Source: an optimization exercise on an open RTL-to-GDS flow (aim: small area). Production flows keep margins and buffers that such runs may drop.
Where RTL was checked, it was by simulation tests only, not by an equivalence proof against the original.
The series may have gaps, and a smaller design here may also do less where the tests do not look.
Only the layout flow was run in run 6; the RTL was not checked for function there.
Power is estimated from default activity; no workload was simulated.

==> design.v <==
module Compare #(parameter CW = 16) (Count1, Count2, Index1, Index2, Max);
input [CW-1:0]Count1, Count2;
input [2:0]Index1,Index2;
output logic [2:0] Max;
always_comb begin
	if(Count2>Count1)
		Max = Index2;
	else 
		Max = Index1;
end
endmodule
module CalcMax#(parameter BuffLength = 8, parameter CW = 16)(Counters, MaxValue);
input [BuffLength - 1:0][CW-1:0] Counters;
output logic [2:0]MaxValue;
wire [5:0][2:0]max;
Compare #(.CW(CW)) c0(Counters[0],Counters[1],3'd0,3'd1,max[0]);
Compare #(.CW(CW)) c1(Counters[2],Counters[3],3'd2,3'd3,max[1]);
Compare #(.CW(CW)) c2(Counters[4],Counters[5],3'd4,3'd5,max[2]);
Compare #(.CW(CW)) c3(Counters[6],Counters[7],3'd6,3'd7,max[3]);
Compare #(.CW(CW)) c4(Counters[max[0]],Counters[max[1]],max[0],max[1],max[4]);
Compare #(.CW(CW)) c5(Counters[max[2]],Counters[max[3]],max[2],max[3],max[5]);
Compare #(.CW(CW)) c6(Counters[max[4]],Counters[max[5]],max[4],max[5],MaxValue);
endmodule
module Scheduler
#(
	parameter TRP = 16,
	parameter TRCD = 16,
	parameter TCL = 16,
	parameter TCCD_L = 6,
	parameter TCCD_S = 4,
	parameter CWIDTH = 10,
	parameter RWIDTH = 15,
	parameter BWIDTH = 2,
	parameter BGWIDTH = 2,
	parameter TWIDTH = 3,
	parameter DATAWIDTH = 64,
	parameter ADDRESSWIDTH = 32,
	parameter AWIDTH = 18,
	parameter DWIDTH = 64,
	parameter BANKGROUP = 4,
	parameter BANKS = 4,
	parameter B_BITS = $clog2(BANKS),	
	parameter BG_BITS = $clog2(BANKGROUP),	
	parameter SHIFTBITS = $clog2(TCL),
	parameter BuffLength = 8,
	parameter BuffBits = $clog2(BuffLength),
	parameter Threshold = 16'h1000
)
(
	input logic [DATAWIDTH-1:0] DataIn,
	input logic [ADDRESSWIDTH-1:0] AddrIn,
	input logic rw_in,reset,clock,
	input logic done,valid,buff,
	input logic [BuffBits-1:0] tagfsm,
	output logic [DATAWIDTH-1:0] DataOut,
	output logic [ADDRESSWIDTH-1:0] AddrOut,
	output logic rw_out, full,refresh,ap,
	output logic start,
	output logic [BuffBits -1:0]tagread, tag,
	output logic PageMiss, PageEmpty,
	output logic [1:0] PageHit
);
logic [BuffLength-1:0]                 Queue_rw;
logic [BuffLength-1:0][DATAWIDTH-1:0]  Queue_data;
logic [BuffLength-1:0][RWIDTH-1:0]     Queue_row;
logic [BuffLength-1:0][CWIDTH-1:0]     Queue_column;
logic [BuffLength-1:0][BWIDTH-1:0]     Queue_bank;
logic [BuffLength-1:0][BGWIDTH-1:0]    Queue_bankgrp;
logic [BuffLength-1:0]                 Queue_rstcount;
logic [RWIDTH-1:0]  CurrentTx_row;
logic [BWIDTH-1:0]  CurrentTx_bank;
logic [BGWIDTH-1:0] CurrentTx_bankgrp;
assign refresh = 1'b0;
assign ap = 1'b0;
wire checkthresh;
wire empty;
wire issue;
logic NextPageHitL, NextPageHitS;
logic [BuffBits-1:0] PageHitIndL,PageHitIndS;
logic [BuffLength-1:0][15:0] Counters;
logic [BuffLength-1:0][16:0] EligibleCount;
logic [BuffBits-1:0] Readptr,Writeptr;
logic [BuffBits-1:0] NextTr;
logic [BuffLength-1:0] Freelist;
logic [BuffLength-1:0] ThresholdCrossed;
logic [BuffLength-1:0] ScheduledList;
logic [BuffLength-1:0] Eligible;
logic [BuffBits-1:0] MaxValue;
logic [1:0] PageHitT;
logic PageMissT;
logic PageEmptyT;
logic [BuffLength-1:0] OpenPageShort, OpenPageLong;
logic [BANKGROUP*BANKS-1:0]             OpenRowValid;
logic [BANKGROUP*BANKS-1:0][RWIDTH-1:0] OpenRowAddress;
assign full = &Freelist;  
assign empty = ~(|Eligible);
assign tag = valid ? Writeptr : '0;
always_comb begin
	Writeptr = '0;
	for (int i = BuffLength-1; i >= 0; i--)
		if (!Freelist[i])
			Writeptr = i[BuffBits-1:0];
end
always_ff@(posedge clock) begin
	if(valid) begin
		Queue_rw[Writeptr] <= rw_in;
		Queue_row[Writeptr] <= AddrIn[31:17];
		Queue_column[Writeptr] <= {AddrIn[14:8],AddrIn[5:3]};
		Queue_bank[Writeptr] <= AddrIn[16:15];
		Queue_bankgrp[Writeptr] <= AddrIn[7:6];
		Queue_data[Writeptr] <= DataIn;
		Queue_rstcount[Writeptr] <= 1'b1;
	end
	else begin
		Queue_rstcount <= '0;
	end
end
always_ff@(posedge clock) begin
	for (int i = 0; i < BuffLength; i++) begin
		if(Queue_rstcount[i] || ~Freelist[i] || ScheduledList[i])
			Counters[i] <= '0;
		else	 
			Counters[i] <= Counters[i] + 1'b1;
	end
end
always_ff@(posedge clock) begin
	if(reset)
		Freelist <= '0;
	else begin
	if(valid)
		Freelist[Writeptr] <= 1'b1;
	if(start && !rw_out)
		Freelist[tagread] <= 1'b0;
	if(buff)
		Freelist[tagfsm] <= 1'b0;
	end
end
always_ff@(posedge clock) begin
	if(reset)
		ScheduledList <= '0;
	else begin
		if(start && rw_out)
			ScheduledList[tagread] <= 1'b1;
		if(buff)
			ScheduledList[tagfsm] <= 1'b0;
	end
end
assign Eligible = Freelist & ~ScheduledList;
always_comb begin
	for (int i = 0; i < BuffLength; i++)
		EligibleCount[i] = Eligible[i] ? {1'b1, Counters[i]} : 17'd0;
end
CalcMax #(.BuffLength(BuffLength), .CW(17)) CM (EligibleCount, MaxValue);
always_comb begin
	for (int i = 0; i<BuffLength; i++) begin
		if(Eligible[i] && Counters[i] > Threshold)
			ThresholdCrossed[i] = 1'b1;
		else
			ThresholdCrossed[i] = 1'b0;
	end
end
assign checkthresh = |ThresholdCrossed;
always_comb begin
	for (int i = 0; i < BuffLength; i++) begin
		OpenPageLong[i] = Queue_row[i] == OpenRowAddress[{Queue_bankgrp[i], Queue_bank[i]}]
				&& OpenRowValid[{Queue_bankgrp[i], Queue_bank[i]}] && Eligible[i];
		OpenPageShort[i] = OpenPageLong[i] && CurrentTx_bankgrp != Queue_bankgrp[i];
	end
end
always_comb begin
	NextPageHitS = 1'b0;
	PageHitIndS = '0;
	for (int i = BuffLength-1; i >= 0; i--)
		if (OpenPageShort[i]) begin
			NextPageHitS = 1'b1;
			PageHitIndS = i[BuffBits-1:0];
		end
end
always_comb begin
	NextPageHitL = 1'b0;
	PageHitIndL = '0;
	for (int i = BuffLength-1; i >= 0; i--)
		if (OpenPageLong[i]) begin
			NextPageHitL = 1'b1;
			PageHitIndL = i[BuffBits-1:0];
		end
end
always_comb begin
	if(checkthresh) begin
		NextTr = MaxValue;
		if(OpenPageShort[MaxValue])
			{PageHitT,PageMissT,PageEmptyT} = 4'b1000;
		else if(OpenPageLong[MaxValue])
			{PageHitT,PageMissT,PageEmptyT} = 4'b1100;
		else if(OpenRowValid[{Queue_bankgrp[MaxValue],Queue_bank[MaxValue]}])
			{PageHitT,PageMissT,PageEmptyT} = 4'b0010;
		else
			{PageHitT,PageMissT,PageEmptyT} = 4'b0001;
	end
	else if(NextPageHitS) begin
		NextTr = PageHitIndS;
		{PageHitT,PageMissT,PageEmptyT} = 4'b1000;
	end
	else if(NextPageHitL) begin
		NextTr = PageHitIndL;
		{PageHitT,PageMissT,PageEmptyT} = 4'b1100;
	end
	else begin
		NextTr = MaxValue;
		if(OpenRowValid[{Queue_bankgrp[MaxValue],Queue_bank[MaxValue]}])
			{PageHitT,PageMissT,PageEmptyT} = 4'b0010;
		else
			{PageHitT,PageMissT,PageEmptyT} = 4'b0001;
	end
end
assign issue = done && !start && !empty;
always_ff@(posedge clock) begin
	if(reset)
		start <= 1'b0;
	else
		start <= issue;
end
always_ff@(posedge clock) begin
	if(issue) begin
		CurrentTx_row <= Queue_row[NextTr];
		CurrentTx_bank <= Queue_bank[NextTr];
		CurrentTx_bankgrp <= Queue_bankgrp[NextTr];
		{PageHit,PageMiss,PageEmpty} <= {PageHitT,PageMissT,PageEmptyT};
		Readptr <= NextTr;
		tagread <= NextTr;
	end
end
always_ff@(posedge clock) begin
	if(issue) begin
		rw_out <= Queue_rw[NextTr];
	 	AddrOut[31:17] <= Queue_row[NextTr];
		AddrOut[14:8] <= Queue_column[NextTr][CWIDTH-1:3];
		AddrOut[16:15] <= Queue_bank[NextTr];
		AddrOut[7:6] <= Queue_bankgrp[NextTr];
		AddrOut[5:0] <= 6'b0;
		DataOut <= Queue_data[NextTr];
	end
end
always_ff@(posedge clock) begin
	if(reset)
		OpenRowValid <= '0;
	else if(start)
		OpenRowValid[{CurrentTx_bankgrp,CurrentTx_bank}] <= 1'b1;
end
always_ff@(posedge clock) begin
	OpenRowAddress[{CurrentTx_bankgrp,CurrentTx_bank}] <= CurrentTx_row;
end
endmodule
==> run.sh <==
#!/bin/bash
# synth_recipe.tcl (not shown) runs the flow's synth.tcl, then flattens the netlist and writes it again
# the make line also repeats each setting of config.mk as NAME=value (left out here)
make -C /OpenROAD-flow-scripts/flow DESIGN_CONFIG=/design/flow/config.mk WORK_HOME=/design/flow/orfs CLKGATE_MAP_FILE= SYNTH_SCRIPT=/design/flow/synth_recipe.tcl finish
==> config.mk <==
export PLATFORM = sky130hd
export DESIGN_NAME = Scheduler
export DESIGN_NICKNAME = Scheduler
export VERILOG_FILES = /design/flow/design.v
export SDC_FILE = /design/flow/constraint.sdc
export NUM_CORES = 4
export LEC_CHECK = 0
export CAP_MARGIN = 20
export CORE_MARGIN = 2
export CORE_UTILIZATION = 40
export PLACE_DENSITY = 0.6
export SLEW_MARGIN = 20
==> constraint.sdc <==
create_clock -name core_clock -period 12.0 [get_ports {clock}]
set_input_delay 2.4000 -clock core_clock [delete_from_list [all_inputs] [get_ports {clock}]]
set_output_delay 2.4000 -clock core_clock [all_outputs]
set_load 0.01 [all_outputs]
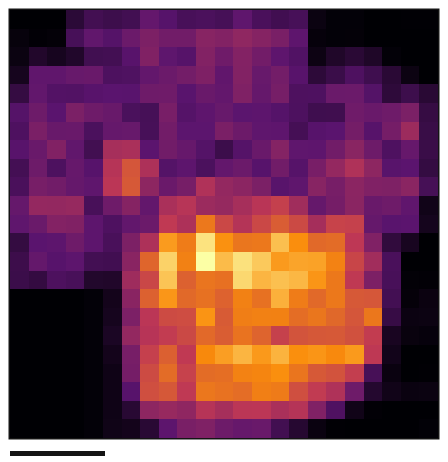
**Above:** run 1 (signal metal coverage by tile).
Scale bar: 100 µm. The die is cut into 23 by 23 equal tiles; black is low, pale yellow is high, scaled to the fullest tile. Values are wire area over tile area, all layers added.
- mean over tiles: 0.26
- fullest tile: 0.85
- nearly empty tiles: 16%
- tiles over half the peak: 22%

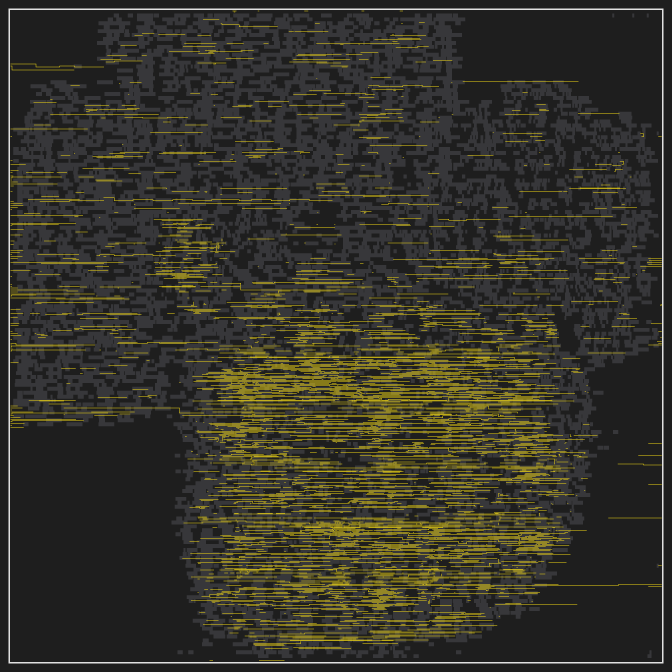
**Above:** run 1 (metal 3).
- main direction: horizontal
- wire length on this layer: 36.5 mm
- longest straight run: 202 µm
routed via count: 62745
final wirelength: 306000 µm
met3 layer usage reported by global route: 8.81%

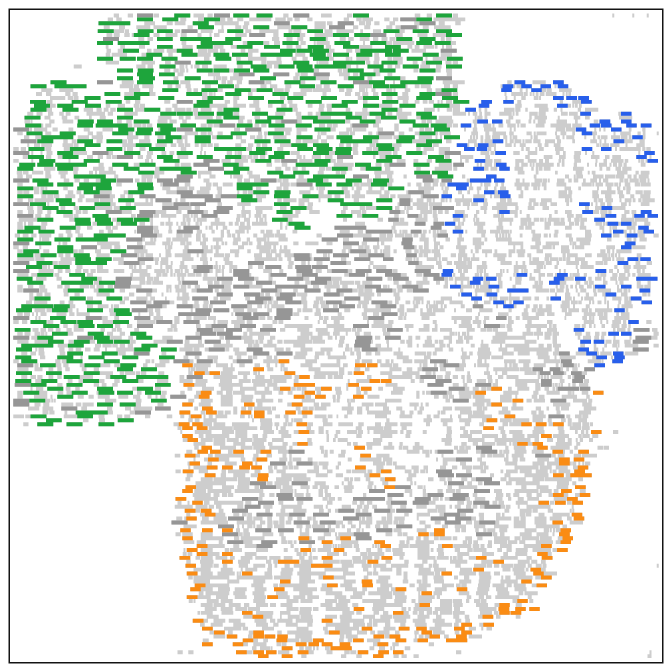
**Above:** run 1 (sequential cells colored by netlist name).
Other sequential cells in the stronger gray, the rest of the logic in the fainter gray.
- orange: OpenRowAddress (placed flops 240)
- blue: Counters (placed flops 128)
- green: Queue_data (placed flops 512)
- not colored: 355

==> results.txt, run 1 <==
Setup path
• **endpoint of the worst setup timing path** DataOut[57]
• **Worst Path Max Fanout** 85
• **family with the most delay on the worst path** compound AO/OA/AOI/OAI gates
• **Worst R2R Setup Slack** 1.01 ns
• **longest individual stage delay on the worst path** 0.92 ns
• **critical path depth** 34
• **CP bufs+invs** 5
• **slowest cell on the critical path** a31oi_4

Synthesis
• **yosys warns** 2
• **most instantiated flip-flop cell in the synthesis netlist** edfxtp_1

CTS
• **post-CTS setup buffer count** 0
• **maximum buffer depth of the clock tree** 3
• **post-cts repair resize count** 0
• **clk root buf** clkbuf_16

Drt
• **drt first pass iters** 7
• **via/cell ratio** 6.55

Die
• **Initial Util** 40.1%
• **core region area** 199000 µm²

Placed design
• **Placed Instance Area** 84700 µm²

STA
• **count of final max-slew check failures** 0
• **clk_skew** 0.0615 ns
• **final-report hold violation count** 0
• **highest attainable clock frequency** 91.0 MHz

Final layout
• **area of all sequential standard cells** 33000 µm²
• **final cell count without fillers** 9584

Run status
• **run status** complete, no violations

Power and ir drop
• **worst ir drop on vdd** 0.200 mV

Global routing
• **number of global-route vias before repair** 59671
• **Remaining Overflow, GRT** 0

run 1: kinds of logic (layout without fill, tap and decap cells):
family          count (synthesis)  after routing  share of synthesized area (%)
other cells                     1             19                        0.00469
fa+ha+maj                     160            160                           2.50
flops                        1235           1235                           41.2
compound gates               1269           1269                           12.0
mux                          1669           1669                           29.0
xor+xnor                      251            251                           2.75
simple gates                 1542           1542                           8.81
buf+inv                       651            783                           3.70
run 1: report_power, final:
group	switching [µW]	internal (µW)	leakage, µW
registers	1200	5460	0.0114
clock network	1990	2490	0.00233
logic	4250	3910	0.0203
run 1: stage by stage:
step	hold slack, ns	util (%)
CTS	0.458	44.9
global placement	0.439	42.5
floorplan	0.432	-
global route	0.480	44.9
detailed placement	0.446	42.5
finish	0.455	44.9
run 1: worst register-to-register path: cells and delay by family, from the launching register on:
family / cells / cell delay, ns
buffers and inverters: 5 / 1.76
AOI/OAI and AO/OA: 14 / 4.74
DFF: 1 / 0.40
and+or+nand+nor: 9 / 2.12
muxes: 3 / 0.79
adders and majority gates: 3 / 0.91
run 1: layout by cell type, fill, tap and decap left out, types with 121 or more instances in the layout:
| cell | n |
|---|---|
| edfxtp_1 | 826 |
| mux2i_1 | 790 |
| nand2_1 | 677 |
| a22o_1 | 554 |
| mux4_2 | 476 |
| dfxtp_1 | 409 |
| mux2_2 | 328 |
| nor2_1 | 308 |
| clkdlybuf4s50_1 | 202 |
| o21ai_0 | 164 |
| ha_1 | 160 |
| buf_4 | 160 |
| clkbuf_16 | 152 |
| a21oi_1 | 145 |
| xor2_1 | 129 |
| inv_1 | 123 |
| nand3_1 | 123 |
| xnor2_1 | 121 |
run 1: synthesized netlist by cell type, types with 11 or more instances:
master	count	share of area (%)
nand2b_1	33	0.26
o22ai_1	25	0.20
nor4_1	27	0.21
mux2_2	328	4.6
edfxtp_1	826	31
a21oi_1	146	0.91
mux2_1	64	0.90
nor3_1	60	0.38
buf_2	64	0.40
a31oi_1	44	0.34
a221oi_1	23	0.25
mux2i_1	791	9.9
mux4_2	476	13
buf_4	90	0.84
o2111ai_1	11	0.12
nand3_1	125	0.78
a22o_1	554	6.1
buf_6	13	0.18
or3_1	44	0.34
a22oi_1	66	0.62
dfxtp_1	409	10
and3_1	42	0.33
buf_1	35	0.16
inv_1	123	0.58
o211ai_1	27	0.25
o21ai_0	164	1.0
o21a_1	16	0.15
a221o_1	13	0.16
clkbuf_1	322	1.5
nor2b_1	54	0.42
o31ai_1	11	0.10
a211oi_1	19	0.18
ha_1	160	2.5
and2_1	48	0.38
nand4_1	55	0.43
nor2_1	316	1.5
xor2_1	129	1.4
a21o_1	66	0.62
xnor2_1	122	1.3
nand2_1	682	3.2
run 1: final cells by class:
cell class                      instances  share of cell area (%)
Multi-Input combinational cell       4899                    49.5
Sequential cell                      1235                    36.8
Clock buffer                          207                    4.62
Timing Repair Buffer                  384                    4.06
Tap cell                             2656                    3.71
Clock inverter                         65                   0.750
Inverter                              127                   0.532
Antenna cell                           11                  0.0307
run 1: how the worst min path moves through the flow:
stage	startpoint	end	slack, ns	depth (start not counted)
global route	Queue_rstcount[4]	Queue_rstcount[4]	0.48	1
finish	Queue_rstcount[2]	Queue_rstcount[2]	0.45	1
global placement	Queue_rstcount[2]	Queue_rstcount[2]	0.44	1
detailed placement	Queue_rstcount[2]	Queue_rstcount[2]	0.45	1
CTS	Queue_rstcount[2]	Queue_rstcount[2]	0.46	1
floorplan	Queue_rstcount[7]	Queue_rstcount[7]	0.43	1
run 1: per-layer routing:
metal,part of all wire (%),routed length [µm],GRT usage (%),up-vias
met5,0.086,263,0.284,-
met4,6.1,18600,14.8,28
met3,12,36500,8.81,849
met2,43,132000,43.2,3883
met1,39,119000,38.9,31571
li1,-,-,-,26414
run 1: registers in the layout (all words and copies together) (netlist names), 2 cells and up:
name	cells
Queue_data	512
OpenRowAddress	240
Counters	128
Queue_row	120
DataOut	64
Queue_column	56
OpenRowValid	16
Queue_bank	16
Queue_bankgrp	16
CurrentTx_row	15
AddrOut	9
Freelist	8
Queue_rstcount	8
Queue_rw	8
ScheduledList	8
tagread	3
PageHit	2
**Run 1: routed clock nets over the placement**

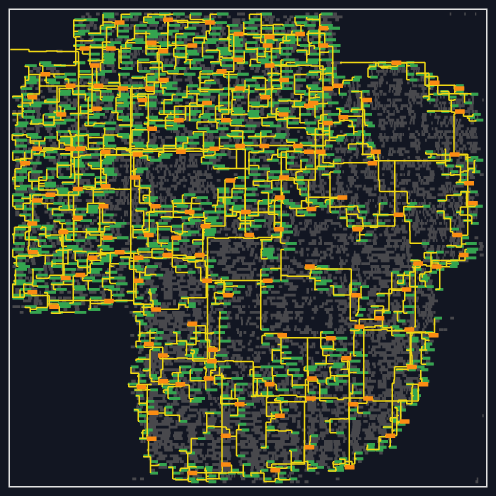

## Run 2: files that changed since run 1, shown whole
==> design.v <==
module CalcMax #(parameter BuffLength = 8, parameter CW = 17) (Counters, MaxValue, MaxCount);
input  [BuffLength-1:0][CW-1:0] Counters;
output logic [2:0]    MaxValue;
output logic [CW-1:0] MaxCount;
logic [3:0][CW-1:0] v1;
logic [3:0]         i1;
logic [1:0][CW-1:0] v2;
logic [1:0][1:0]    i2;
logic               g3;
assign i1[0] = Counters[1] > Counters[0];
assign i1[1] = Counters[3] > Counters[2];
assign i1[2] = Counters[5] > Counters[4];
assign i1[3] = Counters[7] > Counters[6];
assign v1[0] = i1[0] ? Counters[1] : Counters[0];
assign v1[1] = i1[1] ? Counters[3] : Counters[2];
assign v1[2] = i1[2] ? Counters[5] : Counters[4];
assign v1[3] = i1[3] ? Counters[7] : Counters[6];
assign i2[0][1] = v1[1] > v1[0];
assign i2[1][1] = v1[3] > v1[2];
assign i2[0][0] = i2[0][1] ? i1[1] : i1[0];
assign i2[1][0] = i2[1][1] ? i1[3] : i1[2];
assign v2[0] = i2[0][1] ? v1[1] : v1[0];
assign v2[1] = i2[1][1] ? v1[3] : v1[2];
assign g3 = v2[1] > v2[0];
assign MaxCount = g3 ? v2[1] : v2[0];
assign MaxValue = g3 ? {1'b1, i2[1]} : {1'b0, i2[0]};
endmodule
module Scheduler
#(
	parameter RWIDTH = 15,
	parameter DATAWIDTH = 64,
	parameter ADDRESSWIDTH = 32,
	parameter BuffLength = 8,
	parameter BuffBits = $clog2(BuffLength),
	parameter Threshold = 16'h1000
)
(
	input logic [DATAWIDTH-1:0] DataIn,
	input logic [ADDRESSWIDTH-1:0] AddrIn,
	input logic rw_in,reset,clock,
	input logic done,valid,buff,
	input logic [BuffBits-1:0] tagfsm,
	output logic [DATAWIDTH-1:0] DataOut,
	output logic [ADDRESSWIDTH-1:0] AddrOut,
	output logic rw_out, full,refresh,ap,
	output logic start,
	output logic [BuffBits -1:0]tagread, tag,
	output logic PageMiss, PageEmpty,
	output logic [1:0] PageHit
);
localparam EW = 1 + RWIDTH + 2 + 7 + 2 + DATAWIDTH;
logic [BuffLength-1:0][EW-1:0]  Queue;
logic [BuffLength-1:0]          Queue_hit;       
logic [BuffLength-1:0]          Queue_rstcount;
logic [BuffLength-1:0][15:0]    Counters;
logic [BuffLength-1:0]          Freelist;        
logic [BuffLength-1:0]          ScheduledList;   
logic [15:0]             OpenRowValid;
logic [15:0][RWIDTH-1:0] OpenRowAddress;
assign refresh = 1'b0;
assign ap = 1'b0;
assign AddrOut[5:0] = 6'b0;
wire [RWIDTH-1:0] CurRow  = AddrOut[31:17];
wire [3:0]        CurBank = {AddrOut[7:6], AddrOut[16:15]};
function automatic [RWIDTH-1:0] e_row(input [EW-1:0] e);  e_row  = e[EW-2 -: RWIDTH]; endfunction
function automatic [3:0]        e_bank(input [EW-1:0] e); e_bank = {e[DATAWIDTH+1:DATAWIDTH], e[DATAWIDTH+10:DATAWIDTH+9]}; endfunction
function automatic [1:0]        e_bg(input [EW-1:0] e);   e_bg   = e[DATAWIDTH+1:DATAWIDTH]; endfunction
logic [BuffLength-1:0] WriteSel;
assign full = &Freelist;
logic [BuffBits-1:0]   Writeptr;
always_comb begin
	Writeptr = '0;
	for (int i = BuffLength-1; i >= 0; i--)
		if (!Freelist[i])
			Writeptr = i[BuffBits-1:0];
	WriteSel = '0;
	WriteSel[Writeptr] = !full;
end
assign tag = Writeptr;
wire [3:0] InBank = {AddrIn[7:6], AddrIn[16:15]};
wire InHit = OpenRowValid[InBank] && AddrIn[31:17] == OpenRowAddress[InBank];
always_ff @(posedge clock)
	for (int i = 0; i < BuffLength; i++)
		if (valid && WriteSel[i])
			Queue[i] <= {rw_in, AddrIn[31:17], AddrIn[16:15], AddrIn[14:8], AddrIn[7:6], DataIn};
always_ff @(posedge clock)
	for (int i = 0; i < BuffLength; i++)
		if (valid && WriteSel[i])
			Queue_hit[i] <= InHit;
		else if (start && e_bank(Queue[i]) == CurBank)
			Queue_hit[i] <= e_row(Queue[i]) == CurRow;
always_ff @(posedge clock)
	if (valid) begin
		for (int i = 0; i < BuffLength; i++)
			if (WriteSel[i])
				Queue_rstcount[i] <= 1'b1;
	end
	else
		Queue_rstcount <= '0;
always_ff @(posedge clock) begin
	if (reset)
		Freelist <= '0;
	else begin
		if (valid)
			Freelist[Writeptr] <= 1'b1;
		if (start && !rw_out)
			Freelist[tagread] <= 1'b0;
		if (buff)
			Freelist[tagfsm] <= 1'b0;
	end
end
always_ff @(posedge clock) begin
	if (reset)
		ScheduledList <= '0;
	else begin
		if (start && rw_out)
			ScheduledList[tagread] <= 1'b1;
		if (buff)
			ScheduledList[tagfsm] <= 1'b0;
	end
end
wire [BuffLength-1:0] Eligible = Freelist & ~ScheduledList;
always_ff @(posedge clock)
	for (int i = 0; i < BuffLength; i++)
		if (Queue_rstcount[i] || !Eligible[i])
			Counters[i] <= '0;
		else
			Counters[i] <= Counters[i] + 1'b1;
logic [BuffLength-1:0][16:0] EligibleCount;
always_comb
	for (int i = 0; i < BuffLength; i++)
		EligibleCount[i] = {Eligible[i], Eligible[i] ? Counters[i] : 16'd0};
logic [BuffBits-1:0] MaxValue;
logic [16:0] MaxCount;
CalcMax #(.BuffLength(BuffLength), .CW(17)) CM (EligibleCount, MaxValue, MaxCount);
wire checkthresh = MaxCount[16] && MaxCount[15:0] > Threshold;
logic [BuffLength-1:0] OpenPageLong, OpenPageShort;
always_comb
	for (int i = 0; i < BuffLength; i++) begin
		OpenPageLong[i]  = Queue_hit[i] && Eligible[i];
		OpenPageShort[i] = OpenPageLong[i] && e_bg(Queue[i]) != AddrOut[7:6];
	end
logic [BuffBits-1:0] PageHitIndS, PageHitIndL;
always_comb begin
	PageHitIndS = '0;
	PageHitIndL = '0;
	for (int i = BuffLength-1; i >= 0; i--) begin
		if (OpenPageShort[i]) PageHitIndS = i[BuffBits-1:0];
		if (OpenPageLong[i])  PageHitIndL = i[BuffBits-1:0];
	end
end
logic [BuffBits-1:0] NextTr;
always_comb
	if (checkthresh)            NextTr = MaxValue;
	else if (|OpenPageShort)    NextTr = PageHitIndS;
	else if (|OpenPageLong)     NextTr = PageHitIndL;
	else                        NextTr = MaxValue;
wire [EW-1:0] Next = Queue[NextTr];
wire NextHit = Queue_hit[NextTr];
wire NextOpen = OpenRowValid[e_bank(Next)];
wire issue = done && !start && |Eligible;
always_ff @(posedge clock)
	if (reset)
		start <= 1'b0;
	else
		start <= issue;
always_ff @(posedge clock)
	if (issue) begin
		tagread <= NextTr;
		{rw_out, AddrOut[31:17], AddrOut[16:15], AddrOut[14:8], AddrOut[7:6], DataOut} <= Next;
		PageHit <= {NextHit, NextHit && e_bg(Next) == AddrOut[7:6]};
		PageMiss <= !NextHit && NextOpen;
		PageEmpty <= !NextHit && !NextOpen;
	end
always_ff @(posedge clock)
	if (reset)
		OpenRowValid <= '0;
	else if (issue)
		OpenRowValid[e_bank(Next)] <= 1'b1;
always_ff @(posedge clock)
	if (issue)
		OpenRowAddress[e_bank(Next)] <= e_row(Next);
endmodule
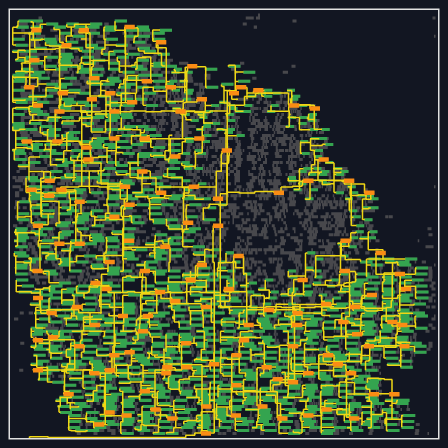
**Above:** run 2 (routed clock nets over the placement).
- yellow: clock wires (length 15600 µm)
- orange: clock-net drivers (count 137)
- green: flip-flops (count 1243)
- routed clock nets: 138
- flops lie: widely spread

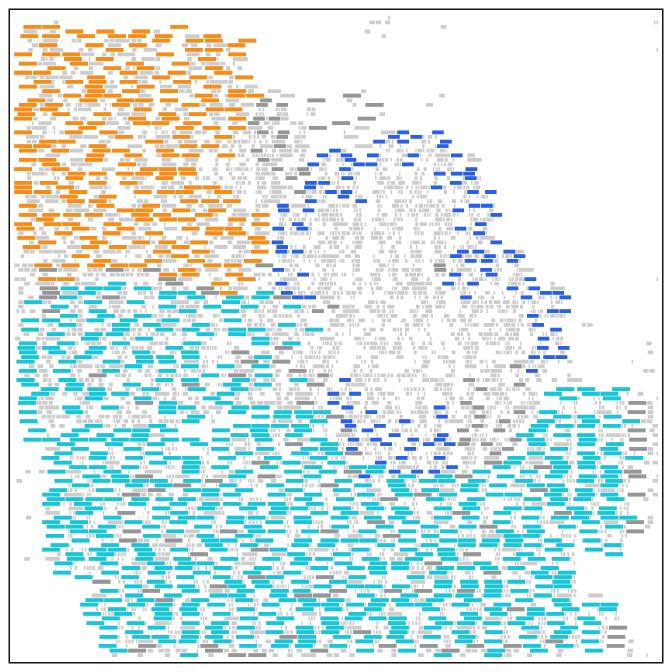
**Above:** run 2 (sequential cells colored by netlist name).
Other sequential cells in the stronger gray, the rest of the logic in the fainter gray.
- cyan: Queue (placed flops 728)
- orange: OpenRowAddress (placed flops 240; where upper left)
- blue: Counters (placed flops 128)
- not colored: 147
area of all sequential standard cells: 35600 µm²
final design utilization: 46.2%

==> results.txt, run 2 <==
STA
• **crit path time final** 11.35 ns, was 10.99 ns
• **highest attainable clock frequency** 88.1 MHz, was 91.0 MHz
• **Setup TNS Final** 0 ns, unchanged
• **clk_skew** 0.0636 ns, was 0.0615 ns
• **Final Hold Slack** 0.441 ns, was 0.455 ns
• **final-report hold violation count** 0, unchanged
• **count of final max-slew check failures** 0, unchanged
• **transition time at the pin with the least slew margin** 1.19 ns, was 1.28 ns

Die
• **FP Rows** 140, was 164
• **Initial Util** 40.3%, was 40.1%
• **die footprint** 150000 µm², was 204000 µm²
• **die boundary width** 387 µm, was 451 µm
• **core region area** 146000 µm², was 199000 µm²
• **chip height** 387 µm, was 451 µm

Synthesis
• **share of the synthesized area in the top cell type** 55.0%, was 31.0%
• **most instantiated flip-flop cell in the synthesis netlist** edfxtp_1, unchanged
• **Mapped Area** 58600 µm², was 80000 µm²
• **ranking of synthesized cells by area** edfxtp_1 55%, nand2_1 6.2%, dfxtp_1 5.8%, nand3_1 4.1%, ha_1 3.1%, was edfxtp_1 31%, mux4_2 13%, dfxtp_1 10%, mux2i_1 9.9%, a22o_1 6.1%
• **register bit total from synthesis** 1243, was 1235
• **post-synth top area cell** edfxtp_1, unchanged
• **yosys warns** 1, was 2
• **Post-synth EDFFs** 1074, was 826
• **share of synthesized area occupied by flip-flops and latches** 60.8%, was 41.2%
• **cell with the most instances after synthesis** edfxtp_1, unchanged
• **most common library cells after synthesis** 1074 x edfxtp_1, 961 x nand2_1, 485 x nand3_1, was 826 x edfxtp_1, 791 x mux2i_1, 682 x nand2_1

Final layout
• **most common library cell in the layout ignoring fill and taps** edfxtp_1, unchanged
• **commonest cells after routing, fill and taps aside** 1074 x edfxtp_1, 960 x nand2_1, 485 x nand3_1, 254 x nor2_1, 198 x clkdlybuf4s50_1, was 826 x edfxtp_1, 790 x mux2i_1, 677 x nand2_1, 554 x a22o_1, 476 x mux4_2
• **net count reported at finish** 5339, was 7060
• **number of flip-flops under the largest register name** 728, was 512
• **largest register by flop count** Queue, was Queue_data
• **largest registers** Queue x728, OpenRowAddress x240, Counters x128, was Queue_data x512, OpenRowAddress x240, Counters x128

CTS
• **post-CTS setup buffer count** 0, unchanged
• **post-cts repair resize count** 0, unchanged
• **clock latency reported for the late side of the worst-skew pair** 0.78 ns, was 0.85 ns
• **number of hold-repair buffers added at the cts stage** 0, unchanged
• **maximum buffer depth of the clock tree** 3, unchanged
• **CTS tree** done, unchanged
• **clk root buf** clkbuf_16, unchanged
• **H-Tree Depth** 4, unchanged

Drt
• **final wirelength** 160000 µm, was 306000 µm
• **count of unresolved DRC violations after routing** 0, unchanged
• **drt first pass iters** 5, was 7
• **via/cell ratio** 5.56, was 6.55
• **routed via count** 39547, was 62745
• **First DRT Iteration DRCs** 3498, was 8772

Setup path
• **longest individual stage delay on the worst path** 0.48 ns, was 0.92 ns
• **required time at the endpoint of the critical path** 12.52 ns, was 12.56 ns
• **CP bufs+invs** 9, was 5
• **family with the most delay on the worst path** compound AO/OA/AOI/OAI gates, unchanged
• **Worst Path Max Fanout** 23, was 85
• **slowest cell on the critical path** dfxtp_1, was a31oi_4

Power and ir drop
• **Pwr Total** 13900 µW, was 19300 µW
• **worst ir drop on vdd** 0.235 mV, was 0.200 mV
• **power per standard cell area** 207 nW/µm², was 215 nW/µm²

Run status
• **run status** complete, no violations, unchanged

Global routing
• **Remaining Overflow, GRT** 0, unchanged
• **antenna violations before repair** 10, was 41
• **total routing resource utilization after global routing** 20.9%, was 29.3%
• **number of global-route vias before repair** 38417, was 59671

## run 2: power by group
group          internal (µW)  leakage [µW]  switching [µW]
Combinational           1450        0.0101            2970
Clock                   2340       0.00212            1770
Sequential              5180        0.0112             187
## run 2: path summary, 6_finish.rpt
kind,from,to,slack [ns],cells after the start
worst max register to register,Freelist[0],OpenRowAddress[149],0.65,43
worst min-delay path,Queue_rstcount[1],Queue_rstcount[1],0.44,2
worst min register to register,Queue_rstcount[1],Queue_rstcount[1],0.44,2
worst max-delay path,Freelist[0],OpenRowAddress[149],0.65,43
## run 2: cells by family (layout without fill, tap and decap cells)
| family | Yosys count | after routing | synth area share (%) |
|---|---|---|---|
| AOI/OAI and AO/OA | 660 | 660 | 8.25 |
| muxes | 229 | 229 | 5.78 |
| other | 1 | 12 | 0.00640 |
| xor gates and xnor gates | 281 | 281 | 4.20 |
| adders and majority gates | 144 | 144 | 3.07 |
| DFF | 1243 | 1243 | 60.8 |
| buffers and inverters | 359 | 623 | 2.54 |
| and+or+nand+nor | 2009 | 2010 | 15.3 |
## run 2: worst reg2reg max path, delay by kind of cell (launching register included)
family	cells	cell delay [ns]
DFF	1	0.48
adders and majority gates	4	1.40
muxes	3	0.72
AOI/OAI and AO/OA	15	4.04
buffers and inverters	9	1.99
and+or+nand+nor	12	2.48
## run 2: routing by layer
layer  wire length [µm]  up-vias  global-route usage (%)
met5                 67        -                       0
met2              76600     1229                    34.4
met4               3750       10                    5.79
met3               9360      241                    3.41
met1              70500    19593                    28.7
li1                   -    18474                       -
## run 2: area by class of cell
class	instances	area, µm²
flip-flops and latches	1243	35600
clock buffers	176	3670
clock inverters	71	719
diodes	4	10.0
inverters	72	299
multi-input cells	3332	21600
fillers	13120	78300
repair buffers	304	2880
well taps	1917	2400
## run 2: metrics by stage
| step | instances | area, µm² | util, % | setup slack (ns) |
|---|---|---|---|---|
| after detailed placement | 6866 | 62800 | 43.1 | 0.473 |
| after global placement | 6866 | 62800 | 43.1 | 0.584 |
| after global routing | 7118 | 67200 | 46.2 | 0.0351 |
| after CTS | 7113 | 67200 | 46.2 | 0.421 |
| after floorplan | 4933 | 58600 | - | 1.15 |
| final | 7119 | 67200 | 46.2 | 0.646 |
**Run 2: signal metal coverage by tile**

Scale bar: 100 µm. The die is cut into 39 by 39 equal tiles; black is low, pale yellow is high, scaled to the fullest tile. Values are wire area over tile area, all layers added.
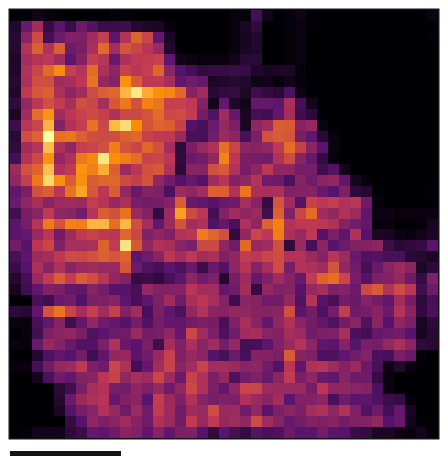

--- run 3 (changed files replaced; the others as in run 2) ---
==> design.v <==
module Scheduler
#(
	parameter RWIDTH = 15,
	parameter DATAWIDTH = 64,
	parameter ADDRESSWIDTH = 32,
	parameter BuffLength = 8,
	parameter BuffBits = $clog2(BuffLength),
	parameter Threshold = 16'h1000
)
(
	input logic [DATAWIDTH-1:0] DataIn,
	input logic [ADDRESSWIDTH-1:0] AddrIn,
	input logic rw_in,reset,clock,
	input logic done,valid,buff,
	input logic [BuffBits-1:0] tagfsm,
	output logic [DATAWIDTH-1:0] DataOut,
	output logic [ADDRESSWIDTH-1:0] AddrOut,
	output logic rw_out, full,refresh,ap,
	output logic start,
	output logic [BuffBits -1:0]tagread, tag,
	output logic PageMiss, PageEmpty,
	output logic [1:0] PageHit
);
localparam EW = 1 + RWIDTH + 2 + 7 + 2 + DATAWIDTH;
logic [BuffLength-1:0][EW-1:0]  Queue;
logic [BuffLength-1:0]          Queue_hit;       
logic [BuffLength-1:0]          Queue_rstcount;
logic [BuffLength-1:0][15:0]    Counters;
logic [BuffLength-1:0]          Freelist;        
logic [BuffLength-1:0]          ScheduledList;   
logic [15:0]             OpenRowValid;
logic [15:0][RWIDTH-1:0] OpenRowAddress;
assign refresh = 1'b0;
assign ap = 1'b0;
assign AddrOut[5:0] = 6'b0;
wire [RWIDTH-1:0] CurRow  = AddrOut[31:17];
wire [3:0]        CurBank = {AddrOut[7:6], AddrOut[16:15]};
function automatic [RWIDTH-1:0] e_row(input [EW-1:0] e);  e_row  = e[EW-2 -: RWIDTH]; endfunction
function automatic [3:0]        e_bank(input [EW-1:0] e); e_bank = {e[DATAWIDTH+1:DATAWIDTH], e[DATAWIDTH+10:DATAWIDTH+9]}; endfunction
function automatic [1:0]        e_bg(input [EW-1:0] e);   e_bg   = e[DATAWIDTH+1:DATAWIDTH]; endfunction
logic [BuffLength-1:0] WriteSel;
assign full = &Freelist;
logic [BuffBits-1:0]   Writeptr;
always_comb begin
	Writeptr = '0;
	for (int i = BuffLength-1; i >= 0; i--)
		if (!Freelist[i])
			Writeptr = i[BuffBits-1:0];
	WriteSel = '0;
	WriteSel[Writeptr] = !full;
end
assign tag = Writeptr;
wire [3:0] InBank = {AddrIn[7:6], AddrIn[16:15]};
wire InHit = OpenRowValid[InBank] && AddrIn[31:17] == OpenRowAddress[InBank];
always_ff @(posedge clock)
	for (int i = 0; i < BuffLength; i++)
		if (valid && WriteSel[i])
			Queue[i] <= {rw_in, AddrIn[31:17], AddrIn[16:15], AddrIn[14:8], AddrIn[7:6], DataIn};
always_ff @(posedge clock)
	for (int i = 0; i < BuffLength; i++)
		if (valid && WriteSel[i])
			Queue_hit[i] <= InHit;
		else if (start && e_bank(Queue[i]) == CurBank)
			Queue_hit[i] <= e_row(Queue[i]) == CurRow;
always_ff @(posedge clock)
	if (valid) begin
		for (int i = 0; i < BuffLength; i++)
			if (WriteSel[i])
				Queue_rstcount[i] <= 1'b1;
	end
	else
		Queue_rstcount <= '0;
always_ff @(posedge clock) begin
	if (reset)
		Freelist <= '0;
	else begin
		if (valid)
			Freelist[Writeptr] <= 1'b1;
		if (start && !rw_out)
			Freelist[tagread] <= 1'b0;
		if (buff)
			Freelist[tagfsm] <= 1'b0;
	end
end
always_ff @(posedge clock) begin
	if (reset)
		ScheduledList <= '0;
	else begin
		if (start && rw_out)
			ScheduledList[tagread] <= 1'b1;
		if (buff)
			ScheduledList[tagfsm] <= 1'b0;
	end
end
wire [BuffLength-1:0] Eligible = Freelist & ~ScheduledList;
localparam [15:0] AgeThresh = 16'h9ed6;
localparam [15:0] AgeLast   = 16'h8000;
function automatic [15:0] age_step(input [15:0] c);
	age_step = {c[14:0], c[15] ^ c[13] ^ c[12] ^ c[10] ^ ~|c[14:0]};
endfunction
logic [BuffLength-1:0] Clear;    
logic [BuffLength-1:0] Zero;     
logic [BuffLength-1:0] Over;
always_comb
	for (int i = 0; i < BuffLength; i++) begin
		Clear[i] = Queue_rstcount[i] || !Eligible[i];
		Zero[i] = Clear[i] || Counters[i] == AgeLast;
	end
always_ff @(posedge clock)
	for (int i = 0; i < BuffLength; i++) begin
		if (Clear[i])
			Counters[i] <= '0;
		else
			Counters[i] <= age_step(Counters[i]);
		Over[i] <= !Zero[i] && (Over[i] || Counters[i] == AgeThresh);
	end
logic [BuffLength-1:0][BuffLength-1:0] Older, Beats;
logic [BuffLength-1:0] MaxSel;       
genvar gi, gj;
generate
	for (gi = 0; gi < BuffLength; gi++) begin : g_row
		for (gj = 0; gj < BuffLength; gj++) begin : g_col
			if (gj < gi) begin : g_lo
				always_ff @(posedge clock)
					Older[gi][gj] <= !Zero[gi] && (Zero[gj] || Older[gi][gj]);
				assign Beats[gi][gj] = !Eligible[gj] || Older[gi][gj];
			end
			else if (gj > gi) begin : g_hi
				assign Older[gi][gj] = 1'b0;
				assign Beats[gi][gj] = !Eligible[gj] || !Older[gj][gi];
			end
			else begin : g_eq
				assign Older[gi][gj] = 1'b0;
				assign Beats[gi][gj] = Eligible[gi];
			end
		end
		assign MaxSel[gi] = &Beats[gi];
	end
endgenerate
logic [BuffLength-1:0] ThresholdCrossed;
always_comb
	for (int i = 0; i < BuffLength; i++)
		ThresholdCrossed[i] = Eligible[i] && Over[i];
wire checkthresh = |ThresholdCrossed;
logic [BuffLength-1:0] OpenPageLong, OpenPageShort;
always_comb
	for (int i = 0; i < BuffLength; i++) begin
		OpenPageLong[i]  = Queue_hit[i] && Eligible[i];
		OpenPageShort[i] = OpenPageLong[i] && e_bg(Queue[i]) != AddrOut[7:6];
	end
logic [BuffLength-1:0] FirstS, FirstL, Sel;
always_comb begin
	FirstS = '0;
	FirstL = '0;
	for (int i = BuffLength-1; i >= 0; i--) begin
		if (OpenPageShort[i]) FirstS = 8'd1 << i;
		if (OpenPageLong[i])  FirstL = 8'd1 << i;
	end
end
always_comb
	if (checkthresh)            Sel = MaxSel;
	else if (|OpenPageShort)    Sel = FirstS;
	else if (|OpenPageLong)     Sel = FirstL;
	else                        Sel = MaxSel;
logic [BuffBits-1:0] NextTr;
logic [EW-1:0] Next;
logic NextHit;
always_comb begin
	NextTr = '0;
	Next = '0;
	NextHit = 1'b0;
	for (int i = 0; i < BuffLength; i++) begin
		NextTr = NextTr | ({BuffBits{Sel[i]}} & i[BuffBits-1:0]);
		Next = Next | ({EW{Sel[i]}} & Queue[i]);
		NextHit = NextHit | (Sel[i] & Queue_hit[i]);
	end
end
wire NextOpen = OpenRowValid[e_bank(Next)];
wire issue = done && !start && |Eligible;
always_ff @(posedge clock)
	if (reset)
		start <= 1'b0;
	else
		start <= issue;
always_ff @(posedge clock)
	if (issue) begin
		tagread <= NextTr;
		{rw_out, AddrOut[31:17], AddrOut[16:15], AddrOut[14:8], AddrOut[7:6], DataOut} <= Next;
		PageHit <= {NextHit, NextHit && e_bg(Next) == AddrOut[7:6]};
		PageMiss <= !NextHit && NextOpen;
		PageEmpty <= !NextHit && !NextOpen;
	end
always_ff @(posedge clock)
	if (reset)
		OpenRowValid <= '0;
	else if (issue)
		OpenRowValid[e_bank(Next)] <= 1'b1;
always_ff @(posedge clock)
	if (issue)
		OpenRowAddress[e_bank(Next)] <= e_row(Next);
endmodule
==> config.mk <==
export PLATFORM = sky130hd
export DESIGN_NAME = Scheduler
export DESIGN_NICKNAME = Scheduler
export VERILOG_FILES = /design/flow/design.v
export SDC_FILE = /design/flow/constraint.sdc
export NUM_CORES = 4
export LEC_CHECK = 0
export CAP_MARGIN = 20
export CORE_MARGIN = 2
export CORE_UTILIZATION = 65
export CTS_BUF_LIST = sky130_fd_sc_hd__clkbuf_4 sky130_fd_sc_hd__clkbuf_8
export PLACE_DENSITY = 0.75
export SLEW_MARGIN = 20
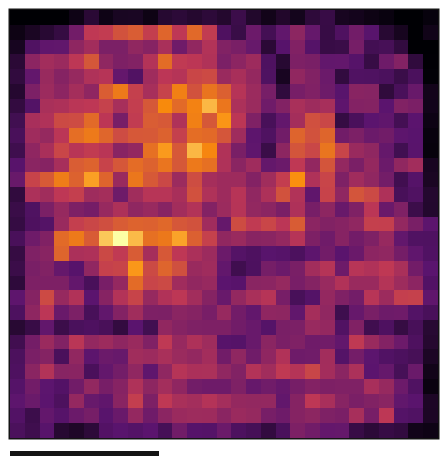
**Above:** run 3 (signal metal coverage by tile).
Scale bar: 100 µm. The die is cut into 29 by 29 equal tiles; black is low, pale yellow is high, scaled to the fullest tile. Values are wire area over tile area, all layers added.
- emptiest ninth of the die: upper right
- tiles over half the peak: 18%
- mean over tiles: 0.28

==> results.txt, run 3 <==
Run status
• **run status** complete, no violations, unchanged

Drt
• **count of unresolved DRC violations after routing** 0, unchanged
• **final wirelength** 136000 µm, was 160000 µm
• **via/cell ratio** 6.79, was 5.56
• **First DRT Iteration DRCs** 4371, was 3498
• **drt first pass iters** 6, was 5

STA
• **final-report hold violation count** 0, unchanged
• **Setup TNS Final** 0 ns, unchanged
• **crit path time final** 7.61 ns, was 11.35 ns

Final layout
• **largest register by flop count** Queue, unchanged
• **commonest cells after routing, fill and taps aside** 1074 x edfxtp_1, 301 x a22oi_1, 208 x clkbuf_8, 205 x dfxtp_1, 198 x clkdlybuf4s50_1, was 1074 x edfxtp_1, 960 x nand2_1, 485 x nand3_1, 254 x nor2_1, 198 x clkdlybuf4s50_1
• **final design utilization** 74.3%, was 46.2%
• **number of fill cells in the layout** 4818, was 13120
• **final cell count without fillers** 4735, was 7119
• **largest registers** Queue x728, OpenRowAddress x240, Counters x128, unchanged
• **net count reported at finish** 3637, was 5339

Power and ir drop
• **net switching share of the total power** 25.6%, was 35.5%
• **internal power of the cells** 7470 µW, was 8980 µW
• **relative contribution of sequential cells to total power** 51.4%, was 38.6%
• **Pwr Total** 10000 µW, was 13900 µW
• **power per standard cell area** 171 nW/µm², was 207 nW/µm²

CTS
• **CTS tree** done, unchanged
• **maximum buffer depth of the clock tree** 3, unchanged
• **post-CTS setup buffer count** 0, unchanged
• **H-Tree Depth** 4, unchanged
• **number of hold-repair buffers added at the cts stage** 0, unchanged

Synthesis
• **Post-Synth XOR/XNOR Area** 3.58%, was 4.20%
• **most instantiated flip-flop cell in the synthesis netlist** edfxtp_1, unchanged
• **multiplexer fraction of the synthesized cell area** 5.03%, was 5.78%
• **register bit total from synthesis** 1279, was 1243
• **main combinational cell family by area after synthesis** compound AO/OA/AOI/OAI gates, was simple AND/OR/NAND/NOR gates
• **Post-synth EDFFs** 1074, unchanged

Placed design
• **cell count after placement** 4367, was 6866

Die
• **chip height** 287 µm, was 387 µm
• **Initial Util** 65.9%, was 40.3%
• **FP Rows** 103, was 140
• **core region area** 79100 µm², was 146000 µm²

Global routing
• **number of global-route vias before repair** 32806, was 38417

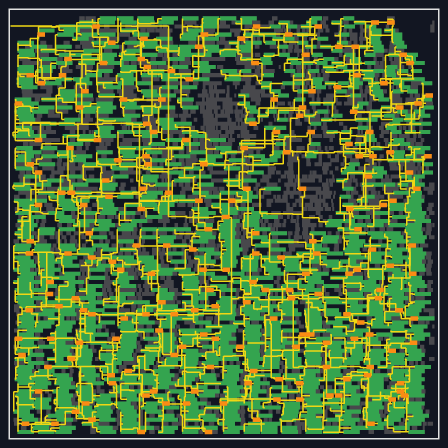
**Above:** run 3 (routed clock nets over the placement).
- orange: clock-net drivers (count 197)
- yellow: clock wires (length 14200 µm)
- green: flip-flops (count 1279)
- routed clock nets: 198
- flops lie: widely spread
clk_skew: 0.0437 ns
power of the clock network: 3590 µW
clock latency reported for the late side of the worst-skew pair: 0.87 ns
Clock power frac: 35.7%

run 3: kinds of logic (layout without fill, tap and decap cells):
kind of cell,after synthesis,after routing
AO/OA/AOI/OAI,731,731
XOR/XNOR,209,209
adder cells (fa/ha/maj),13,13
buffers and inverters,258,644
flip-flops,1279,1279
multiplexers,147,147
other,1,18
AND/OR/NAND/NOR,644,644
run 3: power groups by stage:
stage / registers [µW] / logic (µW) / clock network, µW
final: 5160 / 1290 / 3590
after global routing: 5180 / 1350 / 3820
after CTS: 5160 / 1260 / 3630
after detailed placement: 5250 / 1260 / 0
after global placement: 5240 / 1220 / 0
after floorplan: 5250 / 837 / 0
run 3: layer usage:
metal	part of all wire, %	GRT usage [%]	vias to the layer above
li1	-	-	13771
met1	37	44.1	16089
met2	48	52.7	2000
met3	11	7.73	306
met4	3.7	14.8	6
met5	0.024	0	-
run 3: cell type report:
| type | count | area [µm²] | area share, % |
|---|---|---|---|
| Antenna cell | 10 | 25.0 | 0.0425 |
| Clock buffer | 270 | 3330 | 5.66 |
| Clock inverter | 85 | 584 | 0.993 |
| Inverter | 42 | 170 | 0.289 |
| Multi-Input combinational cell | 1752 | 14700 | 24.9 |
| Sequential cell | 1279 | 36400 | 61.8 |
| Tap cell | 1050 | 1310 | 2.23 |
| Timing Repair Buffer | 247 | 2380 | 4.04 |
run 3: metrics by stage:
step                      hold slack, ns  setup slack (ns)
final                              0.447              4.39
after CTS                          0.446              4.46
after global placement             0.436              4.49
after floorplan                    0.421             0.173
after detailed placement           0.435              4.46
after global routing               0.469              4.15
run 3: final timing paths:
path,start,to,slack (ns),cells past startpoint
hold / removal,Queue_rstcount[5],Counters[80],0.45,1
setup reg to reg,Freelist[0],OpenRowAddress[199],4.39,15
hold reg to reg,Queue_rstcount[5],Counters[80],0.45,1
setup / recovery,Freelist[0],OpenRowAddress[199],4.39,15
run 3: critical path, stage by stage, from the launching register on:
cell,delay [ns]
dfxtp_1,0.43
nand2b_1,0.39
o2111ai_1,0.17
or2_1,0.43
o2111ai_2,0.43
nand3_4,0.68
buf_4,0.62
a22o_1,0.37
a221o_1,0.37
or2_1,0.40
inv_2,0.35
ha_1,0.32
inv_1,0.23
nor2_2,0.67
nand3_1,0.87
a32o_1,0.54
**Run 3: routing congestion**

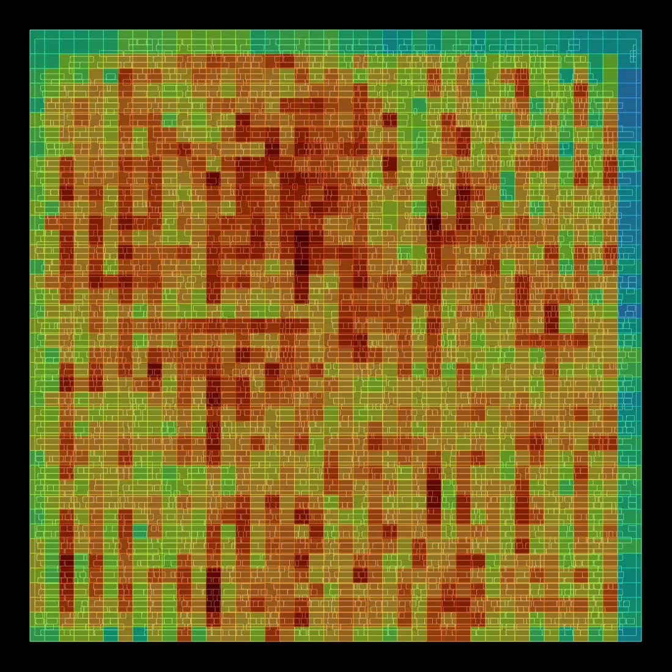

==> run 4, diff against run 3 <==
--- a/config.mk
+++ b/config.mk
@@ -8,6 +8,5 @@
 export CAP_MARGIN = 20
 export CORE_MARGIN = 2
 export CORE_UTILIZATION = 65
-export CTS_BUF_LIST = sky130_fd_sc_hd__clkbuf_4 sky130_fd_sc_hd__clkbuf_8
 export PLACE_DENSITY = 0.75
 export SLEW_MARGIN = 20
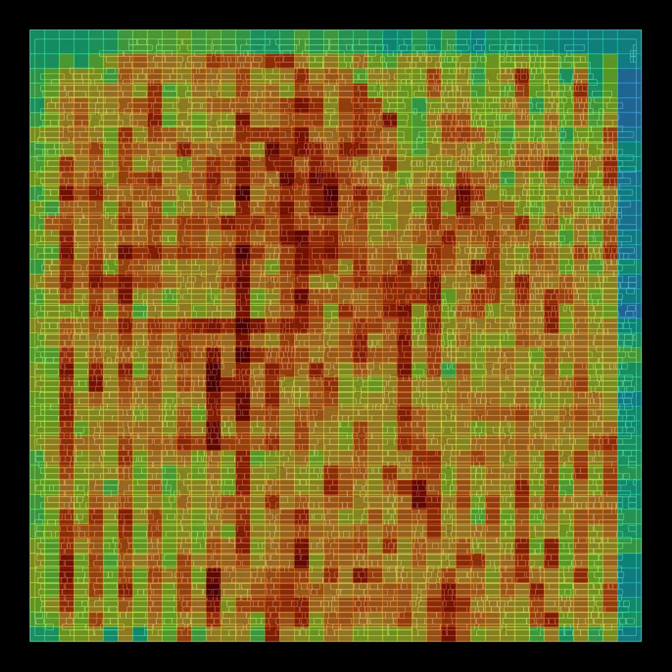
**Above:** run 4 (routing congestion).
global-route met1 utilization: 44.9%
average wire per cell in the routed design: 29.6 µm
met3 layer usage reported by global route: 6.29%
met2 track demand over resource: 53.7%
total routing resource utilization after global routing: 33.2%

==> results.txt, run 4 <==
Run status
• **run status** complete, no violations, unchanged

Power and ir drop
• **relative contribution of sequential cells to total power** 49.3%, was 51.4%
• **worst ir drop on vdd** 0.141 mV, was 0.128 mV

STA
• **highest attainable clock frequency** 133 MHz, was 131 MHz
• **crit path time final** 7.53 ns, was 7.61 ns
• **count of final max-slew check failures** 0, unchanged
• **clk_skew** 0.0332 ns, was 0.0437 ns

Hold path
• **launch point of the worst hold path** Queue_rstcount[5], unchanged
• **Hold Crit Depth** 1, unchanged

Placed design
• **dpl ws** 4.46 ns, unchanged

Final layout
• **final design utilization** 74.7%, was 74.3%
• **largest registers** Queue x728, OpenRowAddress x240, Counters x128, unchanged

Synthesis
• **adder and majority gate portion of the synthesized area** 0.312%, unchanged
• **most common library cells after synthesis** 1074 x edfxtp_1, 301 x a22oi_1, 205 x dfxtp_1, unchanged
• **register bit total from synthesis** 1279, unchanged
• **yosys warns** 29, unchanged
• **compound-gate portion of the synthesized area** 11.8%, unchanged

CTS
• **post-CTS setup buffer count** 0, unchanged
• **number of hold-repair buffers added at the cts stage** 0, unchanged
• **post-cts repair resize count** 0, unchanged
• **maximum buffer depth of the clock tree** 3, unchanged

Setup path
• **depth of the most critical reg-to-reg path** 15, unchanged
• **reg-to-reg critical path startpoint** ScheduledList[0], was Freelist[0]

Drt
• **final wirelength** 136000 µm, about the same
• **First DRT Iteration DRCs** 4437, was 4371

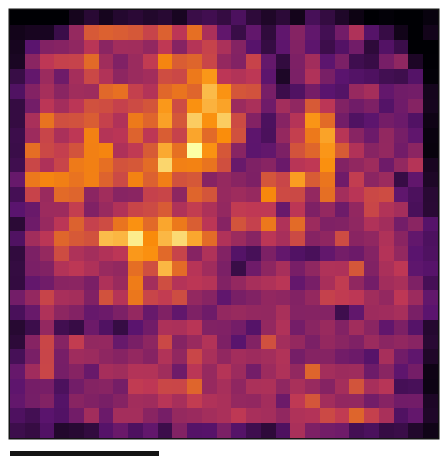
**Above:** run 4 (signal metal coverage by tile).
Scale bar: 100 µm. The die is cut into 29 by 29 equal tiles; black is low, pale yellow is high, scaled to the fullest tile. Values are wire area over tile area, all layers added.
- fullest tile: 0.70
- emptiest ninth of the die: upper right
- mean over tiles: 0.28
- nearly empty tiles: 1.5%
- tiles over half the peak: 25%

## run 4: cell counts after synthesis
Identical to the previous run, type by type.
## run 4: per-layer routing
metal,vias to the layer above,GRT usage [%],part of all wire (%)
li1,13632,-,-
met1,16153,44.9,37
met2,1959,53.7,49
met3,292,6.29,10
met4,2,13.8,3.8
met5,-,0,0.0059
## run 4: how the worst max path moves through the flow
stage               slack [ns]             endpoint  cells past startpoint             start
floorplan                 0.17     OpenRowValid[11]                      5              done
global placement          4.49  OpenRowAddress[120]                     16  ScheduledList[0]
detailed placement        4.46    OpenRowAddress[1]                     14  ScheduledList[0]
CTS                       4.46    OpenRowAddress[5]                     14  ScheduledList[0]
global route              4.16  OpenRowAddress[224]                     16       Freelist[0]
finish                    4.47  OpenRowAddress[196]                     15  ScheduledList[0]
## run 4: cells by family after synthesis
kind of cell             Yosys count
adder cells (fa/ha/maj)           13
AO/OA/AOI/OAI                    731
other                              1
multiplexers                     147
buffers and inverters            258
XOR/XNOR                         209
flip-flops                      1279
AND/OR/NAND/NOR                  644
## run 4: layout make-up
class	count	area, µm²
Antenna cell	2	5.00
Clock buffer	157	3400
Clock inverter	74	827
Tap cell	1050	1310
Multi-Input combinational cell	1752	14700
Sequential cell	1279	36400
Inverter	42	170
Timing Repair Buffer	248	2400
Fill cell	4734	20000
## run 4: power by group through the flow
| stage | combinational (µW) | clock (µW) | sequential, µW |
|---|---|---|---|
| 3_5_place_dp | 1260 | 0 | 5250 |
| 4_1_cts | 1270 | 4040 | 5160 |
| 2_1_floorplan | 837 | 0 | 5250 |
| 6_report | 1290 | 4020 | 5160 |
| 5_1_grt | 1360 | 4220 | 5180 |
| 3_3_place_gp | 1220 | 0 | 5240 |
## run 4: stage by stage
step / hold slack, ns / total power, µW
3_3_place_gp: 0.436 / 6470
4_1_cts: 0.440 / 10500
2_1_floorplan: 0.421 / 6090
6_report: 0.444 / 10500
3_5_place_dp: 0.435 / 6510
5_1_grt: 0.466 / 10800
## run 4: worst max-delay path, stage by stage, from the launching register on
cell,delay [ns]
dfxtp_1,0.41
nand2b_1,0.39
o2111ai_1,0.17
or2_1,0.43
o2111ai_2,0.43
nand3_4,0.66
buf_4,0.63
a22o_1,0.37
a221o_1,0.37
or2_1,0.40
inv_2,0.34
ha_1,0.31
inv_1,0.22
nor2_2,0.66
nand3_1,0.85
a32o_1,0.55
**Run 4: metal 3**

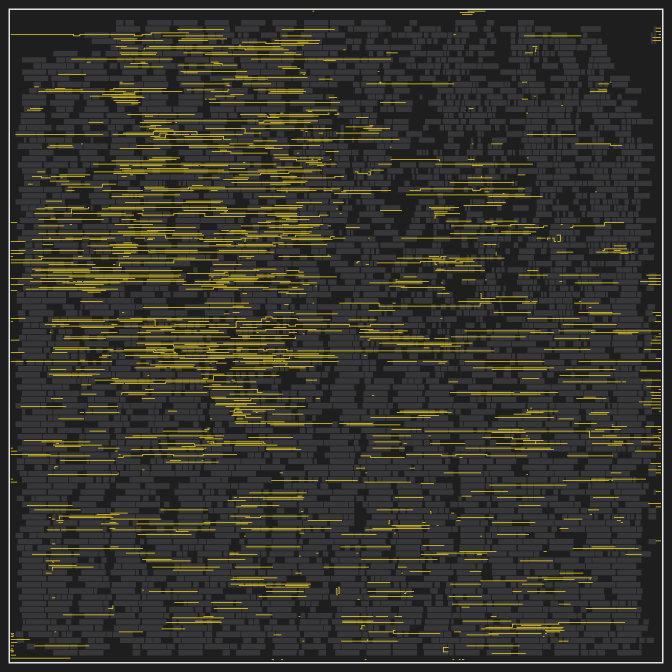

==> run 5, diff against run 4 <==
--- a/design.v
+++ b/design.v
@@ -51,7 +51,17 @@
 end
 assign tag = Writeptr;
 wire [3:0] InBank = {AddrIn[7:6], AddrIn[16:15]};
-wire InHit = OpenRowValid[InBank] && AddrIn[31:17] == OpenRowAddress[InBank];
+logic [RWIDTH-1:0] InOpenRow;
+logic InOpen;
+always_comb begin
+	InOpenRow = '0;
+	InOpen = 1'b0;
+	for (int b = 0; b < 16; b++) begin
+		InOpenRow = InOpenRow | ({RWIDTH{InBank == b}} & OpenRowAddress[b]);
+		InOpen = InOpen | (InBank == b && OpenRowValid[b]);
+	end
+end
+wire InHit = InOpen && AddrIn[31:17] == InOpenRow;
 always_ff @(posedge clock)
 	for (int i = 0; i < BuffLength; i++)
 		if (valid && WriteSel[i])
@@ -182,10 +192,18 @@
 		start <= 1'b0;
 	else
 		start <= issue;
+wire [EW-1:0] OutReg = {rw_out, AddrOut[31:17], AddrOut[16:15], AddrOut[14:8], AddrOut[7:6], DataOut};
+logic [EW-1:0] OutNext;
+always_comb begin
+	OutNext = {EW{!issue}} & OutReg;
+	for (int i = 0; i < BuffLength; i++)
+		OutNext = OutNext | ({EW{issue && Sel[i]}} & Queue[i]);
+end
+always_ff @(posedge clock)
+	{rw_out, AddrOut[31:17], AddrOut[16:15], AddrOut[14:8], AddrOut[7:6], DataOut} <= OutNext;
 always_ff @(posedge clock)
 	if (issue) begin
 		tagread <= NextTr;
-		{rw_out, AddrOut[31:17], AddrOut[16:15], AddrOut[14:8], AddrOut[7:6], DataOut} <= Next;
 		PageHit <= {NextHit, NextHit && e_bg(Next) == AddrOut[7:6]};
 		PageMiss <= !NextHit && NextOpen;
 		PageEmpty <= !NextHit && !NextOpen;
@@ -196,6 +214,7 @@
 	else if (issue)
 		OpenRowValid[e_bank(Next)] <= 1'b1;
 always_ff @(posedge clock)
-	if (issue)
-		OpenRowAddress[e_bank(Next)] <= e_row(Next);
+	for (int b = 0; b < 16; b++)
+		if (issue && e_bank(Next) == b)
+			OpenRowAddress[b] <= e_row(Next);
 endmodule
--- a/config.mk
+++ b/config.mk
@@ -7,6 +7,6 @@
 export LEC_CHECK = 0
 export CAP_MARGIN = 20
 export CORE_MARGIN = 2
-export CORE_UTILIZATION = 65
-export PLACE_DENSITY = 0.75
+export CORE_UTILIZATION = 70
+export PLACE_DENSITY = 0.8
 export SLEW_MARGIN = 20
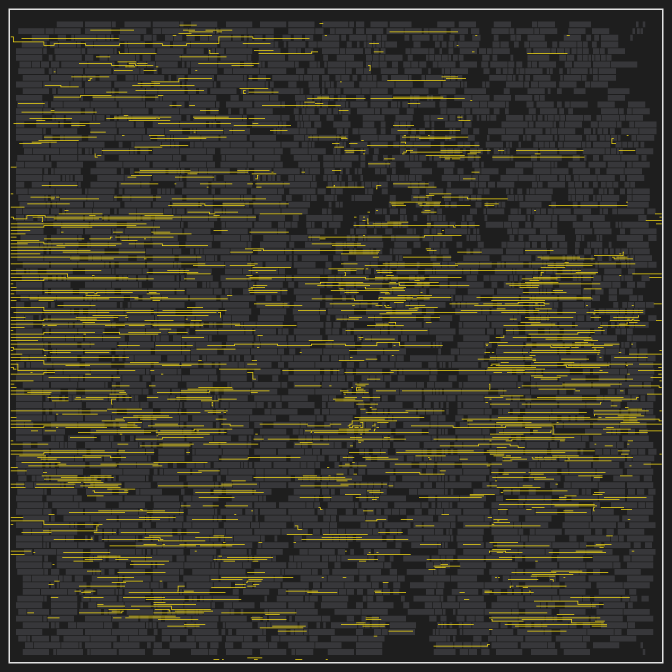
**Above:** run 5 (metal 3).
- wire length on this layer: 13800 µm
- longest straight run: 93.2 µm
- share of all routed wire: 11%
- nets with wire on the layer: 478
final wirelength: 124000 µm
met3 layer usage reported by global route: 7.65%

==> results.txt, run 5 <==
Final layout
• **number of fill cells in the layout** 3497, was 4734
• **multi-input gate area in the final layout** 11900 µm², was 14700 µm²
• **most common library cell in the layout ignoring fill and taps** edfxtp_1, unchanged
• **area of all sequential standard cells** 35400 µm², was 36400 µm²
• **final cell count without fillers** 4403, was 4604
• **largest registers** Queue x728, OpenRowAddress x240, Counters x128, unchanged
• **commonest cells after routing, fill and taps aside** 983 x edfxtp_1, 296 x dfxtp_1, 257 x nand2_1, 201 x clkdlybuf4s50_1, 161 x a21oi_1, was 1074 x edfxtp_1, 301 x a22oi_1, 205 x dfxtp_1, 198 x clkdlybuf4s50_1, 180 x a32o_1

STA
• **Final Hold Slack** 0.434 ns, was 0.444 ns
• **count of final max-slew check failures** 0, unchanged
• **clk_skew** 0.0445 ns, was 0.0332 ns
• **final-report hold violation count** 0, unchanged
• **Setup TNS Final** 0 ns, unchanged
• **highest attainable clock frequency** 152 MHz, was 133 MHz

Die
• **die footprint** 70600 µm², was 82500 µm²
• **Initial Util** 71.0%, was 65.9%
• **chip height** 266 µm, was 287 µm
• **die boundary width** 266 µm, was 287 µm

Synthesis
• **share of synthesized area occupied by flip-flops and latches** 74.0%, was 69.8%
• **most instantiated flip-flop cell in the synthesis netlist** edfxtp_1, unchanged
• **cell with the most instances after synthesis** edfxtp_1, unchanged
• **most common library cells after synthesis** 983 x edfxtp_1, 296 x dfxtp_1, 257 x nand2_1, was 1074 x edfxtp_1, 301 x a22oi_1, 205 x dfxtp_1
• **share of the synthesized area in the top cell type** 61.6%, was 61.9%
• **register bit total from synthesis** 1279, unchanged
• **yosys warns** 29, unchanged

CTS
• **post-cts repair resize count** 0, unchanged
• **H-Tree Depth** 3, was 4
• **post-CTS setup buffer count** 0, unchanged
• **CTS tree** done, unchanged
• **number of hold-repair buffers added at the cts stage** 0, unchanged
• **maximum buffer depth of the clock tree** 3, unchanged
• **clk root buf** clkbuf_16, unchanged

Drt
• **drt first pass iters** 8, was 6
• **count of unresolved DRC violations after routing** 0, unchanged
• **average wire per cell in the routed design** 28.2 µm, was 29.6 µm
• **via/cell ratio** 6.88, was 6.96

Power and ir drop
• **worst ir drop on vdd** 0.154 mV, was 0.141 mV

Run status
• **run status** complete, no violations, unchanged

Setup path
• **depth of the most critical reg-to-reg path** 11, was 15
• **required time at the endpoint of the critical path** 12.47 ns, was 12.46 ns
• **Worst Path Max Fanout** 16, was 46

Global routing
• **number of global-route vias before repair** 31010, was 32317

Hold path
• **Hold Crit Depth** 1, unchanged

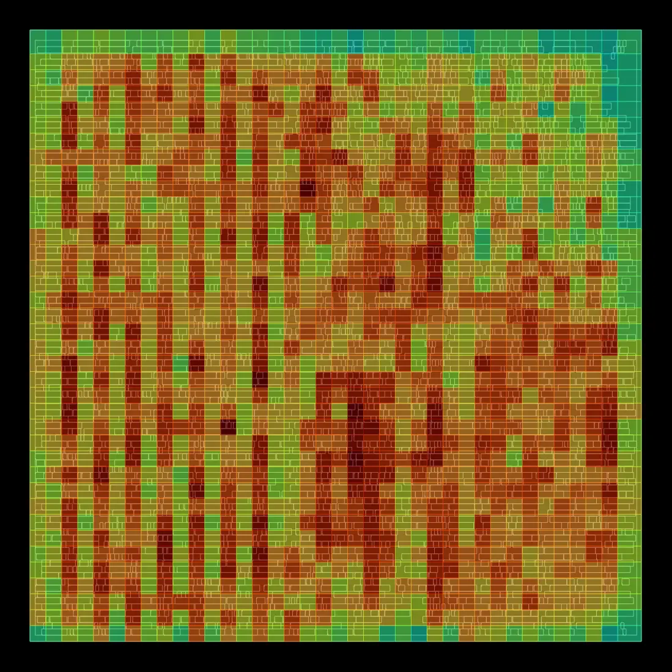
**Above:** run 5 (routing congestion).
met2 track demand over resource: 57.9%
most utilized layer in the global route result: met2

## run 5: changes by cell type after synthesis, sizes merged, moves of 46 or more
cell,change
a21oi,+126
mux2,-54
mux4,-80
nand2,+170
a22oi,-223
dfxtp,+91
a222oi,+136
nand4,-46
a32o,-180
edfxtp,-91
## run 5: layer usage
layer	GRT usage [%]	vias to the layer above	wire length (µm)
li1	-	13006	-
met1	44.5	14923	43800
met2	57.9	2027	61400
met3	7.65	343	13800
met4	16.1	14	4840
met5	0	-	95
## run 5: cell type report
class | count | area share, %
Sequential cell | 1279 | 64.3
Multi-Input combinational cell | 1749 | 21.6
Clock buffer | 157 | 6.05
Timing Repair Buffer | 246 | 4.31
Tap cell | 873 | 1.98
Clock inverter | 66 | 1.48
Inverter | 29 | 0.211
Antenna cell | 4 | 0.0182
## run 5: stage by stage
step	total power [µW]	worst slack [ns]	cell area, µm²	utilization (%)
2_1_floorplan	6080	2.36	47900	-
3_3_place_gp	6730	5.21	50900	75.3
3_5_place_dp	6790	5.02	50900	75.4
4_1_cts	10700	5.67	55000	81.5
5_1_grt	11000	5.33	55100	81.6
6_report	10700	5.44	55100	81.6
## run 5: final timing paths
check,end,start,slack [ns]
setup / recovery,Queue_hit[7],AddrIn[6],5.44
hold / removal,Counters[48],Queue_rstcount[3],0.43
setup reg to reg,OpenRowAddress[192],AddrOut[7],6.35
hold reg to reg,Counters[48],Queue_rstcount[3],0.43
## run 5: kinds of logic (layout without fill, tap and decap cells)
kind of cell | count (synthesis) | after routing | synth area share [%]
adders and majority gates | 13 | 13 | 0.339
AOI/OAI and AO/OA | 665 | 665 | 10.8
DFF | 1279 | 1279 | 74.0
xor gates and xnor gates | 210 | 210 | 3.84
muxes | 20 | 20 | 0.444
buffers and inverters | 202 | 498 | 1.72
and+or+nand+nor | 833 | 833 | 8.85
other | 1 | 12 | 0.00783
## run 5: where the power goes
group	switching, µW	internal (µW)	total (µW)
combinational	870	578	1450
clock	1640	2280	3930
sequential	243	5070	5310
## run 5: critical path, stage by stage
cell	delay, ns
clkdlybuf4s50_1	1.16
nand2_1	0.38
nor2_2	0.98
a22o_1	0.26
a221oi_1	0.07
nand4_1	0.14
xnor2_1	0.12
o21ai_0	0.17
nor3_1	0.33
nand4_1	0.59
o21ai_0	0.41
**Run 5: sequential cells colored by netlist name**

Other sequential cells in the stronger gray, the rest of the logic in the fainter gray.
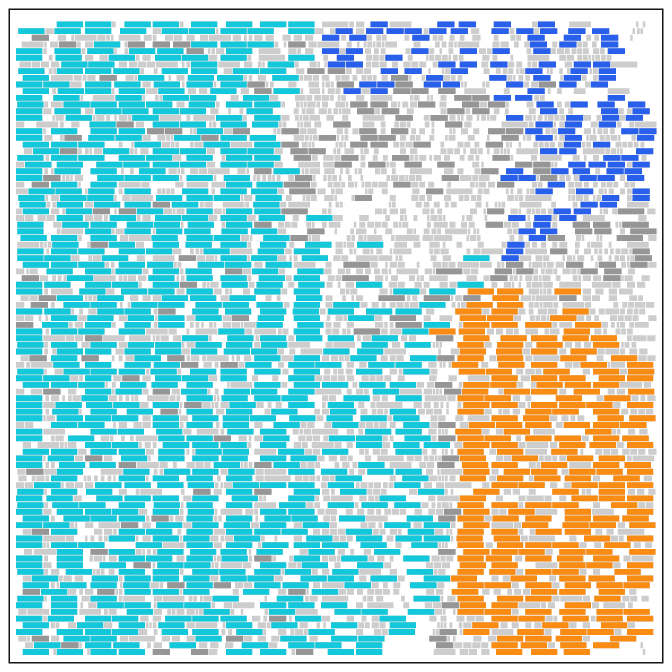

==> run 6, diff against run 5 <==
--- a/design.v
+++ b/design.v
@@ -80,28 +80,24 @@
 	end
 	else
 		Queue_rstcount <= '0;
-always_ff @(posedge clock) begin
-	if (reset)
-		Freelist <= '0;
-	else begin
-		if (valid)
-			Freelist[Writeptr] <= 1'b1;
-		if (start && !rw_out)
-			Freelist[tagread] <= 1'b0;
-		if (buff)
-			Freelist[tagfsm] <= 1'b0;
-	end
-end
-always_ff @(posedge clock) begin
-	if (reset)
-		ScheduledList <= '0;
-	else begin
-		if (start && rw_out)
-			ScheduledList[tagread] <= 1'b1;
-		if (buff)
-			ScheduledList[tagfsm] <= 1'b0;
-	end
-end
+always_ff @(posedge clock)
+	for (int i = 0; i < BuffLength; i++)
+		if (reset)
+			Freelist[i] <= 1'b0;
+		else if (buff && tagfsm == i)
+			Freelist[i] <= 1'b0;
+		else if (start && !rw_out && tagread == i)
+			Freelist[i] <= 1'b0;
+		else if (valid && WriteSel[i])
+			Freelist[i] <= 1'b1;
+always_ff @(posedge clock)
+	for (int i = 0; i < BuffLength; i++)
+		if (reset)
+			ScheduledList[i] <= 1'b0;
+		else if (buff && tagfsm == i)
+			ScheduledList[i] <= 1'b0;
+		else if (start && rw_out && tagread == i)
+			ScheduledList[i] <= 1'b1;
 wire [BuffLength-1:0] Eligible = Freelist & ~ScheduledList;
 localparam [15:0] AgeThresh = 16'h9ed6;
 localparam [15:0] AgeLast   = 16'h8000;
@@ -185,7 +181,12 @@
 		NextHit = NextHit | (Sel[i] & Queue_hit[i]);
 	end
 end
-wire NextOpen = OpenRowValid[e_bank(Next)];
+logic NextOpen;
+always_comb begin
+	NextOpen = 1'b0;
+	for (int b = 0; b < 16; b++)
+		NextOpen = NextOpen | (e_bank(Next) == b && OpenRowValid[b]);
+end
 wire issue = done && !start && |Eligible;
 always_ff @(posedge clock)
 	if (reset)
@@ -211,8 +212,10 @@
 always_ff @(posedge clock)
 	if (reset)
 		OpenRowValid <= '0;
-	else if (issue)
-		OpenRowValid[e_bank(Next)] <= 1'b1;
+	else
+		for (int b = 0; b < 16; b++)
+			if (issue && e_bank(Next) == b)
+				OpenRowValid[b] <= 1'b1;
 always_ff @(posedge clock)
 	for (int b = 0; b < 16; b++)
 		if (issue && e_bank(Next) == b)
--- a/config.mk
+++ b/config.mk
@@ -8,5 +8,7 @@
 export CAP_MARGIN = 20
 export CORE_MARGIN = 2
 export CORE_UTILIZATION = 70
+export CTS_CLUSTER_DIAMETER = 100
+export CTS_CLUSTER_SIZE = 30
 export PLACE_DENSITY = 0.8
 export SLEW_MARGIN = 20
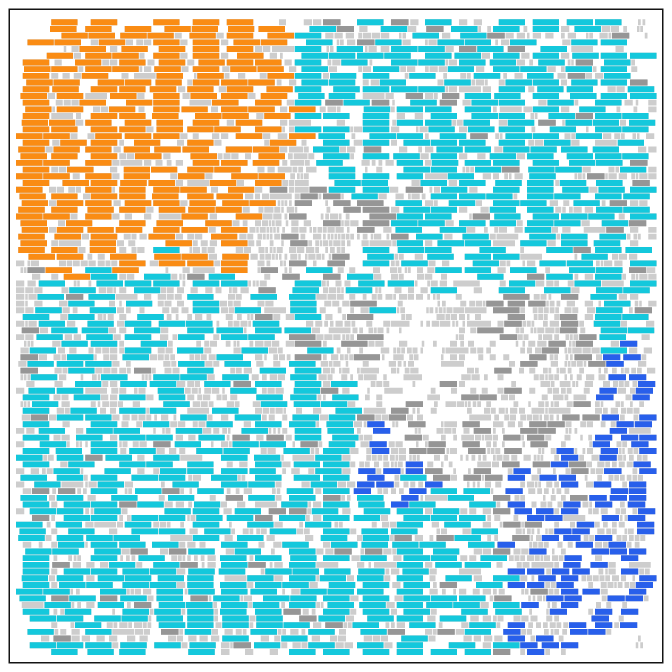
**Above:** run 6 (sequential cells colored by netlist name).
Other sequential cells in the stronger gray, the rest of the logic in the fainter gray.
- orange: OpenRowAddress (placed flops 240; where upper left)
- blue: Counters (placed flops 128; where lower right)
- cyan: Queue (placed flops 728; where widely spread)

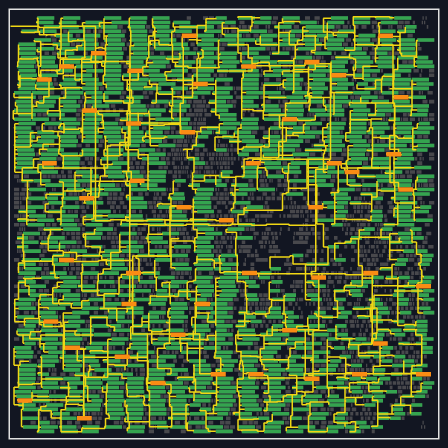
**Above:** run 6 (routed clock nets over the placement).
- orange: clock-net drivers (count 48)
- yellow: clock wires (length 10900 µm)
- green: flip-flops (count 1279)
- routed clock nets: 49

==> results.txt, run 6 <==
Final layout
• **final cell count without fillers** 4212, was 4403
• **design area** 52000 µm², was 55100 µm²
• **number of fill cells in the layout** 3889, was 3497
• **largest registers** Queue x728, OpenRowAddress x240, Counters x128, unchanged
• **largest register by flop count** Queue, unchanged
• **most common library cell in the layout ignoring fill and taps** edfxtp_1, unchanged

Drt
• **M1 wire length** 44700 µm, was 43800 µm
• **via/cell ratio** 6.93, was 6.88
• **routed length on met2** 57100 µm, was 61400 µm
• **DR WL met3** 13100 µm, was 13800 µm
• **routed via count** 29205, was 30313
• **drt first pass iters** 9, was 8

Synthesis
• **Post-synth EDFFs** 983, unchanged
• **ranking of synthesized cells by area** edfxtp_1 62%, dfxtp_1 12%, a222oi_1 2.4%, xnor2_1 2.2%, a22oi_1 2.1%, was edfxtp_1 62%, dfxtp_1 12%, a222oi_1 2.9%, xor2_1 2.3%, nand2_1 2.0%
• **most common library cells after synthesis** 983 x edfxtp_1, 296 x dfxtp_1, 199 x nand2_1, was 983 x edfxtp_1, 296 x dfxtp_1, 257 x nand2_1
• **Mapped Area** 47600 µm², was 47900 µm²
• **post-synth top area cell** edfxtp_1, unchanged
• **share of synthesized area occupied by flip-flops and latches** 74.5%, was 74.0%
• **share of the synthesized area in the top cell type** 62.0%, was 61.6%

Setup path
• **most used cell along the critical path** nand4_1
• **CP bufs+invs** 1, unchanged
• **Worst Path Max Fanout** 16, unchanged
• **cell chain of the critical path** clkdlybuf4s50_1 > nand2b_1 > nor2_2 > a22o_1 > a221oi_1 > nand4_1 > xnor2_1 > nand4_1 > or4_1 > o21ai_0, was clkdlybuf4s50_1 > nand2_1 > nor2_2 > a22o_1 > a221oi_1 > nand4_1 > xnor2_1 > o21ai_0 > nor3_1 > nand4_1 > o21ai_0
• **family with the most delay on the worst path** simple AND/OR/NAND/NOR gates, unchanged

CTS
• **H-Tree Depth** 2, was 3
• **clock latency reported for the late side of the worst-skew pair** 0.66 ns, was 0.71 ns
• **number of hold-repair buffers added at the cts stage** 0, unchanged
• **post-CTS setup buffer count** 0, unchanged
• **maximum buffer depth of the clock tree** 3, unchanged

Power and ir drop
• **worst ir drop on vdd** 0.186 mV, was 0.154 mV
• **power per standard cell area** 171 nW/µm², was 194 nW/µm²

STA
• **Setup TNS Final** 0 ns, unchanged
• **clk_skew** 0.0371 ns, was 0.0445 ns
• **count of final max-slew check failures** 0, unchanged
• **crit path setup slack, layout** 5.71 ns, was 5.44 ns

Die
• **core region area** 67300 µm², was 67500 µm²
• **FP Rows** 95, unchanged
• **Initial Util** 70.7%, was 71.0%

Placed design
• **dpl ws** 5.20 ns, was 5.02 ns
• **cell count after placement** 4118, was 4173

Global routing
• **antenna violations before repair** 9, was 12
• **total routing resource utilization after global routing** 33.9%, was 34.9%
• **number of global-route vias before repair** 29079, was 31010

Run status
• **run status** complete, no violations, unchanged

[run 6: cell type report]
class / instances / area share, %
multi-input combinational: 1688 / 22.2
inverter: 31 / 0.257
sequential: 1279 / 68.1
clock inverter: 4 / 0.108
antenna: 5 / 0.0241
timing repair buffer: 248 / 4.55
clock buffer: 84 / 2.65
tap: 873 / 2.10
[run 6: power breakdown]
part,internal [µW],switching (µW)
Combinational,600,859
Sequential,5110,245
Clock,820,1250
Total,6530,2350
[run 6: final timing paths]
kind | cells after the start | start | endpoint | slack (ns)
hold reg to reg | 1 | Queue_rstcount[0] | Counters[0] | 0.46
setup / recovery | 10 | AddrIn[7] | Queue_hit[4] | 5.71
setup reg to reg | 10 | ScheduledList[0] | OpenRowAddress[63] | 6.44
hold / removal | 1 | Queue_rstcount[0] | Counters[0] | 0.46
[run 6: metal layers]
metal | track usage [%] | up-vias
li1 | - | 12654
met1 | 47.2 | 14404
met2 | 55.4 | 1851
met3 | 5.50 | 288
met4 | 11.5 | 8
met5 | 0 | -
[run 6: cells by family after synthesis]
| group | after synthesis | share of synthesized area (%) |
|---|---|---|
| buf+inv | 203 | 1.77 |
| compound gates | 659 | 11.0 |
| xor+xnor | 202 | 3.72 |
| fa+ha+maj | 1 | 0.0263 |
| other cells | 1 | 0.00788 |
| mux | 4 | 0.0841 |
| simple gates | 814 | 8.87 |
| flops | 1279 | 74.5 |
[run 6: per-stage QoR]
stage | hold slack [ns] | power (µW) | util (%)
floorplan | 0.421 | 6130 | -
detailed placement | 0.440 | 6870 | 75.1
finish | 0.455 | 8880 | 77.3
CTS | 0.457 | 8860 | 77.3
global route | 0.484 | 9140 | 77.3
global placement | 0.435 | 6820 | 75.1
[run 6: worst reg2reg max path, delay by kind of cell, from the launching register on]
family                 cells  cell delay, ns
flip-flops                 1            0.42
AO/OA/AOI/OAI              4            1.81
buffers and inverters      1            0.38
AND/OR/NAND/NOR            5            2.66
**Run 6: routing congestion**

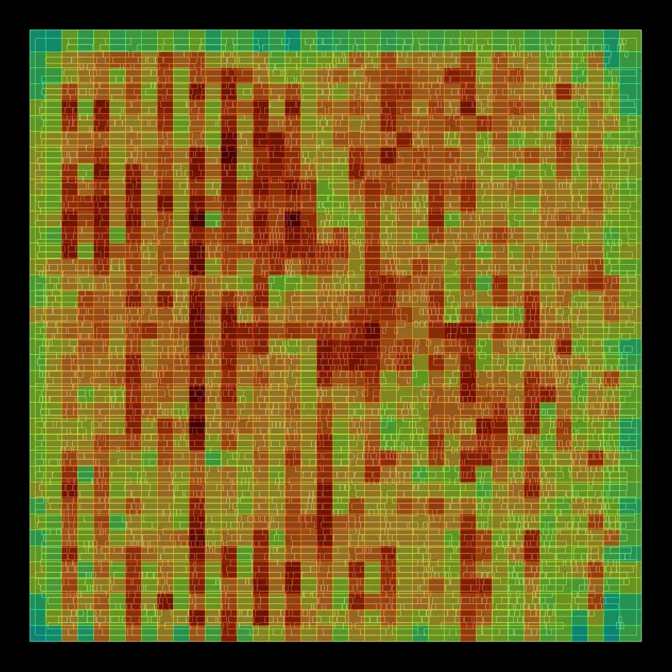

==> run 7, diff against run 6 <==
--- a/design.v
+++ b/design.v
@@ -99,10 +99,13 @@
 		else if (start && rw_out && tagread == i)
 			ScheduledList[i] <= 1'b1;
 wire [BuffLength-1:0] Eligible = Freelist & ~ScheduledList;
-localparam [15:0] AgeThresh = 16'h9ed6;
-localparam [15:0] AgeLast   = 16'h8000;
+localparam [15:0] AgePol    = 16'haaaa;
+localparam [15:0] AgeThresh = 16'h9ed6 ^ AgePol;
+localparam [15:0] AgeLast   = 16'h8000 ^ AgePol;
 function automatic [15:0] age_step(input [15:0] c);
-	age_step = {c[14:0], c[15] ^ c[13] ^ c[12] ^ c[10] ^ ~|c[14:0]};
+	logic [15:0] t;
+	t = c ^ AgePol;
+	age_step = {t[14:0], t[15] ^ t[13] ^ t[12] ^ t[10] ^ ~|t[14:0]} ^ AgePol;
 endfunction
 logic [BuffLength-1:0] Clear;    
 logic [BuffLength-1:0] Zero;     
@@ -115,7 +118,7 @@
 always_ff @(posedge clock)
 	for (int i = 0; i < BuffLength; i++) begin
 		if (Clear[i])
-			Counters[i] <= '0;
+			Counters[i] <= AgePol;
 		else
 			Counters[i] <= age_step(Counters[i]);
 		Over[i] <= !Zero[i] && (Over[i] || Counters[i] == AgeThresh);
--- a/config.mk
+++ b/config.mk
@@ -9,6 +9,6 @@
 export CORE_MARGIN = 2
 export CORE_UTILIZATION = 70
 export CTS_CLUSTER_DIAMETER = 100
-export CTS_CLUSTER_SIZE = 30
+export CTS_CLUSTER_SIZE = 25
 export PLACE_DENSITY = 0.8
 export SLEW_MARGIN = 20
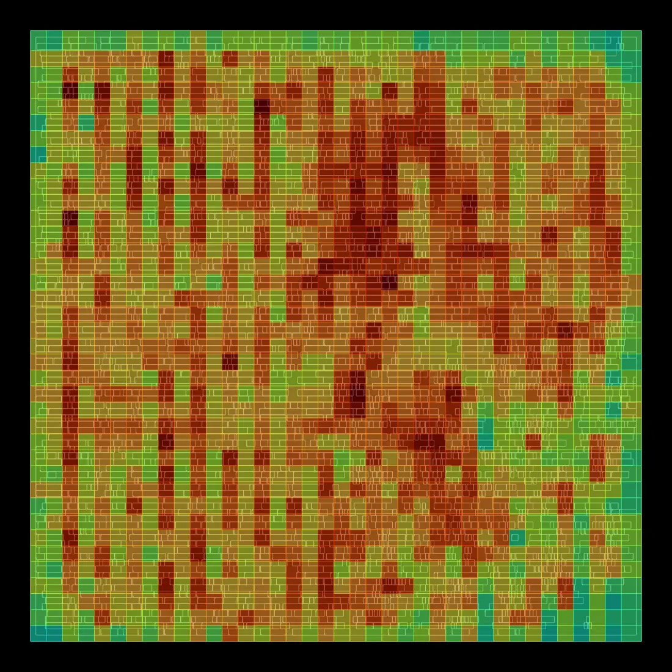
**Above:** run 7 (routing congestion).
final design utilization: 77.7%
met2 track demand over resource: 55.5%

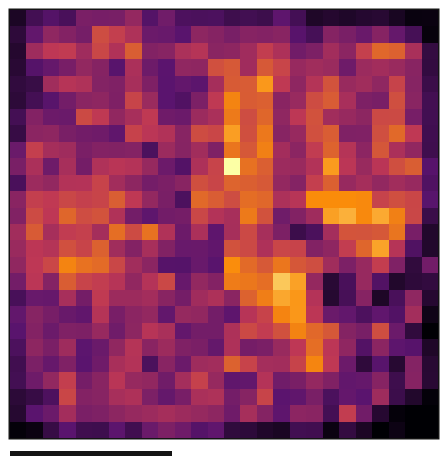
**Above:** run 7 (signal metal coverage by tile).
Scale bar: 100 µm. The die is cut into 26 by 26 equal tiles; black is low, pale yellow is high, scaled to the fullest tile. Values are wire area over tile area, all layers added.
- nearly empty tiles: 1.5%
- fullest tile: 0.76
- mean over tiles: 0.30
- emptiest ninth of the die: lower right

==> results.txt, run 7 <==
Hold path
• **launch point of the worst hold path** Counters[40], was Queue_rstcount[0]
• **Hold Crit Depth** 1, unchanged

STA
• **crit path time final** 6.22 ns, was 6.29 ns
• **Setup TNS Final** 0 ns, unchanged
• **clk_skew** 0.0221 ns, was 0.0371 ns
• **Final Hold Slack** 0.388 ns, was 0.455 ns

Synthesis
• **Post-synth EDFFs** 983, unchanged
• **register bit total from synthesis** 1279, unchanged
• **ranking of synthesized cells by area** edfxtp_1 62%, dfxtp_1 13%, xnor2_1 2.5%, a22oi_1 2.3%, a221oi_1 2.1%, was edfxtp_1 62%, dfxtp_1 12%, a222oi_1 2.4%, xnor2_1 2.2%, a22oi_1 2.1%
• **most common library cells after synthesis** 983 x edfxtp_1, 296 x dfxtp_1, 217 x nand2_1, was 983 x edfxtp_1, 296 x dfxtp_1, 199 x nand2_1
• **yosys warns** 29, unchanged
• **cell with the most instances after synthesis** edfxtp_1, unchanged

Final layout
• **number of flip-flops under the largest register name** 728, unchanged
• **area of all sequential standard cells** 35400 µm², unchanged
• **commonest cells after routing, fill and taps aside** 983 x edfxtp_1, 296 x dfxtp_1, 215 x nand2_1, 201 x clkdlybuf4s50_1, 187 x nor2_1, was 983 x edfxtp_1, 296 x dfxtp_1, 201 x clkdlybuf4s50_1, 199 x nand2_1, 133 x a22oi_1
• **most common library cell in the layout ignoring fill and taps** edfxtp_1, unchanged

Setup path
• **end of the worst register-to-register path** OpenRowAddress[15], was OpenRowAddress[63]
• **Worst Path Max Fanout** 16, unchanged
• **most used cell along the critical path** nand4_1, unchanged
• **required time at the endpoint of the critical path** 12.50 ns, was 12.47 ns

Die
• **FP Rows** 95, unchanged
• **die boundary width** 264 µm, was 265 µm

Run status
• **run status** complete, no violations, unchanged

Global routing
• **Remaining Overflow, GRT** 0, unchanged
• **total routing resource utilization after global routing** 34.1%, was 33.9%
• **antenna violations before repair** 13, was 9

Power and ir drop
• **Pwr Total** 9050 µW, was 8880 µW
• **worst ir drop on vdd** 0.160 mV, was 0.186 mV

CTS
• **H-Tree Depth** 2, unchanged
• **post-CTS setup buffer count** 0, unchanged
• **maximum buffer depth of the clock tree** 3, unchanged
• **clk root buf** clkbuf_16, unchanged
• **clock latency reported for the late side of the worst-skew pair** 0.68 ns, was 0.66 ns

Drt
• **via/cell ratio** 7.00, was 6.93
• **count of unresolved DRC violations after routing** 0, unchanged
• **average wire per cell in the routed design** 28.4 µm, was 28.3 µm

[run 7: worst max-delay path: cells and delay by family]
| family | cells | cell delay [ns] |
|---|---|---|
| AND/OR/NAND/NOR | 5 | 2.44 |
| buffers and inverters | 1 | 1.07 |
| AO/OA/AOI/OAI | 3 | 0.63 |
| XOR/XNOR | 1 | 0.17 |
[run 7: worst max path at each step]
stage / to / slack (ns) / from / cells past startpoint
after floorplan: Freelist[0] / 1.68 / valid / 4
after global placement: Queue_hit[4] / 5.30 / AddrIn[16] / 10
after detailed placement: Queue_hit[3] / 5.20 / AddrIn[15] / 10
after CTS: Queue_hit[3] / 5.89 / AddrIn[15] / 10
after global routing: Queue_hit[3] / 5.66 / AddrIn[15] / 10
final: Queue_hit[3] / 5.78 / AddrIn[15] / 10
[run 7: cell families after synthesis]
family	Yosys count	share of synthesized area, %
flip-flops	1279	74.9
AND/OR/NAND/NOR	820	8.46
AO/OA/AOI/OAI	654	11.0
buffers and inverters	197	1.69
XOR/XNOR	195	3.61
multiplexers	11	0.249
adder cells (fa/ha/maj)	1	0.0264
other	1	0.00793
[run 7: layout make-up]
type,instances,share of cell area (%)
inverters,23,0.197
clock buffers,99,3.08
diodes,7,0.0336
clock inverters,3,0.132
repair buffers,256,4.70
well taps,873,2.10
multi-input cells,1689,21.8
flip-flops and latches,1279,68.0
[run 7: power by group]
group / switching [µW] / internal (µW)
Clock: 1310 / 925
Sequential: 269 / 5080
Combinational: 824 / 640
[run 7: per-stage QoR]
stage               area (µm²)  setup slack [ns]  std cells
floorplan                47300              1.68       3165
global placement         50400              5.30       4116
detailed placement       50400              5.20       4118
CTS                      52100              5.89       4220
global route             52100              5.66       4227
finish                   52100              5.78       4229
[run 7: routing by layer]
layer,track usage (%),part of all wire (%),vias up,routed length (µm)
li1,-,-,12692,-
met1,45.9,37,14684,44500
met2,55.5,48,1888,57700
met3,6.53,11,324,13300
met4,14.1,3.9,14,4690
met5,0,0.080,-,96
**Run 7: metal 3**

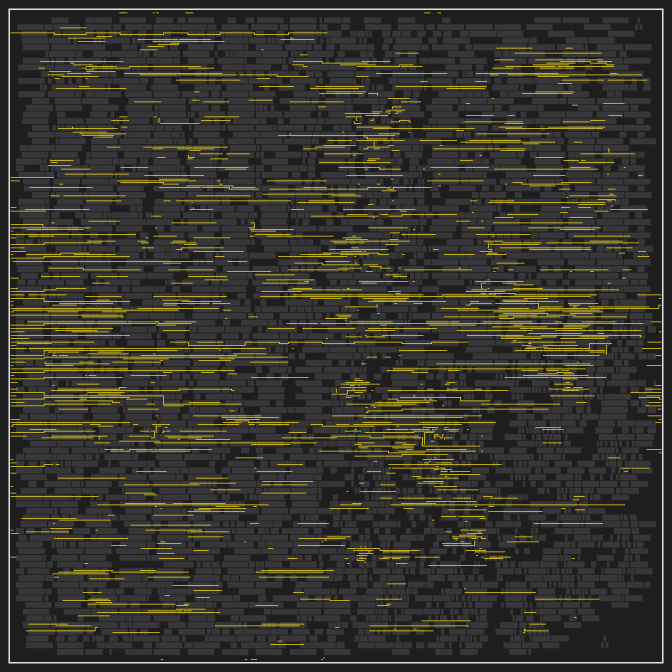

==> run 8, diff against run 7 <==
==> flow/run.sh (new file) <==
#!/bin/bash
# Standard ORFS layout, with two changes: port buffers use the smallest
# buffer cell, and clock tree synthesis inserts no dummy loads.
set -euo pipefail
bash standard.sh \
  "BUFFER_PORTS_ARGS=-buffer_cell sky130_fd_sc_hd__buf_1" \
  "CTS_ARGS=-sink_clustering_enable -repair_clock_nets -dont_use_dummy_load" \
  finish > flow_make.log 2>&1
==> standard.sh (new file) <==
#!/bin/bash
# synth_recipe.tcl (not shown) runs the flow's synth.tcl, then flattens the netlist and writes it again
# the make line also repeats each setting of config.mk as NAME=value (left out here)
make -C /OpenROAD-flow-scripts/flow DESIGN_CONFIG=/design/flow/config.mk WORK_HOME=/design/flow/orfs CLKGATE_MAP_FILE= SYNTH_SCRIPT=/design/flow/synth_recipe.tcl "${@:-finish}"
--- a/config.mk
+++ b/config.mk
@@ -8,7 +8,5 @@
 export CAP_MARGIN = 20
 export CORE_MARGIN = 2
 export CORE_UTILIZATION = 70
-export CTS_CLUSTER_DIAMETER = 100
-export CTS_CLUSTER_SIZE = 25
 export PLACE_DENSITY = 0.8
 export SLEW_MARGIN = 20
removed: run.sh
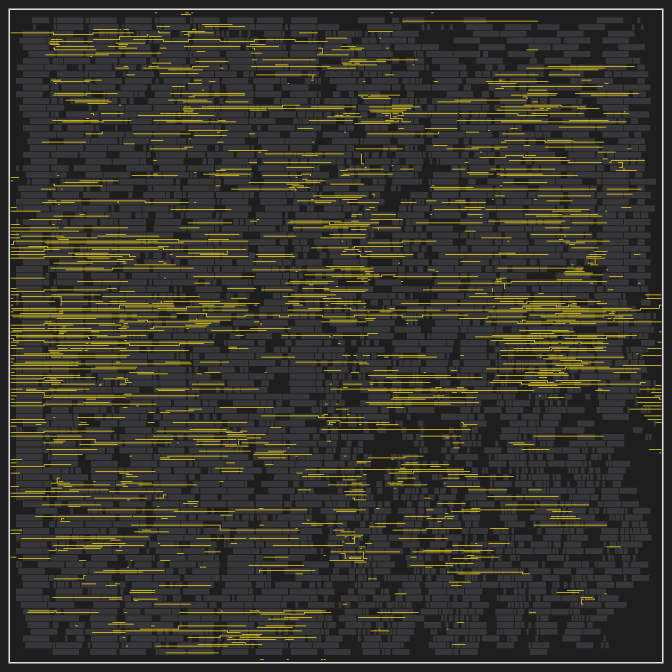
**Above:** run 8 (metal 3).
- share of all routed wire: 11%
- main direction: horizontal
- wire length on this layer: 13700 µm
- nets with wire on the layer: 482

==> results.txt, run 8 <==
Run status
• **run status** complete, no violations, unchanged

Setup path
• **cell chain of the critical path** buf_1 > nand2_1 > nor2_2 > a22o_1 > a221oi_1 > nand4_1 > xnor2_1 > nand4_1 > or4_1 > o21ai_0, was clkdlybuf4s50_1 > nand2_1 > nor2_2 > a22o_1 > a221oi_1 > nand4_1 > xnor2_1 > nand4_1 > or4_1 > o21ai_0
• **Worst Path Max Fanout** 16, unchanged
• **slowest cell on the critical path** nor2_2, was clkdlybuf4s50_1
• **required time at the endpoint of the critical path** 12.43 ns, was 12.50 ns
• **most used cell along the critical path** nand4_1, unchanged

Die
• **die boundary width** 264 µm, unchanged
• **core region area** 67000 µm², unchanged
• **die footprint** 69700 µm², unchanged
• **Initial Util** 70.6%, unchanged
• **FP Rows** 95, unchanged
• **chip height** 264 µm, unchanged

Drt
• **First DRT Iteration DRCs** 4049, was 4080
• **final wirelength** 124000 µm, was 120000 µm
• **via/cell ratio** 7.07, was 7.00
• **routed via count** 30003, was 29602
• **average wire per cell in the routed design** 29.2 µm, was 28.4 µm
• **count of unresolved DRC violations after routing** 0, unchanged

STA
• **transition time at the pin with the least slew margin** 1.24 ns, was 1.20 ns
• **count of final max-slew check failures** 0, unchanged
• **highest attainable clock frequency** 163 MHz, was 161 MHz
• **final-report hold violation count** 0, unchanged
• **Setup TNS Final** 0 ns, unchanged
• **crit path setup slack, layout** 5.87 ns, was 5.78 ns
• **clk_skew** 0.108 ns, was 0.0221 ns

Synthesis
• **yosys warns** 29, unchanged
• **Mapped Area** 47300 µm², unchanged
• **register bit total from synthesis** 1279, unchanged
• **Post-synth EDFFs** 983, unchanged
• **most common library cells after synthesis** 983 x edfxtp_1, 296 x dfxtp_1, 217 x nand2_1, unchanged
• **ranking of synthesized cells by area** edfxtp_1 62%, dfxtp_1 13%, xnor2_1 2.5%, a22oi_1 2.3%, a221oi_1 2.1%, unchanged
• **most instantiated flip-flop cell in the synthesis netlist** edfxtp_1, unchanged

Final layout
• **number of flip-flops under the largest register name** 728, unchanged
• **largest register by flop count** Queue, unchanged
• **most common library cell in the layout ignoring fill and taps** edfxtp_1, unchanged
• **largest registers** Queue x728, OpenRowAddress x240, Counters x128, unchanged
• **commonest cells after routing, fill and taps aside** 983 x edfxtp_1, 296 x dfxtp_1, 215 x nand2_1, 201 x buf_1, 187 x nor2_1, was 983 x edfxtp_1, 296 x dfxtp_1, 215 x nand2_1, 201 x clkdlybuf4s50_1, 187 x nor2_1
• **net count reported at finish** 3470, was 3412
• **share of layout cells above drive strength 1** 7.17%, was 5.58%

CTS
• **post-cts repair resize count** 0, unchanged
• **clk root buf** clkbuf_16, unchanged
• **post-CTS setup buffer count** 0, unchanged
• **maximum buffer depth of the clock tree** 3, unchanged
• **H-Tree Depth** 3, was 2
• **clock latency reported for the late side of the worst-skew pair** 0.70 ns, was 0.68 ns
• **CTS tree** done, unchanged
• **number of hold-repair buffers added at the cts stage** 0, unchanged

Global routing
• **antenna violations before repair** 9, was 13
• **total routing resource utilization after global routing** 35.3%, was 34.1%
• **Remaining Overflow, GRT** 0, unchanged
• **number of global-route vias before repair** 30520, was 29621

Power and ir drop
• **Pwr Total** 9770 µW, was 9050 µW
• **worst ir drop on vdd** 0.166 mV, was 0.160 mV
• **power per standard cell area** 188 nW/µm², was 174 nW/µm²

Job
• **Max Cap Violations** 0, unchanged

Placed design
• **dpl ws** 5.36 ns, was 5.20 ns

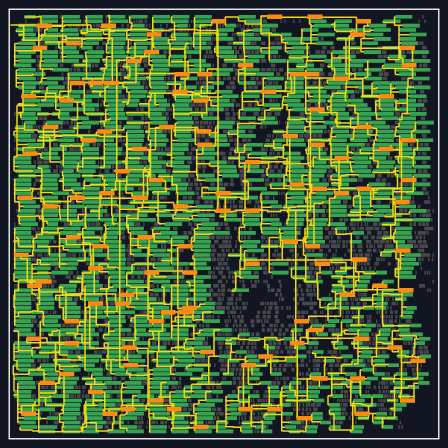
**Above:** run 8 (routed clock nets over the placement).
- green: flip-flops (count 1279)
- orange: clock-net drivers (count 118)
- yellow: clock wires (length 12300 µm)
- routed clock nets: 119

[run 8: cell counts after synthesis]
No cell type changed its count.
[run 8: power breakdown]
part / internal (µW) / total [µW] / switching (µW)
Sequential: 5090 / 5360 / 268
Combinational: 424 / 1260 / 835
Clock: 1710 / 3150 / 1440
[run 8: critical path, delay by kind of cell]
kind                   cells  cell delay [ns]
AO/OA/AOI/OAI              3             0.58
AND/OR/NAND/NOR            5             2.61
buffers and inverters      1             0.79
XOR/XNOR                   1             0.15
[run 8: metal layers]
layer	global-route usage, %	wire length, µm	up-vias
met5	0	58	-
met4	15.6	4650	8
met3	7.02	13700	356
met2	57.5	59900	2027
met1	46.8	45400	14843
li1	-	-	12769
[run 8: cell type report]
type / count / area [µm²]
Sequential cell: 1279 / 35400
Timing Repair Buffer: 253 / 1160
Inverter: 23 / 104
Multi-Input combinational cell: 1689 / 11300
Clock buffer: 118 / 2950
Antenna cell: 6 / 15.0
Fill cell: 3771 / 14900
Tap cell: 873 / 1090
[run 8: metrics by stage]
| step | hold WS [ns] | utilization (%) | area [µm²] | instances |
|---|---|---|---|---|
| finish | 0.329 | 77.7 | 52100 | 4241 |
| global route | 0.336 | 77.7 | 52100 | 4238 |
| CTS | 0.327 | 77.6 | 52000 | 4232 |
| detailed placement | 0.367 | 73.2 | 49100 | 4114 |
| global placement | 0.358 | 73.2 | 49100 | 4114 |
| floorplan | 0.353 | - | 47300 | 3165 |
[run 8: cell families (layout without fill, tap and decap cells)]
family | count (synthesis) | in the layout | synth area share [%]
mux | 11 | 11 | 0.249
compound gates | 654 | 654 | 11.0
xor+xnor | 195 | 195 | 3.61
buf+inv | 197 | 394 | 1.69
flops | 1279 | 1279 | 74.9
fa+ha+maj | 1 | 1 | 0.0264
other cells | 1 | 14 | 0.00793
simple gates | 820 | 820 | 8.46
[run 8: worst paths after layout]
check,cells after the start,slack [ns],from,end
setup / recovery,10,5.87,AddrIn[16],Queue_hit[4]
hold / removal,1,0.33,Counters[64],Counters[65]
setup reg to reg,10,6.07,AddrOut[6],AddrOut[27]
hold reg to reg,1,0.33,Counters[64],Counters[65]
**Run 8: routing congestion**

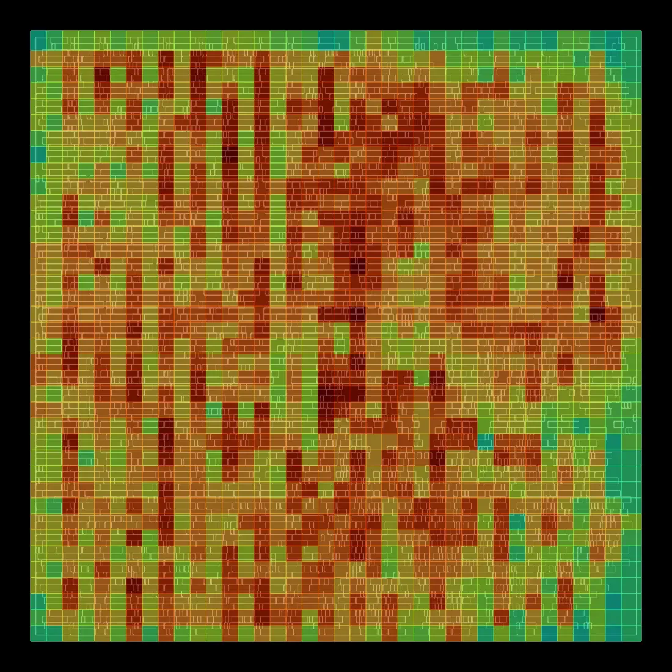

==> run 9, diff against run 8 <==
--- a/design.v
+++ b/design.v
@@ -4,8 +4,7 @@
 	parameter DATAWIDTH = 64,
 	parameter ADDRESSWIDTH = 32,
 	parameter BuffLength = 8,
-	parameter BuffBits = $clog2(BuffLength),
-	parameter Threshold = 16'h1000
+	parameter BuffBits = $clog2(BuffLength)
 )
 (
 	input logic [DATAWIDTH-1:0] DataIn,
==> flow/run.sh (replaced) <==
#!/bin/bash
# The standard ORFS layout (standard synthesis unchanged), with two
# changes that only cut buffer area:
#  - each port gets its buffer from the smallest buffer cell (buf_1);
#  - clock tree synthesis uses larger sink clusters and no dummy loads.
# make's full output goes to flow_make.log; ORFS keeps each step's log
# under orfs/logs/.
set -euo pipefail
bash standard.sh \
  "BUFFER_PORTS_ARGS=-buffer_cell sky130_fd_sc_hd__buf_1" \
  "CTS_ARGS=-sink_clustering_enable -repair_clock_nets -dont_use_dummy_load -sink_clustering_size 25 -sink_clustering_max_diameter 60" \
  finish > flow_make.log 2>&1
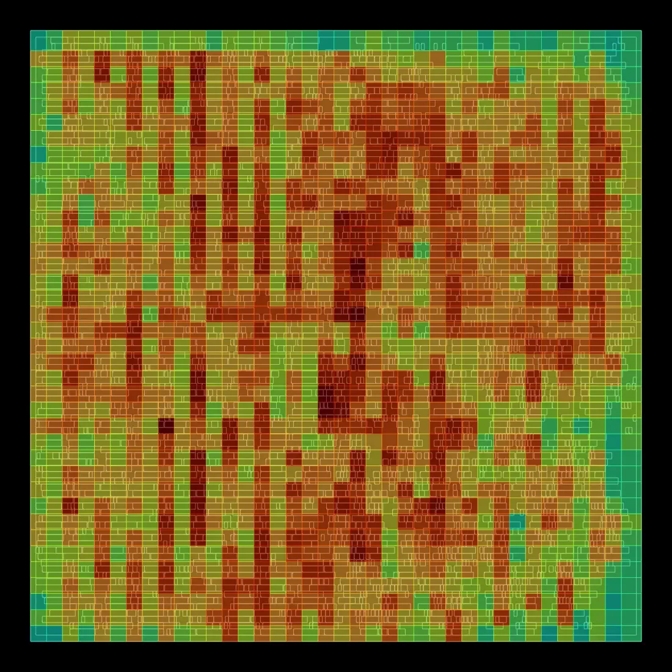
**Above:** run 9 (routing congestion).
final design utilization: 75.8%
met3 layer usage reported by global route: 6.17%
met2 track demand over resource: 56.0%
global-route met1 utilization: 45.9%
average wire per cell in the routed design: 28.5 µm

==> results.txt, run 9 <==
Synthesis
• **share of the synthesized area in the top cell type** 62.4%, unchanged
• **most common library cells after synthesis** 983 x edfxtp_1, 296 x dfxtp_1, 217 x nand2_1, unchanged
• **yosys warns** 29, unchanged
• **cell with the most instances after synthesis** edfxtp_1, unchanged
• **register bit total from synthesis** 1279, unchanged
• **share of synthesized area occupied by flip-flops and latches** 74.9%, unchanged
• **Mapped Area** 47300 µm², unchanged

Final layout
• **net count reported at finish** 3419, was 3470
• **most common library cell in the layout ignoring fill and taps** edfxtp_1, unchanged
• **multi-input gate area in the final layout** 11300 µm², unchanged
• **largest registers** Queue x728, OpenRowAddress x240, Counters x128, unchanged
• **area of all sequential standard cells** 35400 µm², unchanged
• **commonest cells after routing, fill and taps aside** 983 x edfxtp_1, 296 x dfxtp_1, 215 x nand2_1, 201 x buf_1, 187 x nor2_1, unchanged
• **largest register by flop count** Queue, unchanged
• **design area** 50800 µm², was 52100 µm²

Die
• **die footprint** 69700 µm², unchanged
• **core region area** 67000 µm², unchanged
• **chip height** 264 µm, unchanged

Hold path
• **Hold Crit Depth** 1, unchanged

Setup path
• **required time at the endpoint of the critical path** 12.42 ns, was 12.43 ns
• **CP bufs+invs** 1, unchanged
• **startpoint of the most critical setup path** AddrIn[15], was AddrIn[16]
• **Worst Path Max Fanout** 16, unchanged
• **longest individual stage delay on the worst path** 1.02 ns, was 1.05 ns
• **cell chain of the critical path** buf_1 > nand2_1 > nor2_2 > a22o_1 > a221oi_1 > nand4_1 > xnor2_1 > nand4_1 > or4_1 > o21ai_0, unchanged
• **endpoint of the worst setup timing path** Queue_hit[6], was Queue_hit[4]
• **reg-to-reg critical path startpoint** AddrOut[6], unchanged

Placed design
• **Placed Instance Area** 49100 µm², unchanged
• **dpl ws** 5.36 ns, unchanged

Global routing
• **number of global-route vias before repair** 29556, was 30520
• **antenna violations before repair** 10, was 9
• **total routing resource utilization after global routing** 34.1%, was 35.3%

CTS
• **H-Tree Depth** 3, unchanged
• **clk root buf** clkbuf_16, unchanged
• **maximum buffer depth of the clock tree** 3, unchanged
• **CTS tree** done, unchanged
• **clock latency reported for the late side of the worst-skew pair** 0.64 ns, was 0.70 ns

Run status
• **run status** complete, no violations, unchanged

STA
• **crit path setup slack, layout** 5.81 ns, was 5.87 ns
• **highest attainable clock frequency** 162 MHz, was 163 MHz
• **transition time at the pin with the least slew margin** 1.19 ns, was 1.24 ns
• **clk_skew** 0.0665 ns, was 0.108 ns

Drt
• **count of unresolved DRC violations after routing** 0, unchanged
• **drt first pass iters** 8, unchanged

Power and ir drop
• **power per standard cell area** 175 nW/µm², was 188 nW/µm²

Job
• **Max Cap Violations** 0, unchanged

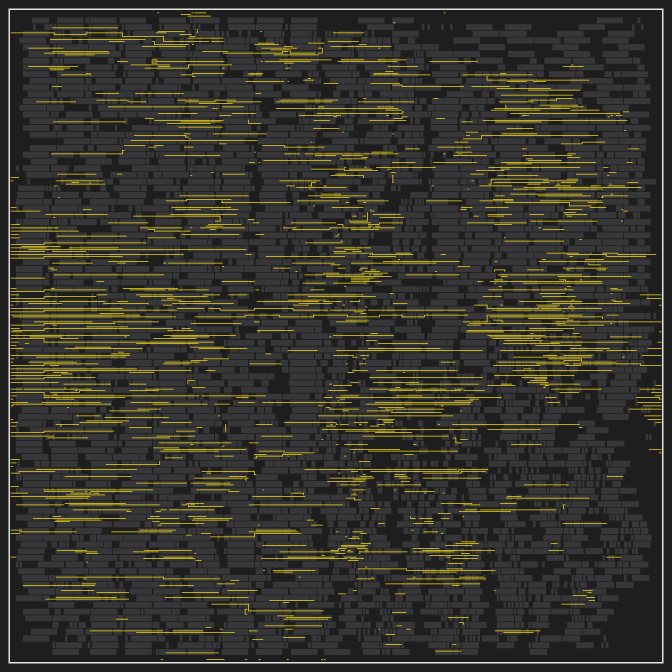
**Above:** run 9 (metal 3).
- wire length on this layer: 12900 µm
- share of all routed wire: 11%
- nets with wire on the layer: 455

## run 9: cell counts after synthesis
No cell type changed its count.
## run 9: worst min path at each step
stage                        from             to  slack (ns)
floorplan           Counters[104]  Counters[105]        0.35
global placement    Counters[120]  Counters[121]        0.36
detailed placement   Counters[24]   Counters[25]        0.37
CTS                  Counters[64]   Counters[65]        0.35
global route         Counters[64]   Counters[65]        0.37
finish               Counters[64]   Counters[65]        0.35
## run 9: stage by stage
stage | cells | power [µW] | hold WS, ns
detailed placement | 4114 | 6650 | 0.367
finish | 4189 | 8880 | 0.352
CTS | 4182 | 8850 | 0.355
global route | 4186 | 9130 | 0.370
global placement | 4114 | 6600 | 0.358
floorplan | 3165 | 6120 | 0.353
## run 9: area by class of cell
class                   instances  area share [%]
diodes                          5          0.0246
multi-input cells            1689            22.3
well taps                     873            2.15
inverters                      23           0.204
flip-flops and latches       1279            69.7
repair buffers                252            2.27
clock buffers                  68            3.35
## run 9: power by group
part           leakage (µW)  internal, µW  switching [µW]
Combinational       0.00401           423             822
Sequential           0.0113          5080             264
Clock              0.000838          1010            1270
Total                0.0162          6520            2360
## run 9: logic make-up (layout without fill, tap and decap cells)
| kind of cell | after synthesis | in the layout | share of synthesized area [%] |
|---|---|---|---|
| flops | 1279 | 1279 | 74.9 |
| simple gates | 820 | 820 | 8.46 |
| compound gates | 654 | 654 | 11.0 |
| buf+inv | 197 | 343 | 1.69 |
| xor+xnor | 195 | 195 | 3.61 |
| mux | 11 | 11 | 0.249 |
| fa+ha+maj | 1 | 1 | 0.0264 |
| other cells | 1 | 13 | 0.00793 |
## run 9: metal layers
layer / part of all wire (%) / vias to the layer above
met2: 49 / 1916
met4: 3.8 / 12
met1: 37 / 14638
li1: - / 12658
met3: 11 / 319
met5: 0.075 / -
**Run 9: routed clock nets over the placement**

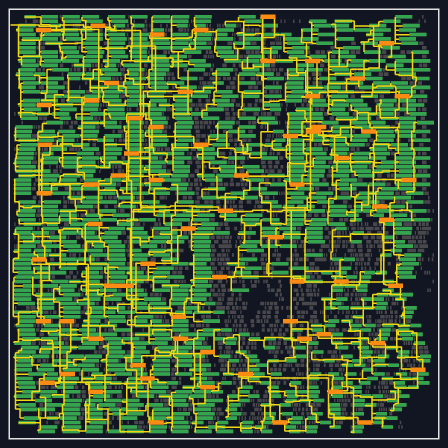

==> run 10, diff against run 9 <==
--- a/design.v
+++ b/design.v
@@ -26,7 +26,7 @@
 logic [BuffLength-1:0]          Queue_rstcount;
 logic [BuffLength-1:0][15:0]    Counters;
 logic [BuffLength-1:0]          Freelist;        
-logic [BuffLength-1:0]          ScheduledList;   
+logic [BuffLength-1:0]          Eligible;        
 logic [15:0]             OpenRowValid;
 logic [15:0][RWIDTH-1:0] OpenRowAddress;
 assign refresh = 1'b0;
@@ -92,12 +92,13 @@
 always_ff @(posedge clock)
 	for (int i = 0; i < BuffLength; i++)
 		if (reset)
-			ScheduledList[i] <= 1'b0;
+			Eligible[i] <= 1'b0;
 		else if (buff && tagfsm == i)
-			ScheduledList[i] <= 1'b0;
-		else if (start && rw_out && tagread == i)
-			ScheduledList[i] <= 1'b1;
-wire [BuffLength-1:0] Eligible = Freelist & ~ScheduledList;
+			Eligible[i] <= 1'b0;
+		else if (start && tagread == i)
+			Eligible[i] <= 1'b0;
+		else if (valid && WriteSel[i])
+			Eligible[i] <= 1'b1;
 localparam [15:0] AgePol    = 16'haaaa;
 localparam [15:0] AgeThresh = 16'h9ed6 ^ AgePol;
 localparam [15:0] AgeLast   = 16'h8000 ^ AgePol;
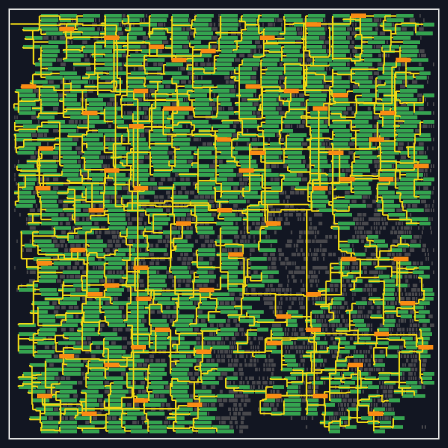
**Above:** run 10 (routed clock nets over the placement).
- yellow: clock wires (length 11200 µm)
- orange: clock-net drivers (count 67)
- green: flip-flops (count 1279)
- routed clock nets: 68
- flops lie: widely spread

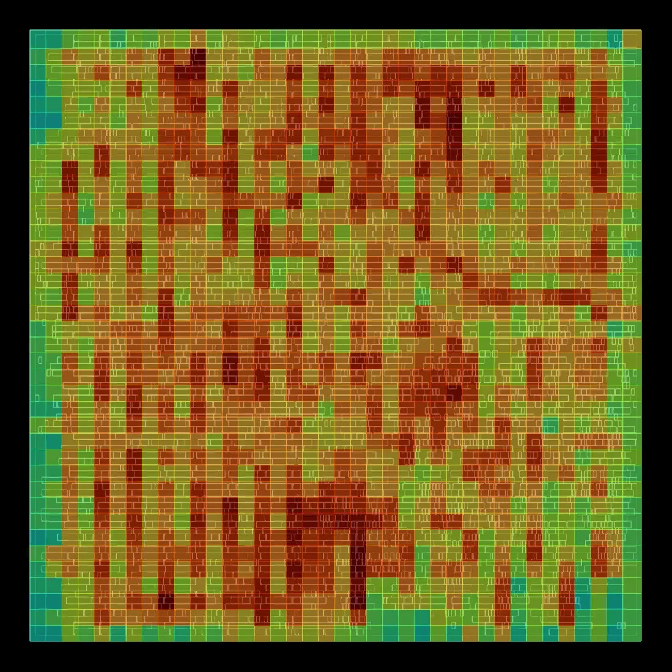
**Above:** run 10 (routing congestion).
global-route met1 utilization: 46.0%
met3 layer usage reported by global route: 6.58%
average wire per cell in the routed design: 29.0 µm
total routing resource utilization after global routing: 33.6%
met2 track demand over resource: 53.4%

==> results.txt, run 10 <==
Run status
• **run status** complete, no violations, unchanged

Setup path
• **required time at the endpoint of the critical path** 12.44 ns, was 12.42 ns
• **Worst Path Max Fanout** 16, unchanged

Final layout
• **multi-input gate area in the final layout** 11000 µm², was 11300 µm²
• **largest registers** Queue x728, OpenRowAddress x240, Counters x128, unchanged
• **largest register by flop count** Queue, unchanged
• **area of all sequential standard cells** 35400 µm², unchanged
• **final cell count without fillers** 4053, was 4189

Synthesis
• **share of the synthesized area in the top cell type** 62.7%, was 62.4%
• **register bit total from synthesis** 1279, unchanged
• **ranking of synthesized cells by area** edfxtp_1 63%, dfxtp_1 13%, a222oi_1 3.8%, nor2_1 1.9%, xnor2_1 1.9%, was edfxtp_1 62%, dfxtp_1 13%, xnor2_1 2.5%, a22oi_1 2.3%, a221oi_1 2.1%
• **yosys warns** 29, unchanged
• **post-synth top area cell** edfxtp_1, unchanged

Placed design
• **dpl ws** 5.43 ns, was 5.36 ns
• **cell count after placement** 3975, was 4114

Global routing
• **number of global-route vias before repair** 29008, was 29556

Drt
• **First DRT Iteration DRCs** 4916, was 4184
• **via/cell ratio** 7.19, was 7.05
• **routed via count** 29140, was 29543

Power and ir drop
• **worst ir drop on vdd** 0.142 mV, was 0.164 mV
• **power per standard cell area** 176 nW/µm², was 175 nW/µm²

Die
• **die boundary width** 263 µm, was 264 µm
• **FP Rows** 95, unchanged

Job
• **Max Cap Violations** 0, unchanged

STA
• **clk_skew** 0.0713 ns, was 0.0665 ns
• **crit path setup slack, layout** 5.93 ns, was 5.81 ns

CTS
• **H-Tree Depth** 3, unchanged
• **post-CTS setup buffer count** 0, unchanged

-- run 10: cells by family after synthesis --
family | synth area share (%)
buf+inv | 1.78
other cells | 0.00797
fa+ha+maj | 0.0266
xor+xnor | 3.70
simple gates | 6.69
mux | 0.574
flops | 75.3
compound gates | 11.9
-- run 10: per-layer routing --
| layer | track usage, % | up-vias | wire length, µm |
|---|---|---|---|
| met5 | 0 | - | 23 |
| met4 | 14.9 | 4 | 4840 |
| met2 | 53.4 | 2089 | 55500 |
| met3 | 6.58 | 319 | 14400 |
| li1 | - | 12354 | - |
| met1 | 46.0 | 14374 | 43000 |
-- run 10: stage by stage --
stage	hold WS (ns)	util, %	cell area [µm²]
after CTS	0.364	75.4	50500
final	0.365	75.5	50500
after global placement	0.359	72.9	48800
after detailed placement	0.364	72.9	48800
after global routing	0.367	75.5	50500
after floorplan	0.353	-	47100
-- run 10: where the power goes --
part | switching, µW | total (µW) | leakage (µW) | internal (µW)
registers | 249 | 5310 | 0.0114 | 5060
logic | 817 | 1290 | 0.00393 | 477
clock network | 1270 | 2270 | 0.000826 | 1000
-- run 10: path summary, 6_finish.rpt --
| path | endpoint | start | cells after the start |
|---|---|---|---|
| setup / recovery | Queue_hit[5] | AddrIn[15] | 10 |
| hold / removal | Counters[25] | Counters[24] | 1 |
| setup reg to reg | OpenRowAddress[125] | Eligible[4] | 10 |
| hold reg to reg | Counters[25] | Counters[24] | 1 |
-- run 10: worst max-delay path, stage by stage --
cell	delay [ns]
buf_1	0.79
nand2_1	0.39
nor2_2	0.98
a22o_1	0.28
a221oi_1	0.07
nand4_1	0.20
xnor2_1	0.20
nand4_1	0.17
or4_1	0.75
o21ai_0	0.27
-- run 10: area by class of cell --
type | count | area share, %
Sequential cell | 1279 | 70.1
Multi-Input combinational cell | 1545 | 21.8
Clock buffer | 67 | 3.32
Timing Repair Buffer | 256 | 2.32
Tap cell | 873 | 2.16
Inverter | 23 | 0.191
Antenna cell | 10 | 0.0495
**Run 10: metal 3**

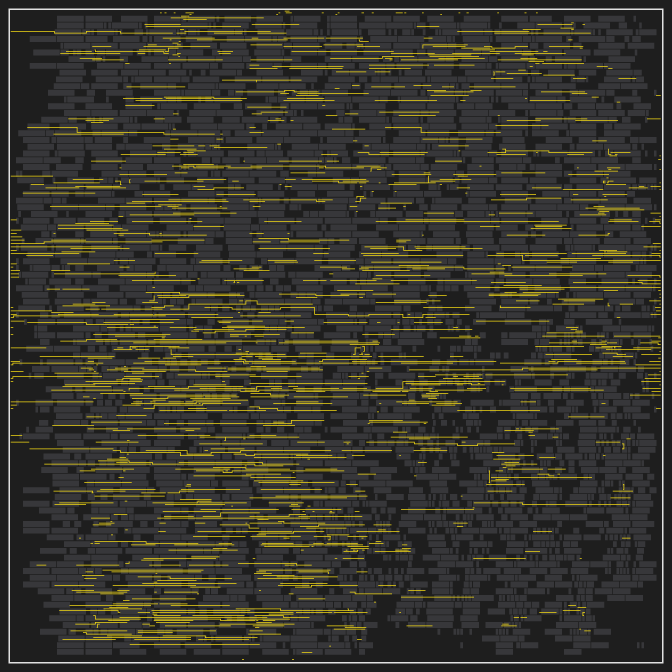

==> run 11, diff against run 10 <==
--- a/config.mk
+++ b/config.mk
@@ -7,6 +7,6 @@
 export LEC_CHECK = 0
 export CAP_MARGIN = 20
 export CORE_MARGIN = 2
-export CORE_UTILIZATION = 70
-export PLACE_DENSITY = 0.8
+export CORE_UTILIZATION = 80
+export PLACE_DENSITY = 0.88
 export SLEW_MARGIN = 20
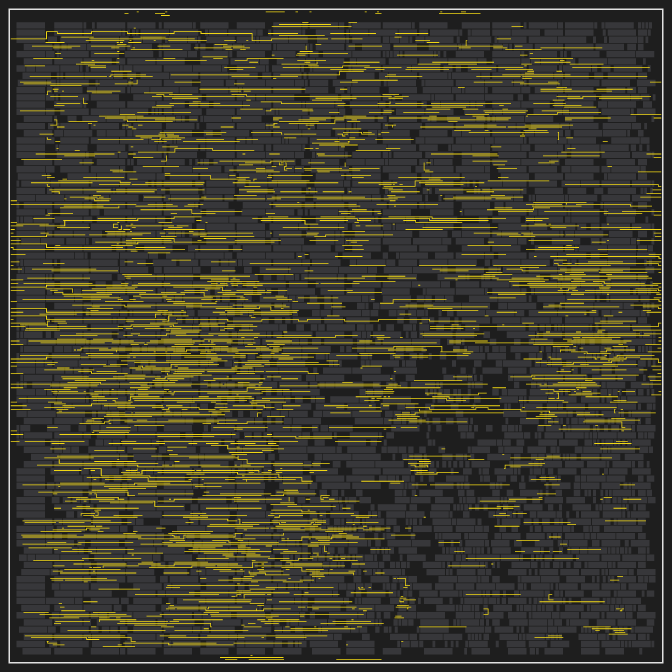
**Above:** run 11 (metal 3).
- main direction: horizontal
- nets with wire on the layer: 713

==> results.txt, run 11 <==
Drt
• **First DRT Iteration DRCs** 5997, was 4916
• **drt first pass iters** 12, was 11
• **final wirelength** 130000 µm, was 118000 µm
• **routed via count** 30893, was 29140

Die
• **die boundary width** 247 µm, was 263 µm
• **die footprint** 60800 µm², was 69300 µm²
• **chip height** 247 µm, was 263 µm

Synthesis
• **area share of and/or/nand/nor cells after synthesis** 6.69%, unchanged
• **share of synthesized area occupied by flip-flops and latches** 75.3%, unchanged
• **share of the synthesized area in the top cell type** 62.7%, unchanged
• **adder and majority gate portion of the synthesized area** 0.0266%, unchanged
• **main combinational cell family by area after synthesis** compound AO/OA/AOI/OAI gates, unchanged
• **post-synth top area cell** edfxtp_1, unchanged
• **Post-synth EDFFs** 983, unchanged
• **ranking of synthesized cells by area** edfxtp_1 63%, dfxtp_1 13%, a222oi_1 3.8%, nor2_1 1.9%, xnor2_1 1.9%, unchanged
• **compound-gate portion of the synthesized area** 11.9%, unchanged
• **Post-Synth XOR/XNOR Area** 3.70%, unchanged
• **register bit total from synthesis** 1279, unchanged
• **cell with the most instances after synthesis** edfxtp_1, unchanged
• **Mapped Area** 47100 µm², unchanged
• **most common library cells after synthesis** 983 x edfxtp_1, 296 x dfxtp_1, 243 x nor2_1, unchanged

Final layout
• **commonest cells after routing, fill and taps aside** 983 x edfxtp_1, 296 x dfxtp_1, 230 x nor2_1, 201 x buf_1, 181 x a222oi_1, was 983 x edfxtp_1, 296 x dfxtp_1, 229 x nor2_1, 201 x buf_1, 181 x a222oi_1
• **most common library cell in the layout ignoring fill and taps** edfxtp_1, unchanged
• **number of flip-flops under the largest register name** 728, unchanged
• **net count reported at finish** 3273, was 3278
• **design area** 50200 µm², was 50500 µm²
• **largest register by flop count** Queue, unchanged

Global routing
• **Remaining Overflow, GRT** 0, unchanged
• **antenna violations before repair** 5, was 11
• **total routing resource utilization after global routing** 42.9%, was 33.6%

Setup path
• **required time at the endpoint of the critical path** 12.34 ns, was 12.44 ns

CTS
• **number of hold-repair buffers added at the cts stage** 0, unchanged
• **post-CTS setup buffer count** 0, unchanged
• **H-Tree Depth** 2, was 3
• **clock latency reported for the late side of the worst-skew pair** 0.66 ns, was 0.64 ns
• **maximum buffer depth of the clock tree** 3, unchanged

Placed design
• **cell count after placement** 3870, was 3975

STA
• **crit path setup slack, layout** 5.68 ns, was 5.93 ns

Job
• **Max Cap Violations** 0, unchanged

Run status
• **run status** complete, no violations, unchanged

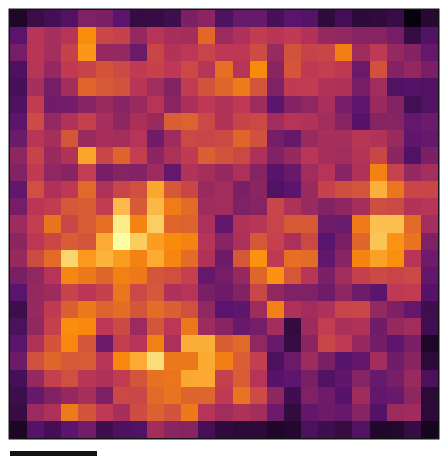
**Above:** run 11 (signal metal coverage by tile).
Scale bar: 50 µm. The die is cut into 25 by 25 equal tiles; black is low, pale yellow is high, scaled to the fullest tile. Values are wire area over tile area, all layers added.
- emptiest ninth of the die: lower right
- densest ninth of the die: middle left
- mean over tiles: 0.39

## run 11: metrics by stage
| stage | util [%] | hold slack (ns) |
|---|---|---|
| floorplan | - | 0.353 |
| global placement | 84.0 | 0.359 |
| detailed placement | 84.0 | 0.365 |
| CTS | 86.6 | 0.386 |
| global route | 86.6 | 0.397 |
| finish | 86.6 | 0.383 |
## run 11: critical path: stages, from the launching register on
cell and delay (ns):
dfxtp_1 0.81, xor2_1 0.28, o21ba_1 0.28, nor4_2 0.54, a21oi_1 0.19, nor2_4 0.69, buf_4 0.91, a222oi_1 0.28
nand4_1 0.48, nand3_1 0.31, nor2_1 0.82, buf_4 0.38
## run 11: final timing paths
kind / startpoint / endpoint / slack, ns / cells after the start
setup / recovery: AddrOut[7] / OpenRowAddress[16] / 5.68 / 11
hold reg to reg: Counters[40] / Counters[41] / 0.38 / 1
setup reg to reg: AddrOut[7] / OpenRowAddress[16] / 5.68 / 11
hold / removal: Counters[40] / Counters[41] / 0.38 / 1
## run 11: report_power, final
group / leakage [µW] / total (µW) / switching [µW] / internal [µW]
clock network: 0.000739 / 2170 / 1280 / 890
registers: 0.0114 / 5340 / 285 / 5060
logic: 0.00393 / 1350 / 873 / 478
total: 0.0160 / 8860 / 2440 / 6430
## run 11: metal layers
metal	track usage, %	up-vias	part of all wire [%]
li1	-	12351	-
met1	56.1	14788	32
met2	68.6	3144	48
met3	9.99	608	15
met4	21.8	2	5.8
met5	0	-	0.0084
## run 11: final cells by class
cell class                 instances  area, µm²
sequential                      1279      35400
multi-input combinational       1545      11000
fill                            2453       7740
clock buffer                      60       1500
timing repair buffer             258       1190
tap                              765        957
inverter                          23       96.3
antenna                            7       17.5
## run 11: cell families after synthesis
| family | count (synthesis) |
|---|---|
| DFF | 1279 |
| muxes | 25 |
| adders and majority gates | 1 |
| AOI/OAI and AO/OA | 656 |
| other | 1 |
| and+or+nand+nor | 658 |
| buffers and inverters | 201 |
| xor gates and xnor gates | 197 |

separate check: timing with driven ports:
How much do the figures lean on ideal ports? The routed layouts below were timed once more, with nothing changed but the port constraints. Step 1, drivers: a clkbuf_16 drives clock and a buf_2 each remaining input, both assumed. Step 2 adds t to the input delays and takes it off the output delays; t is the mean of the earliest and latest rising clock arrival at the registers after step 1. Input paths then give back, and output paths get back, about the clock's delay inside the block. Three values: ideal ports, drivers, drivers and shift; two values: the first two.
| run | shift t [ns] | setup WS [ns] | hold WS [ns] | latest minus earliest clock arrival (ns) |
|---|---|---|---|---|
| run 1 | 0.905 | 1.011 / 1.011 / 1.011 | 0.455 / 0.455 / 0.455 | 0.062 / 0.062 |
| run 2 | 0.821 | 0.646 / 0.646 / 0.646 | 0.441 / 0.441 / 0.441 | 0.064 / 0.063 |
| run 3 | 0.911 | 4.393 / 4.393 / 4.393 | 0.447 / 0.447 / 0.447 | 0.044 / 0.044 |
| run 4 | 0.776 | 4.468 / 4.468 / 4.468 | 0.444 / 0.444 / 0.444 | 0.033 / 0.033 |
| run 5 | 0.750 | 5.437 / 5.474 / 4.724 | 0.434 / 0.434 / 0.434 | 0.048 / 0.048 |
| run 6 | 0.710 | 5.710 / 5.670 / 4.960 | 0.455 / 0.455 / 0.455 | 0.041 / 0.041 |
| run 7 | 0.736 | 5.778 / 5.821 / 5.085 | 0.388 / 0.388 / 0.388 | 0.029 / 0.030 |
| run 8 | 0.717 | 5.872 / 5.908 / 5.191 | 0.329 / 0.329 / 0.329 | 0.108 / 0.108 |
| run 9 | 0.673 | 5.808 / 5.840 / 5.167 | 0.352 / 0.352 / 0.352 | 0.071 / 0.070 |
| run 10 | 0.667 | 5.933 / 5.957 / 5.290 | 0.365 / 0.365 / 0.365 | 0.072 / 0.072 |
| run 11 | 0.710 | 5.679 / 5.679 / 5.418 | 0.383 / 0.383 / 0.383 | 0.062 / 0.062 |
After both steps setup and hold are still met in every run listed. For run 6, which loses most, drivers alone change the setup slack by -0.040 ns; drivers and shift together by -0.750 ns.
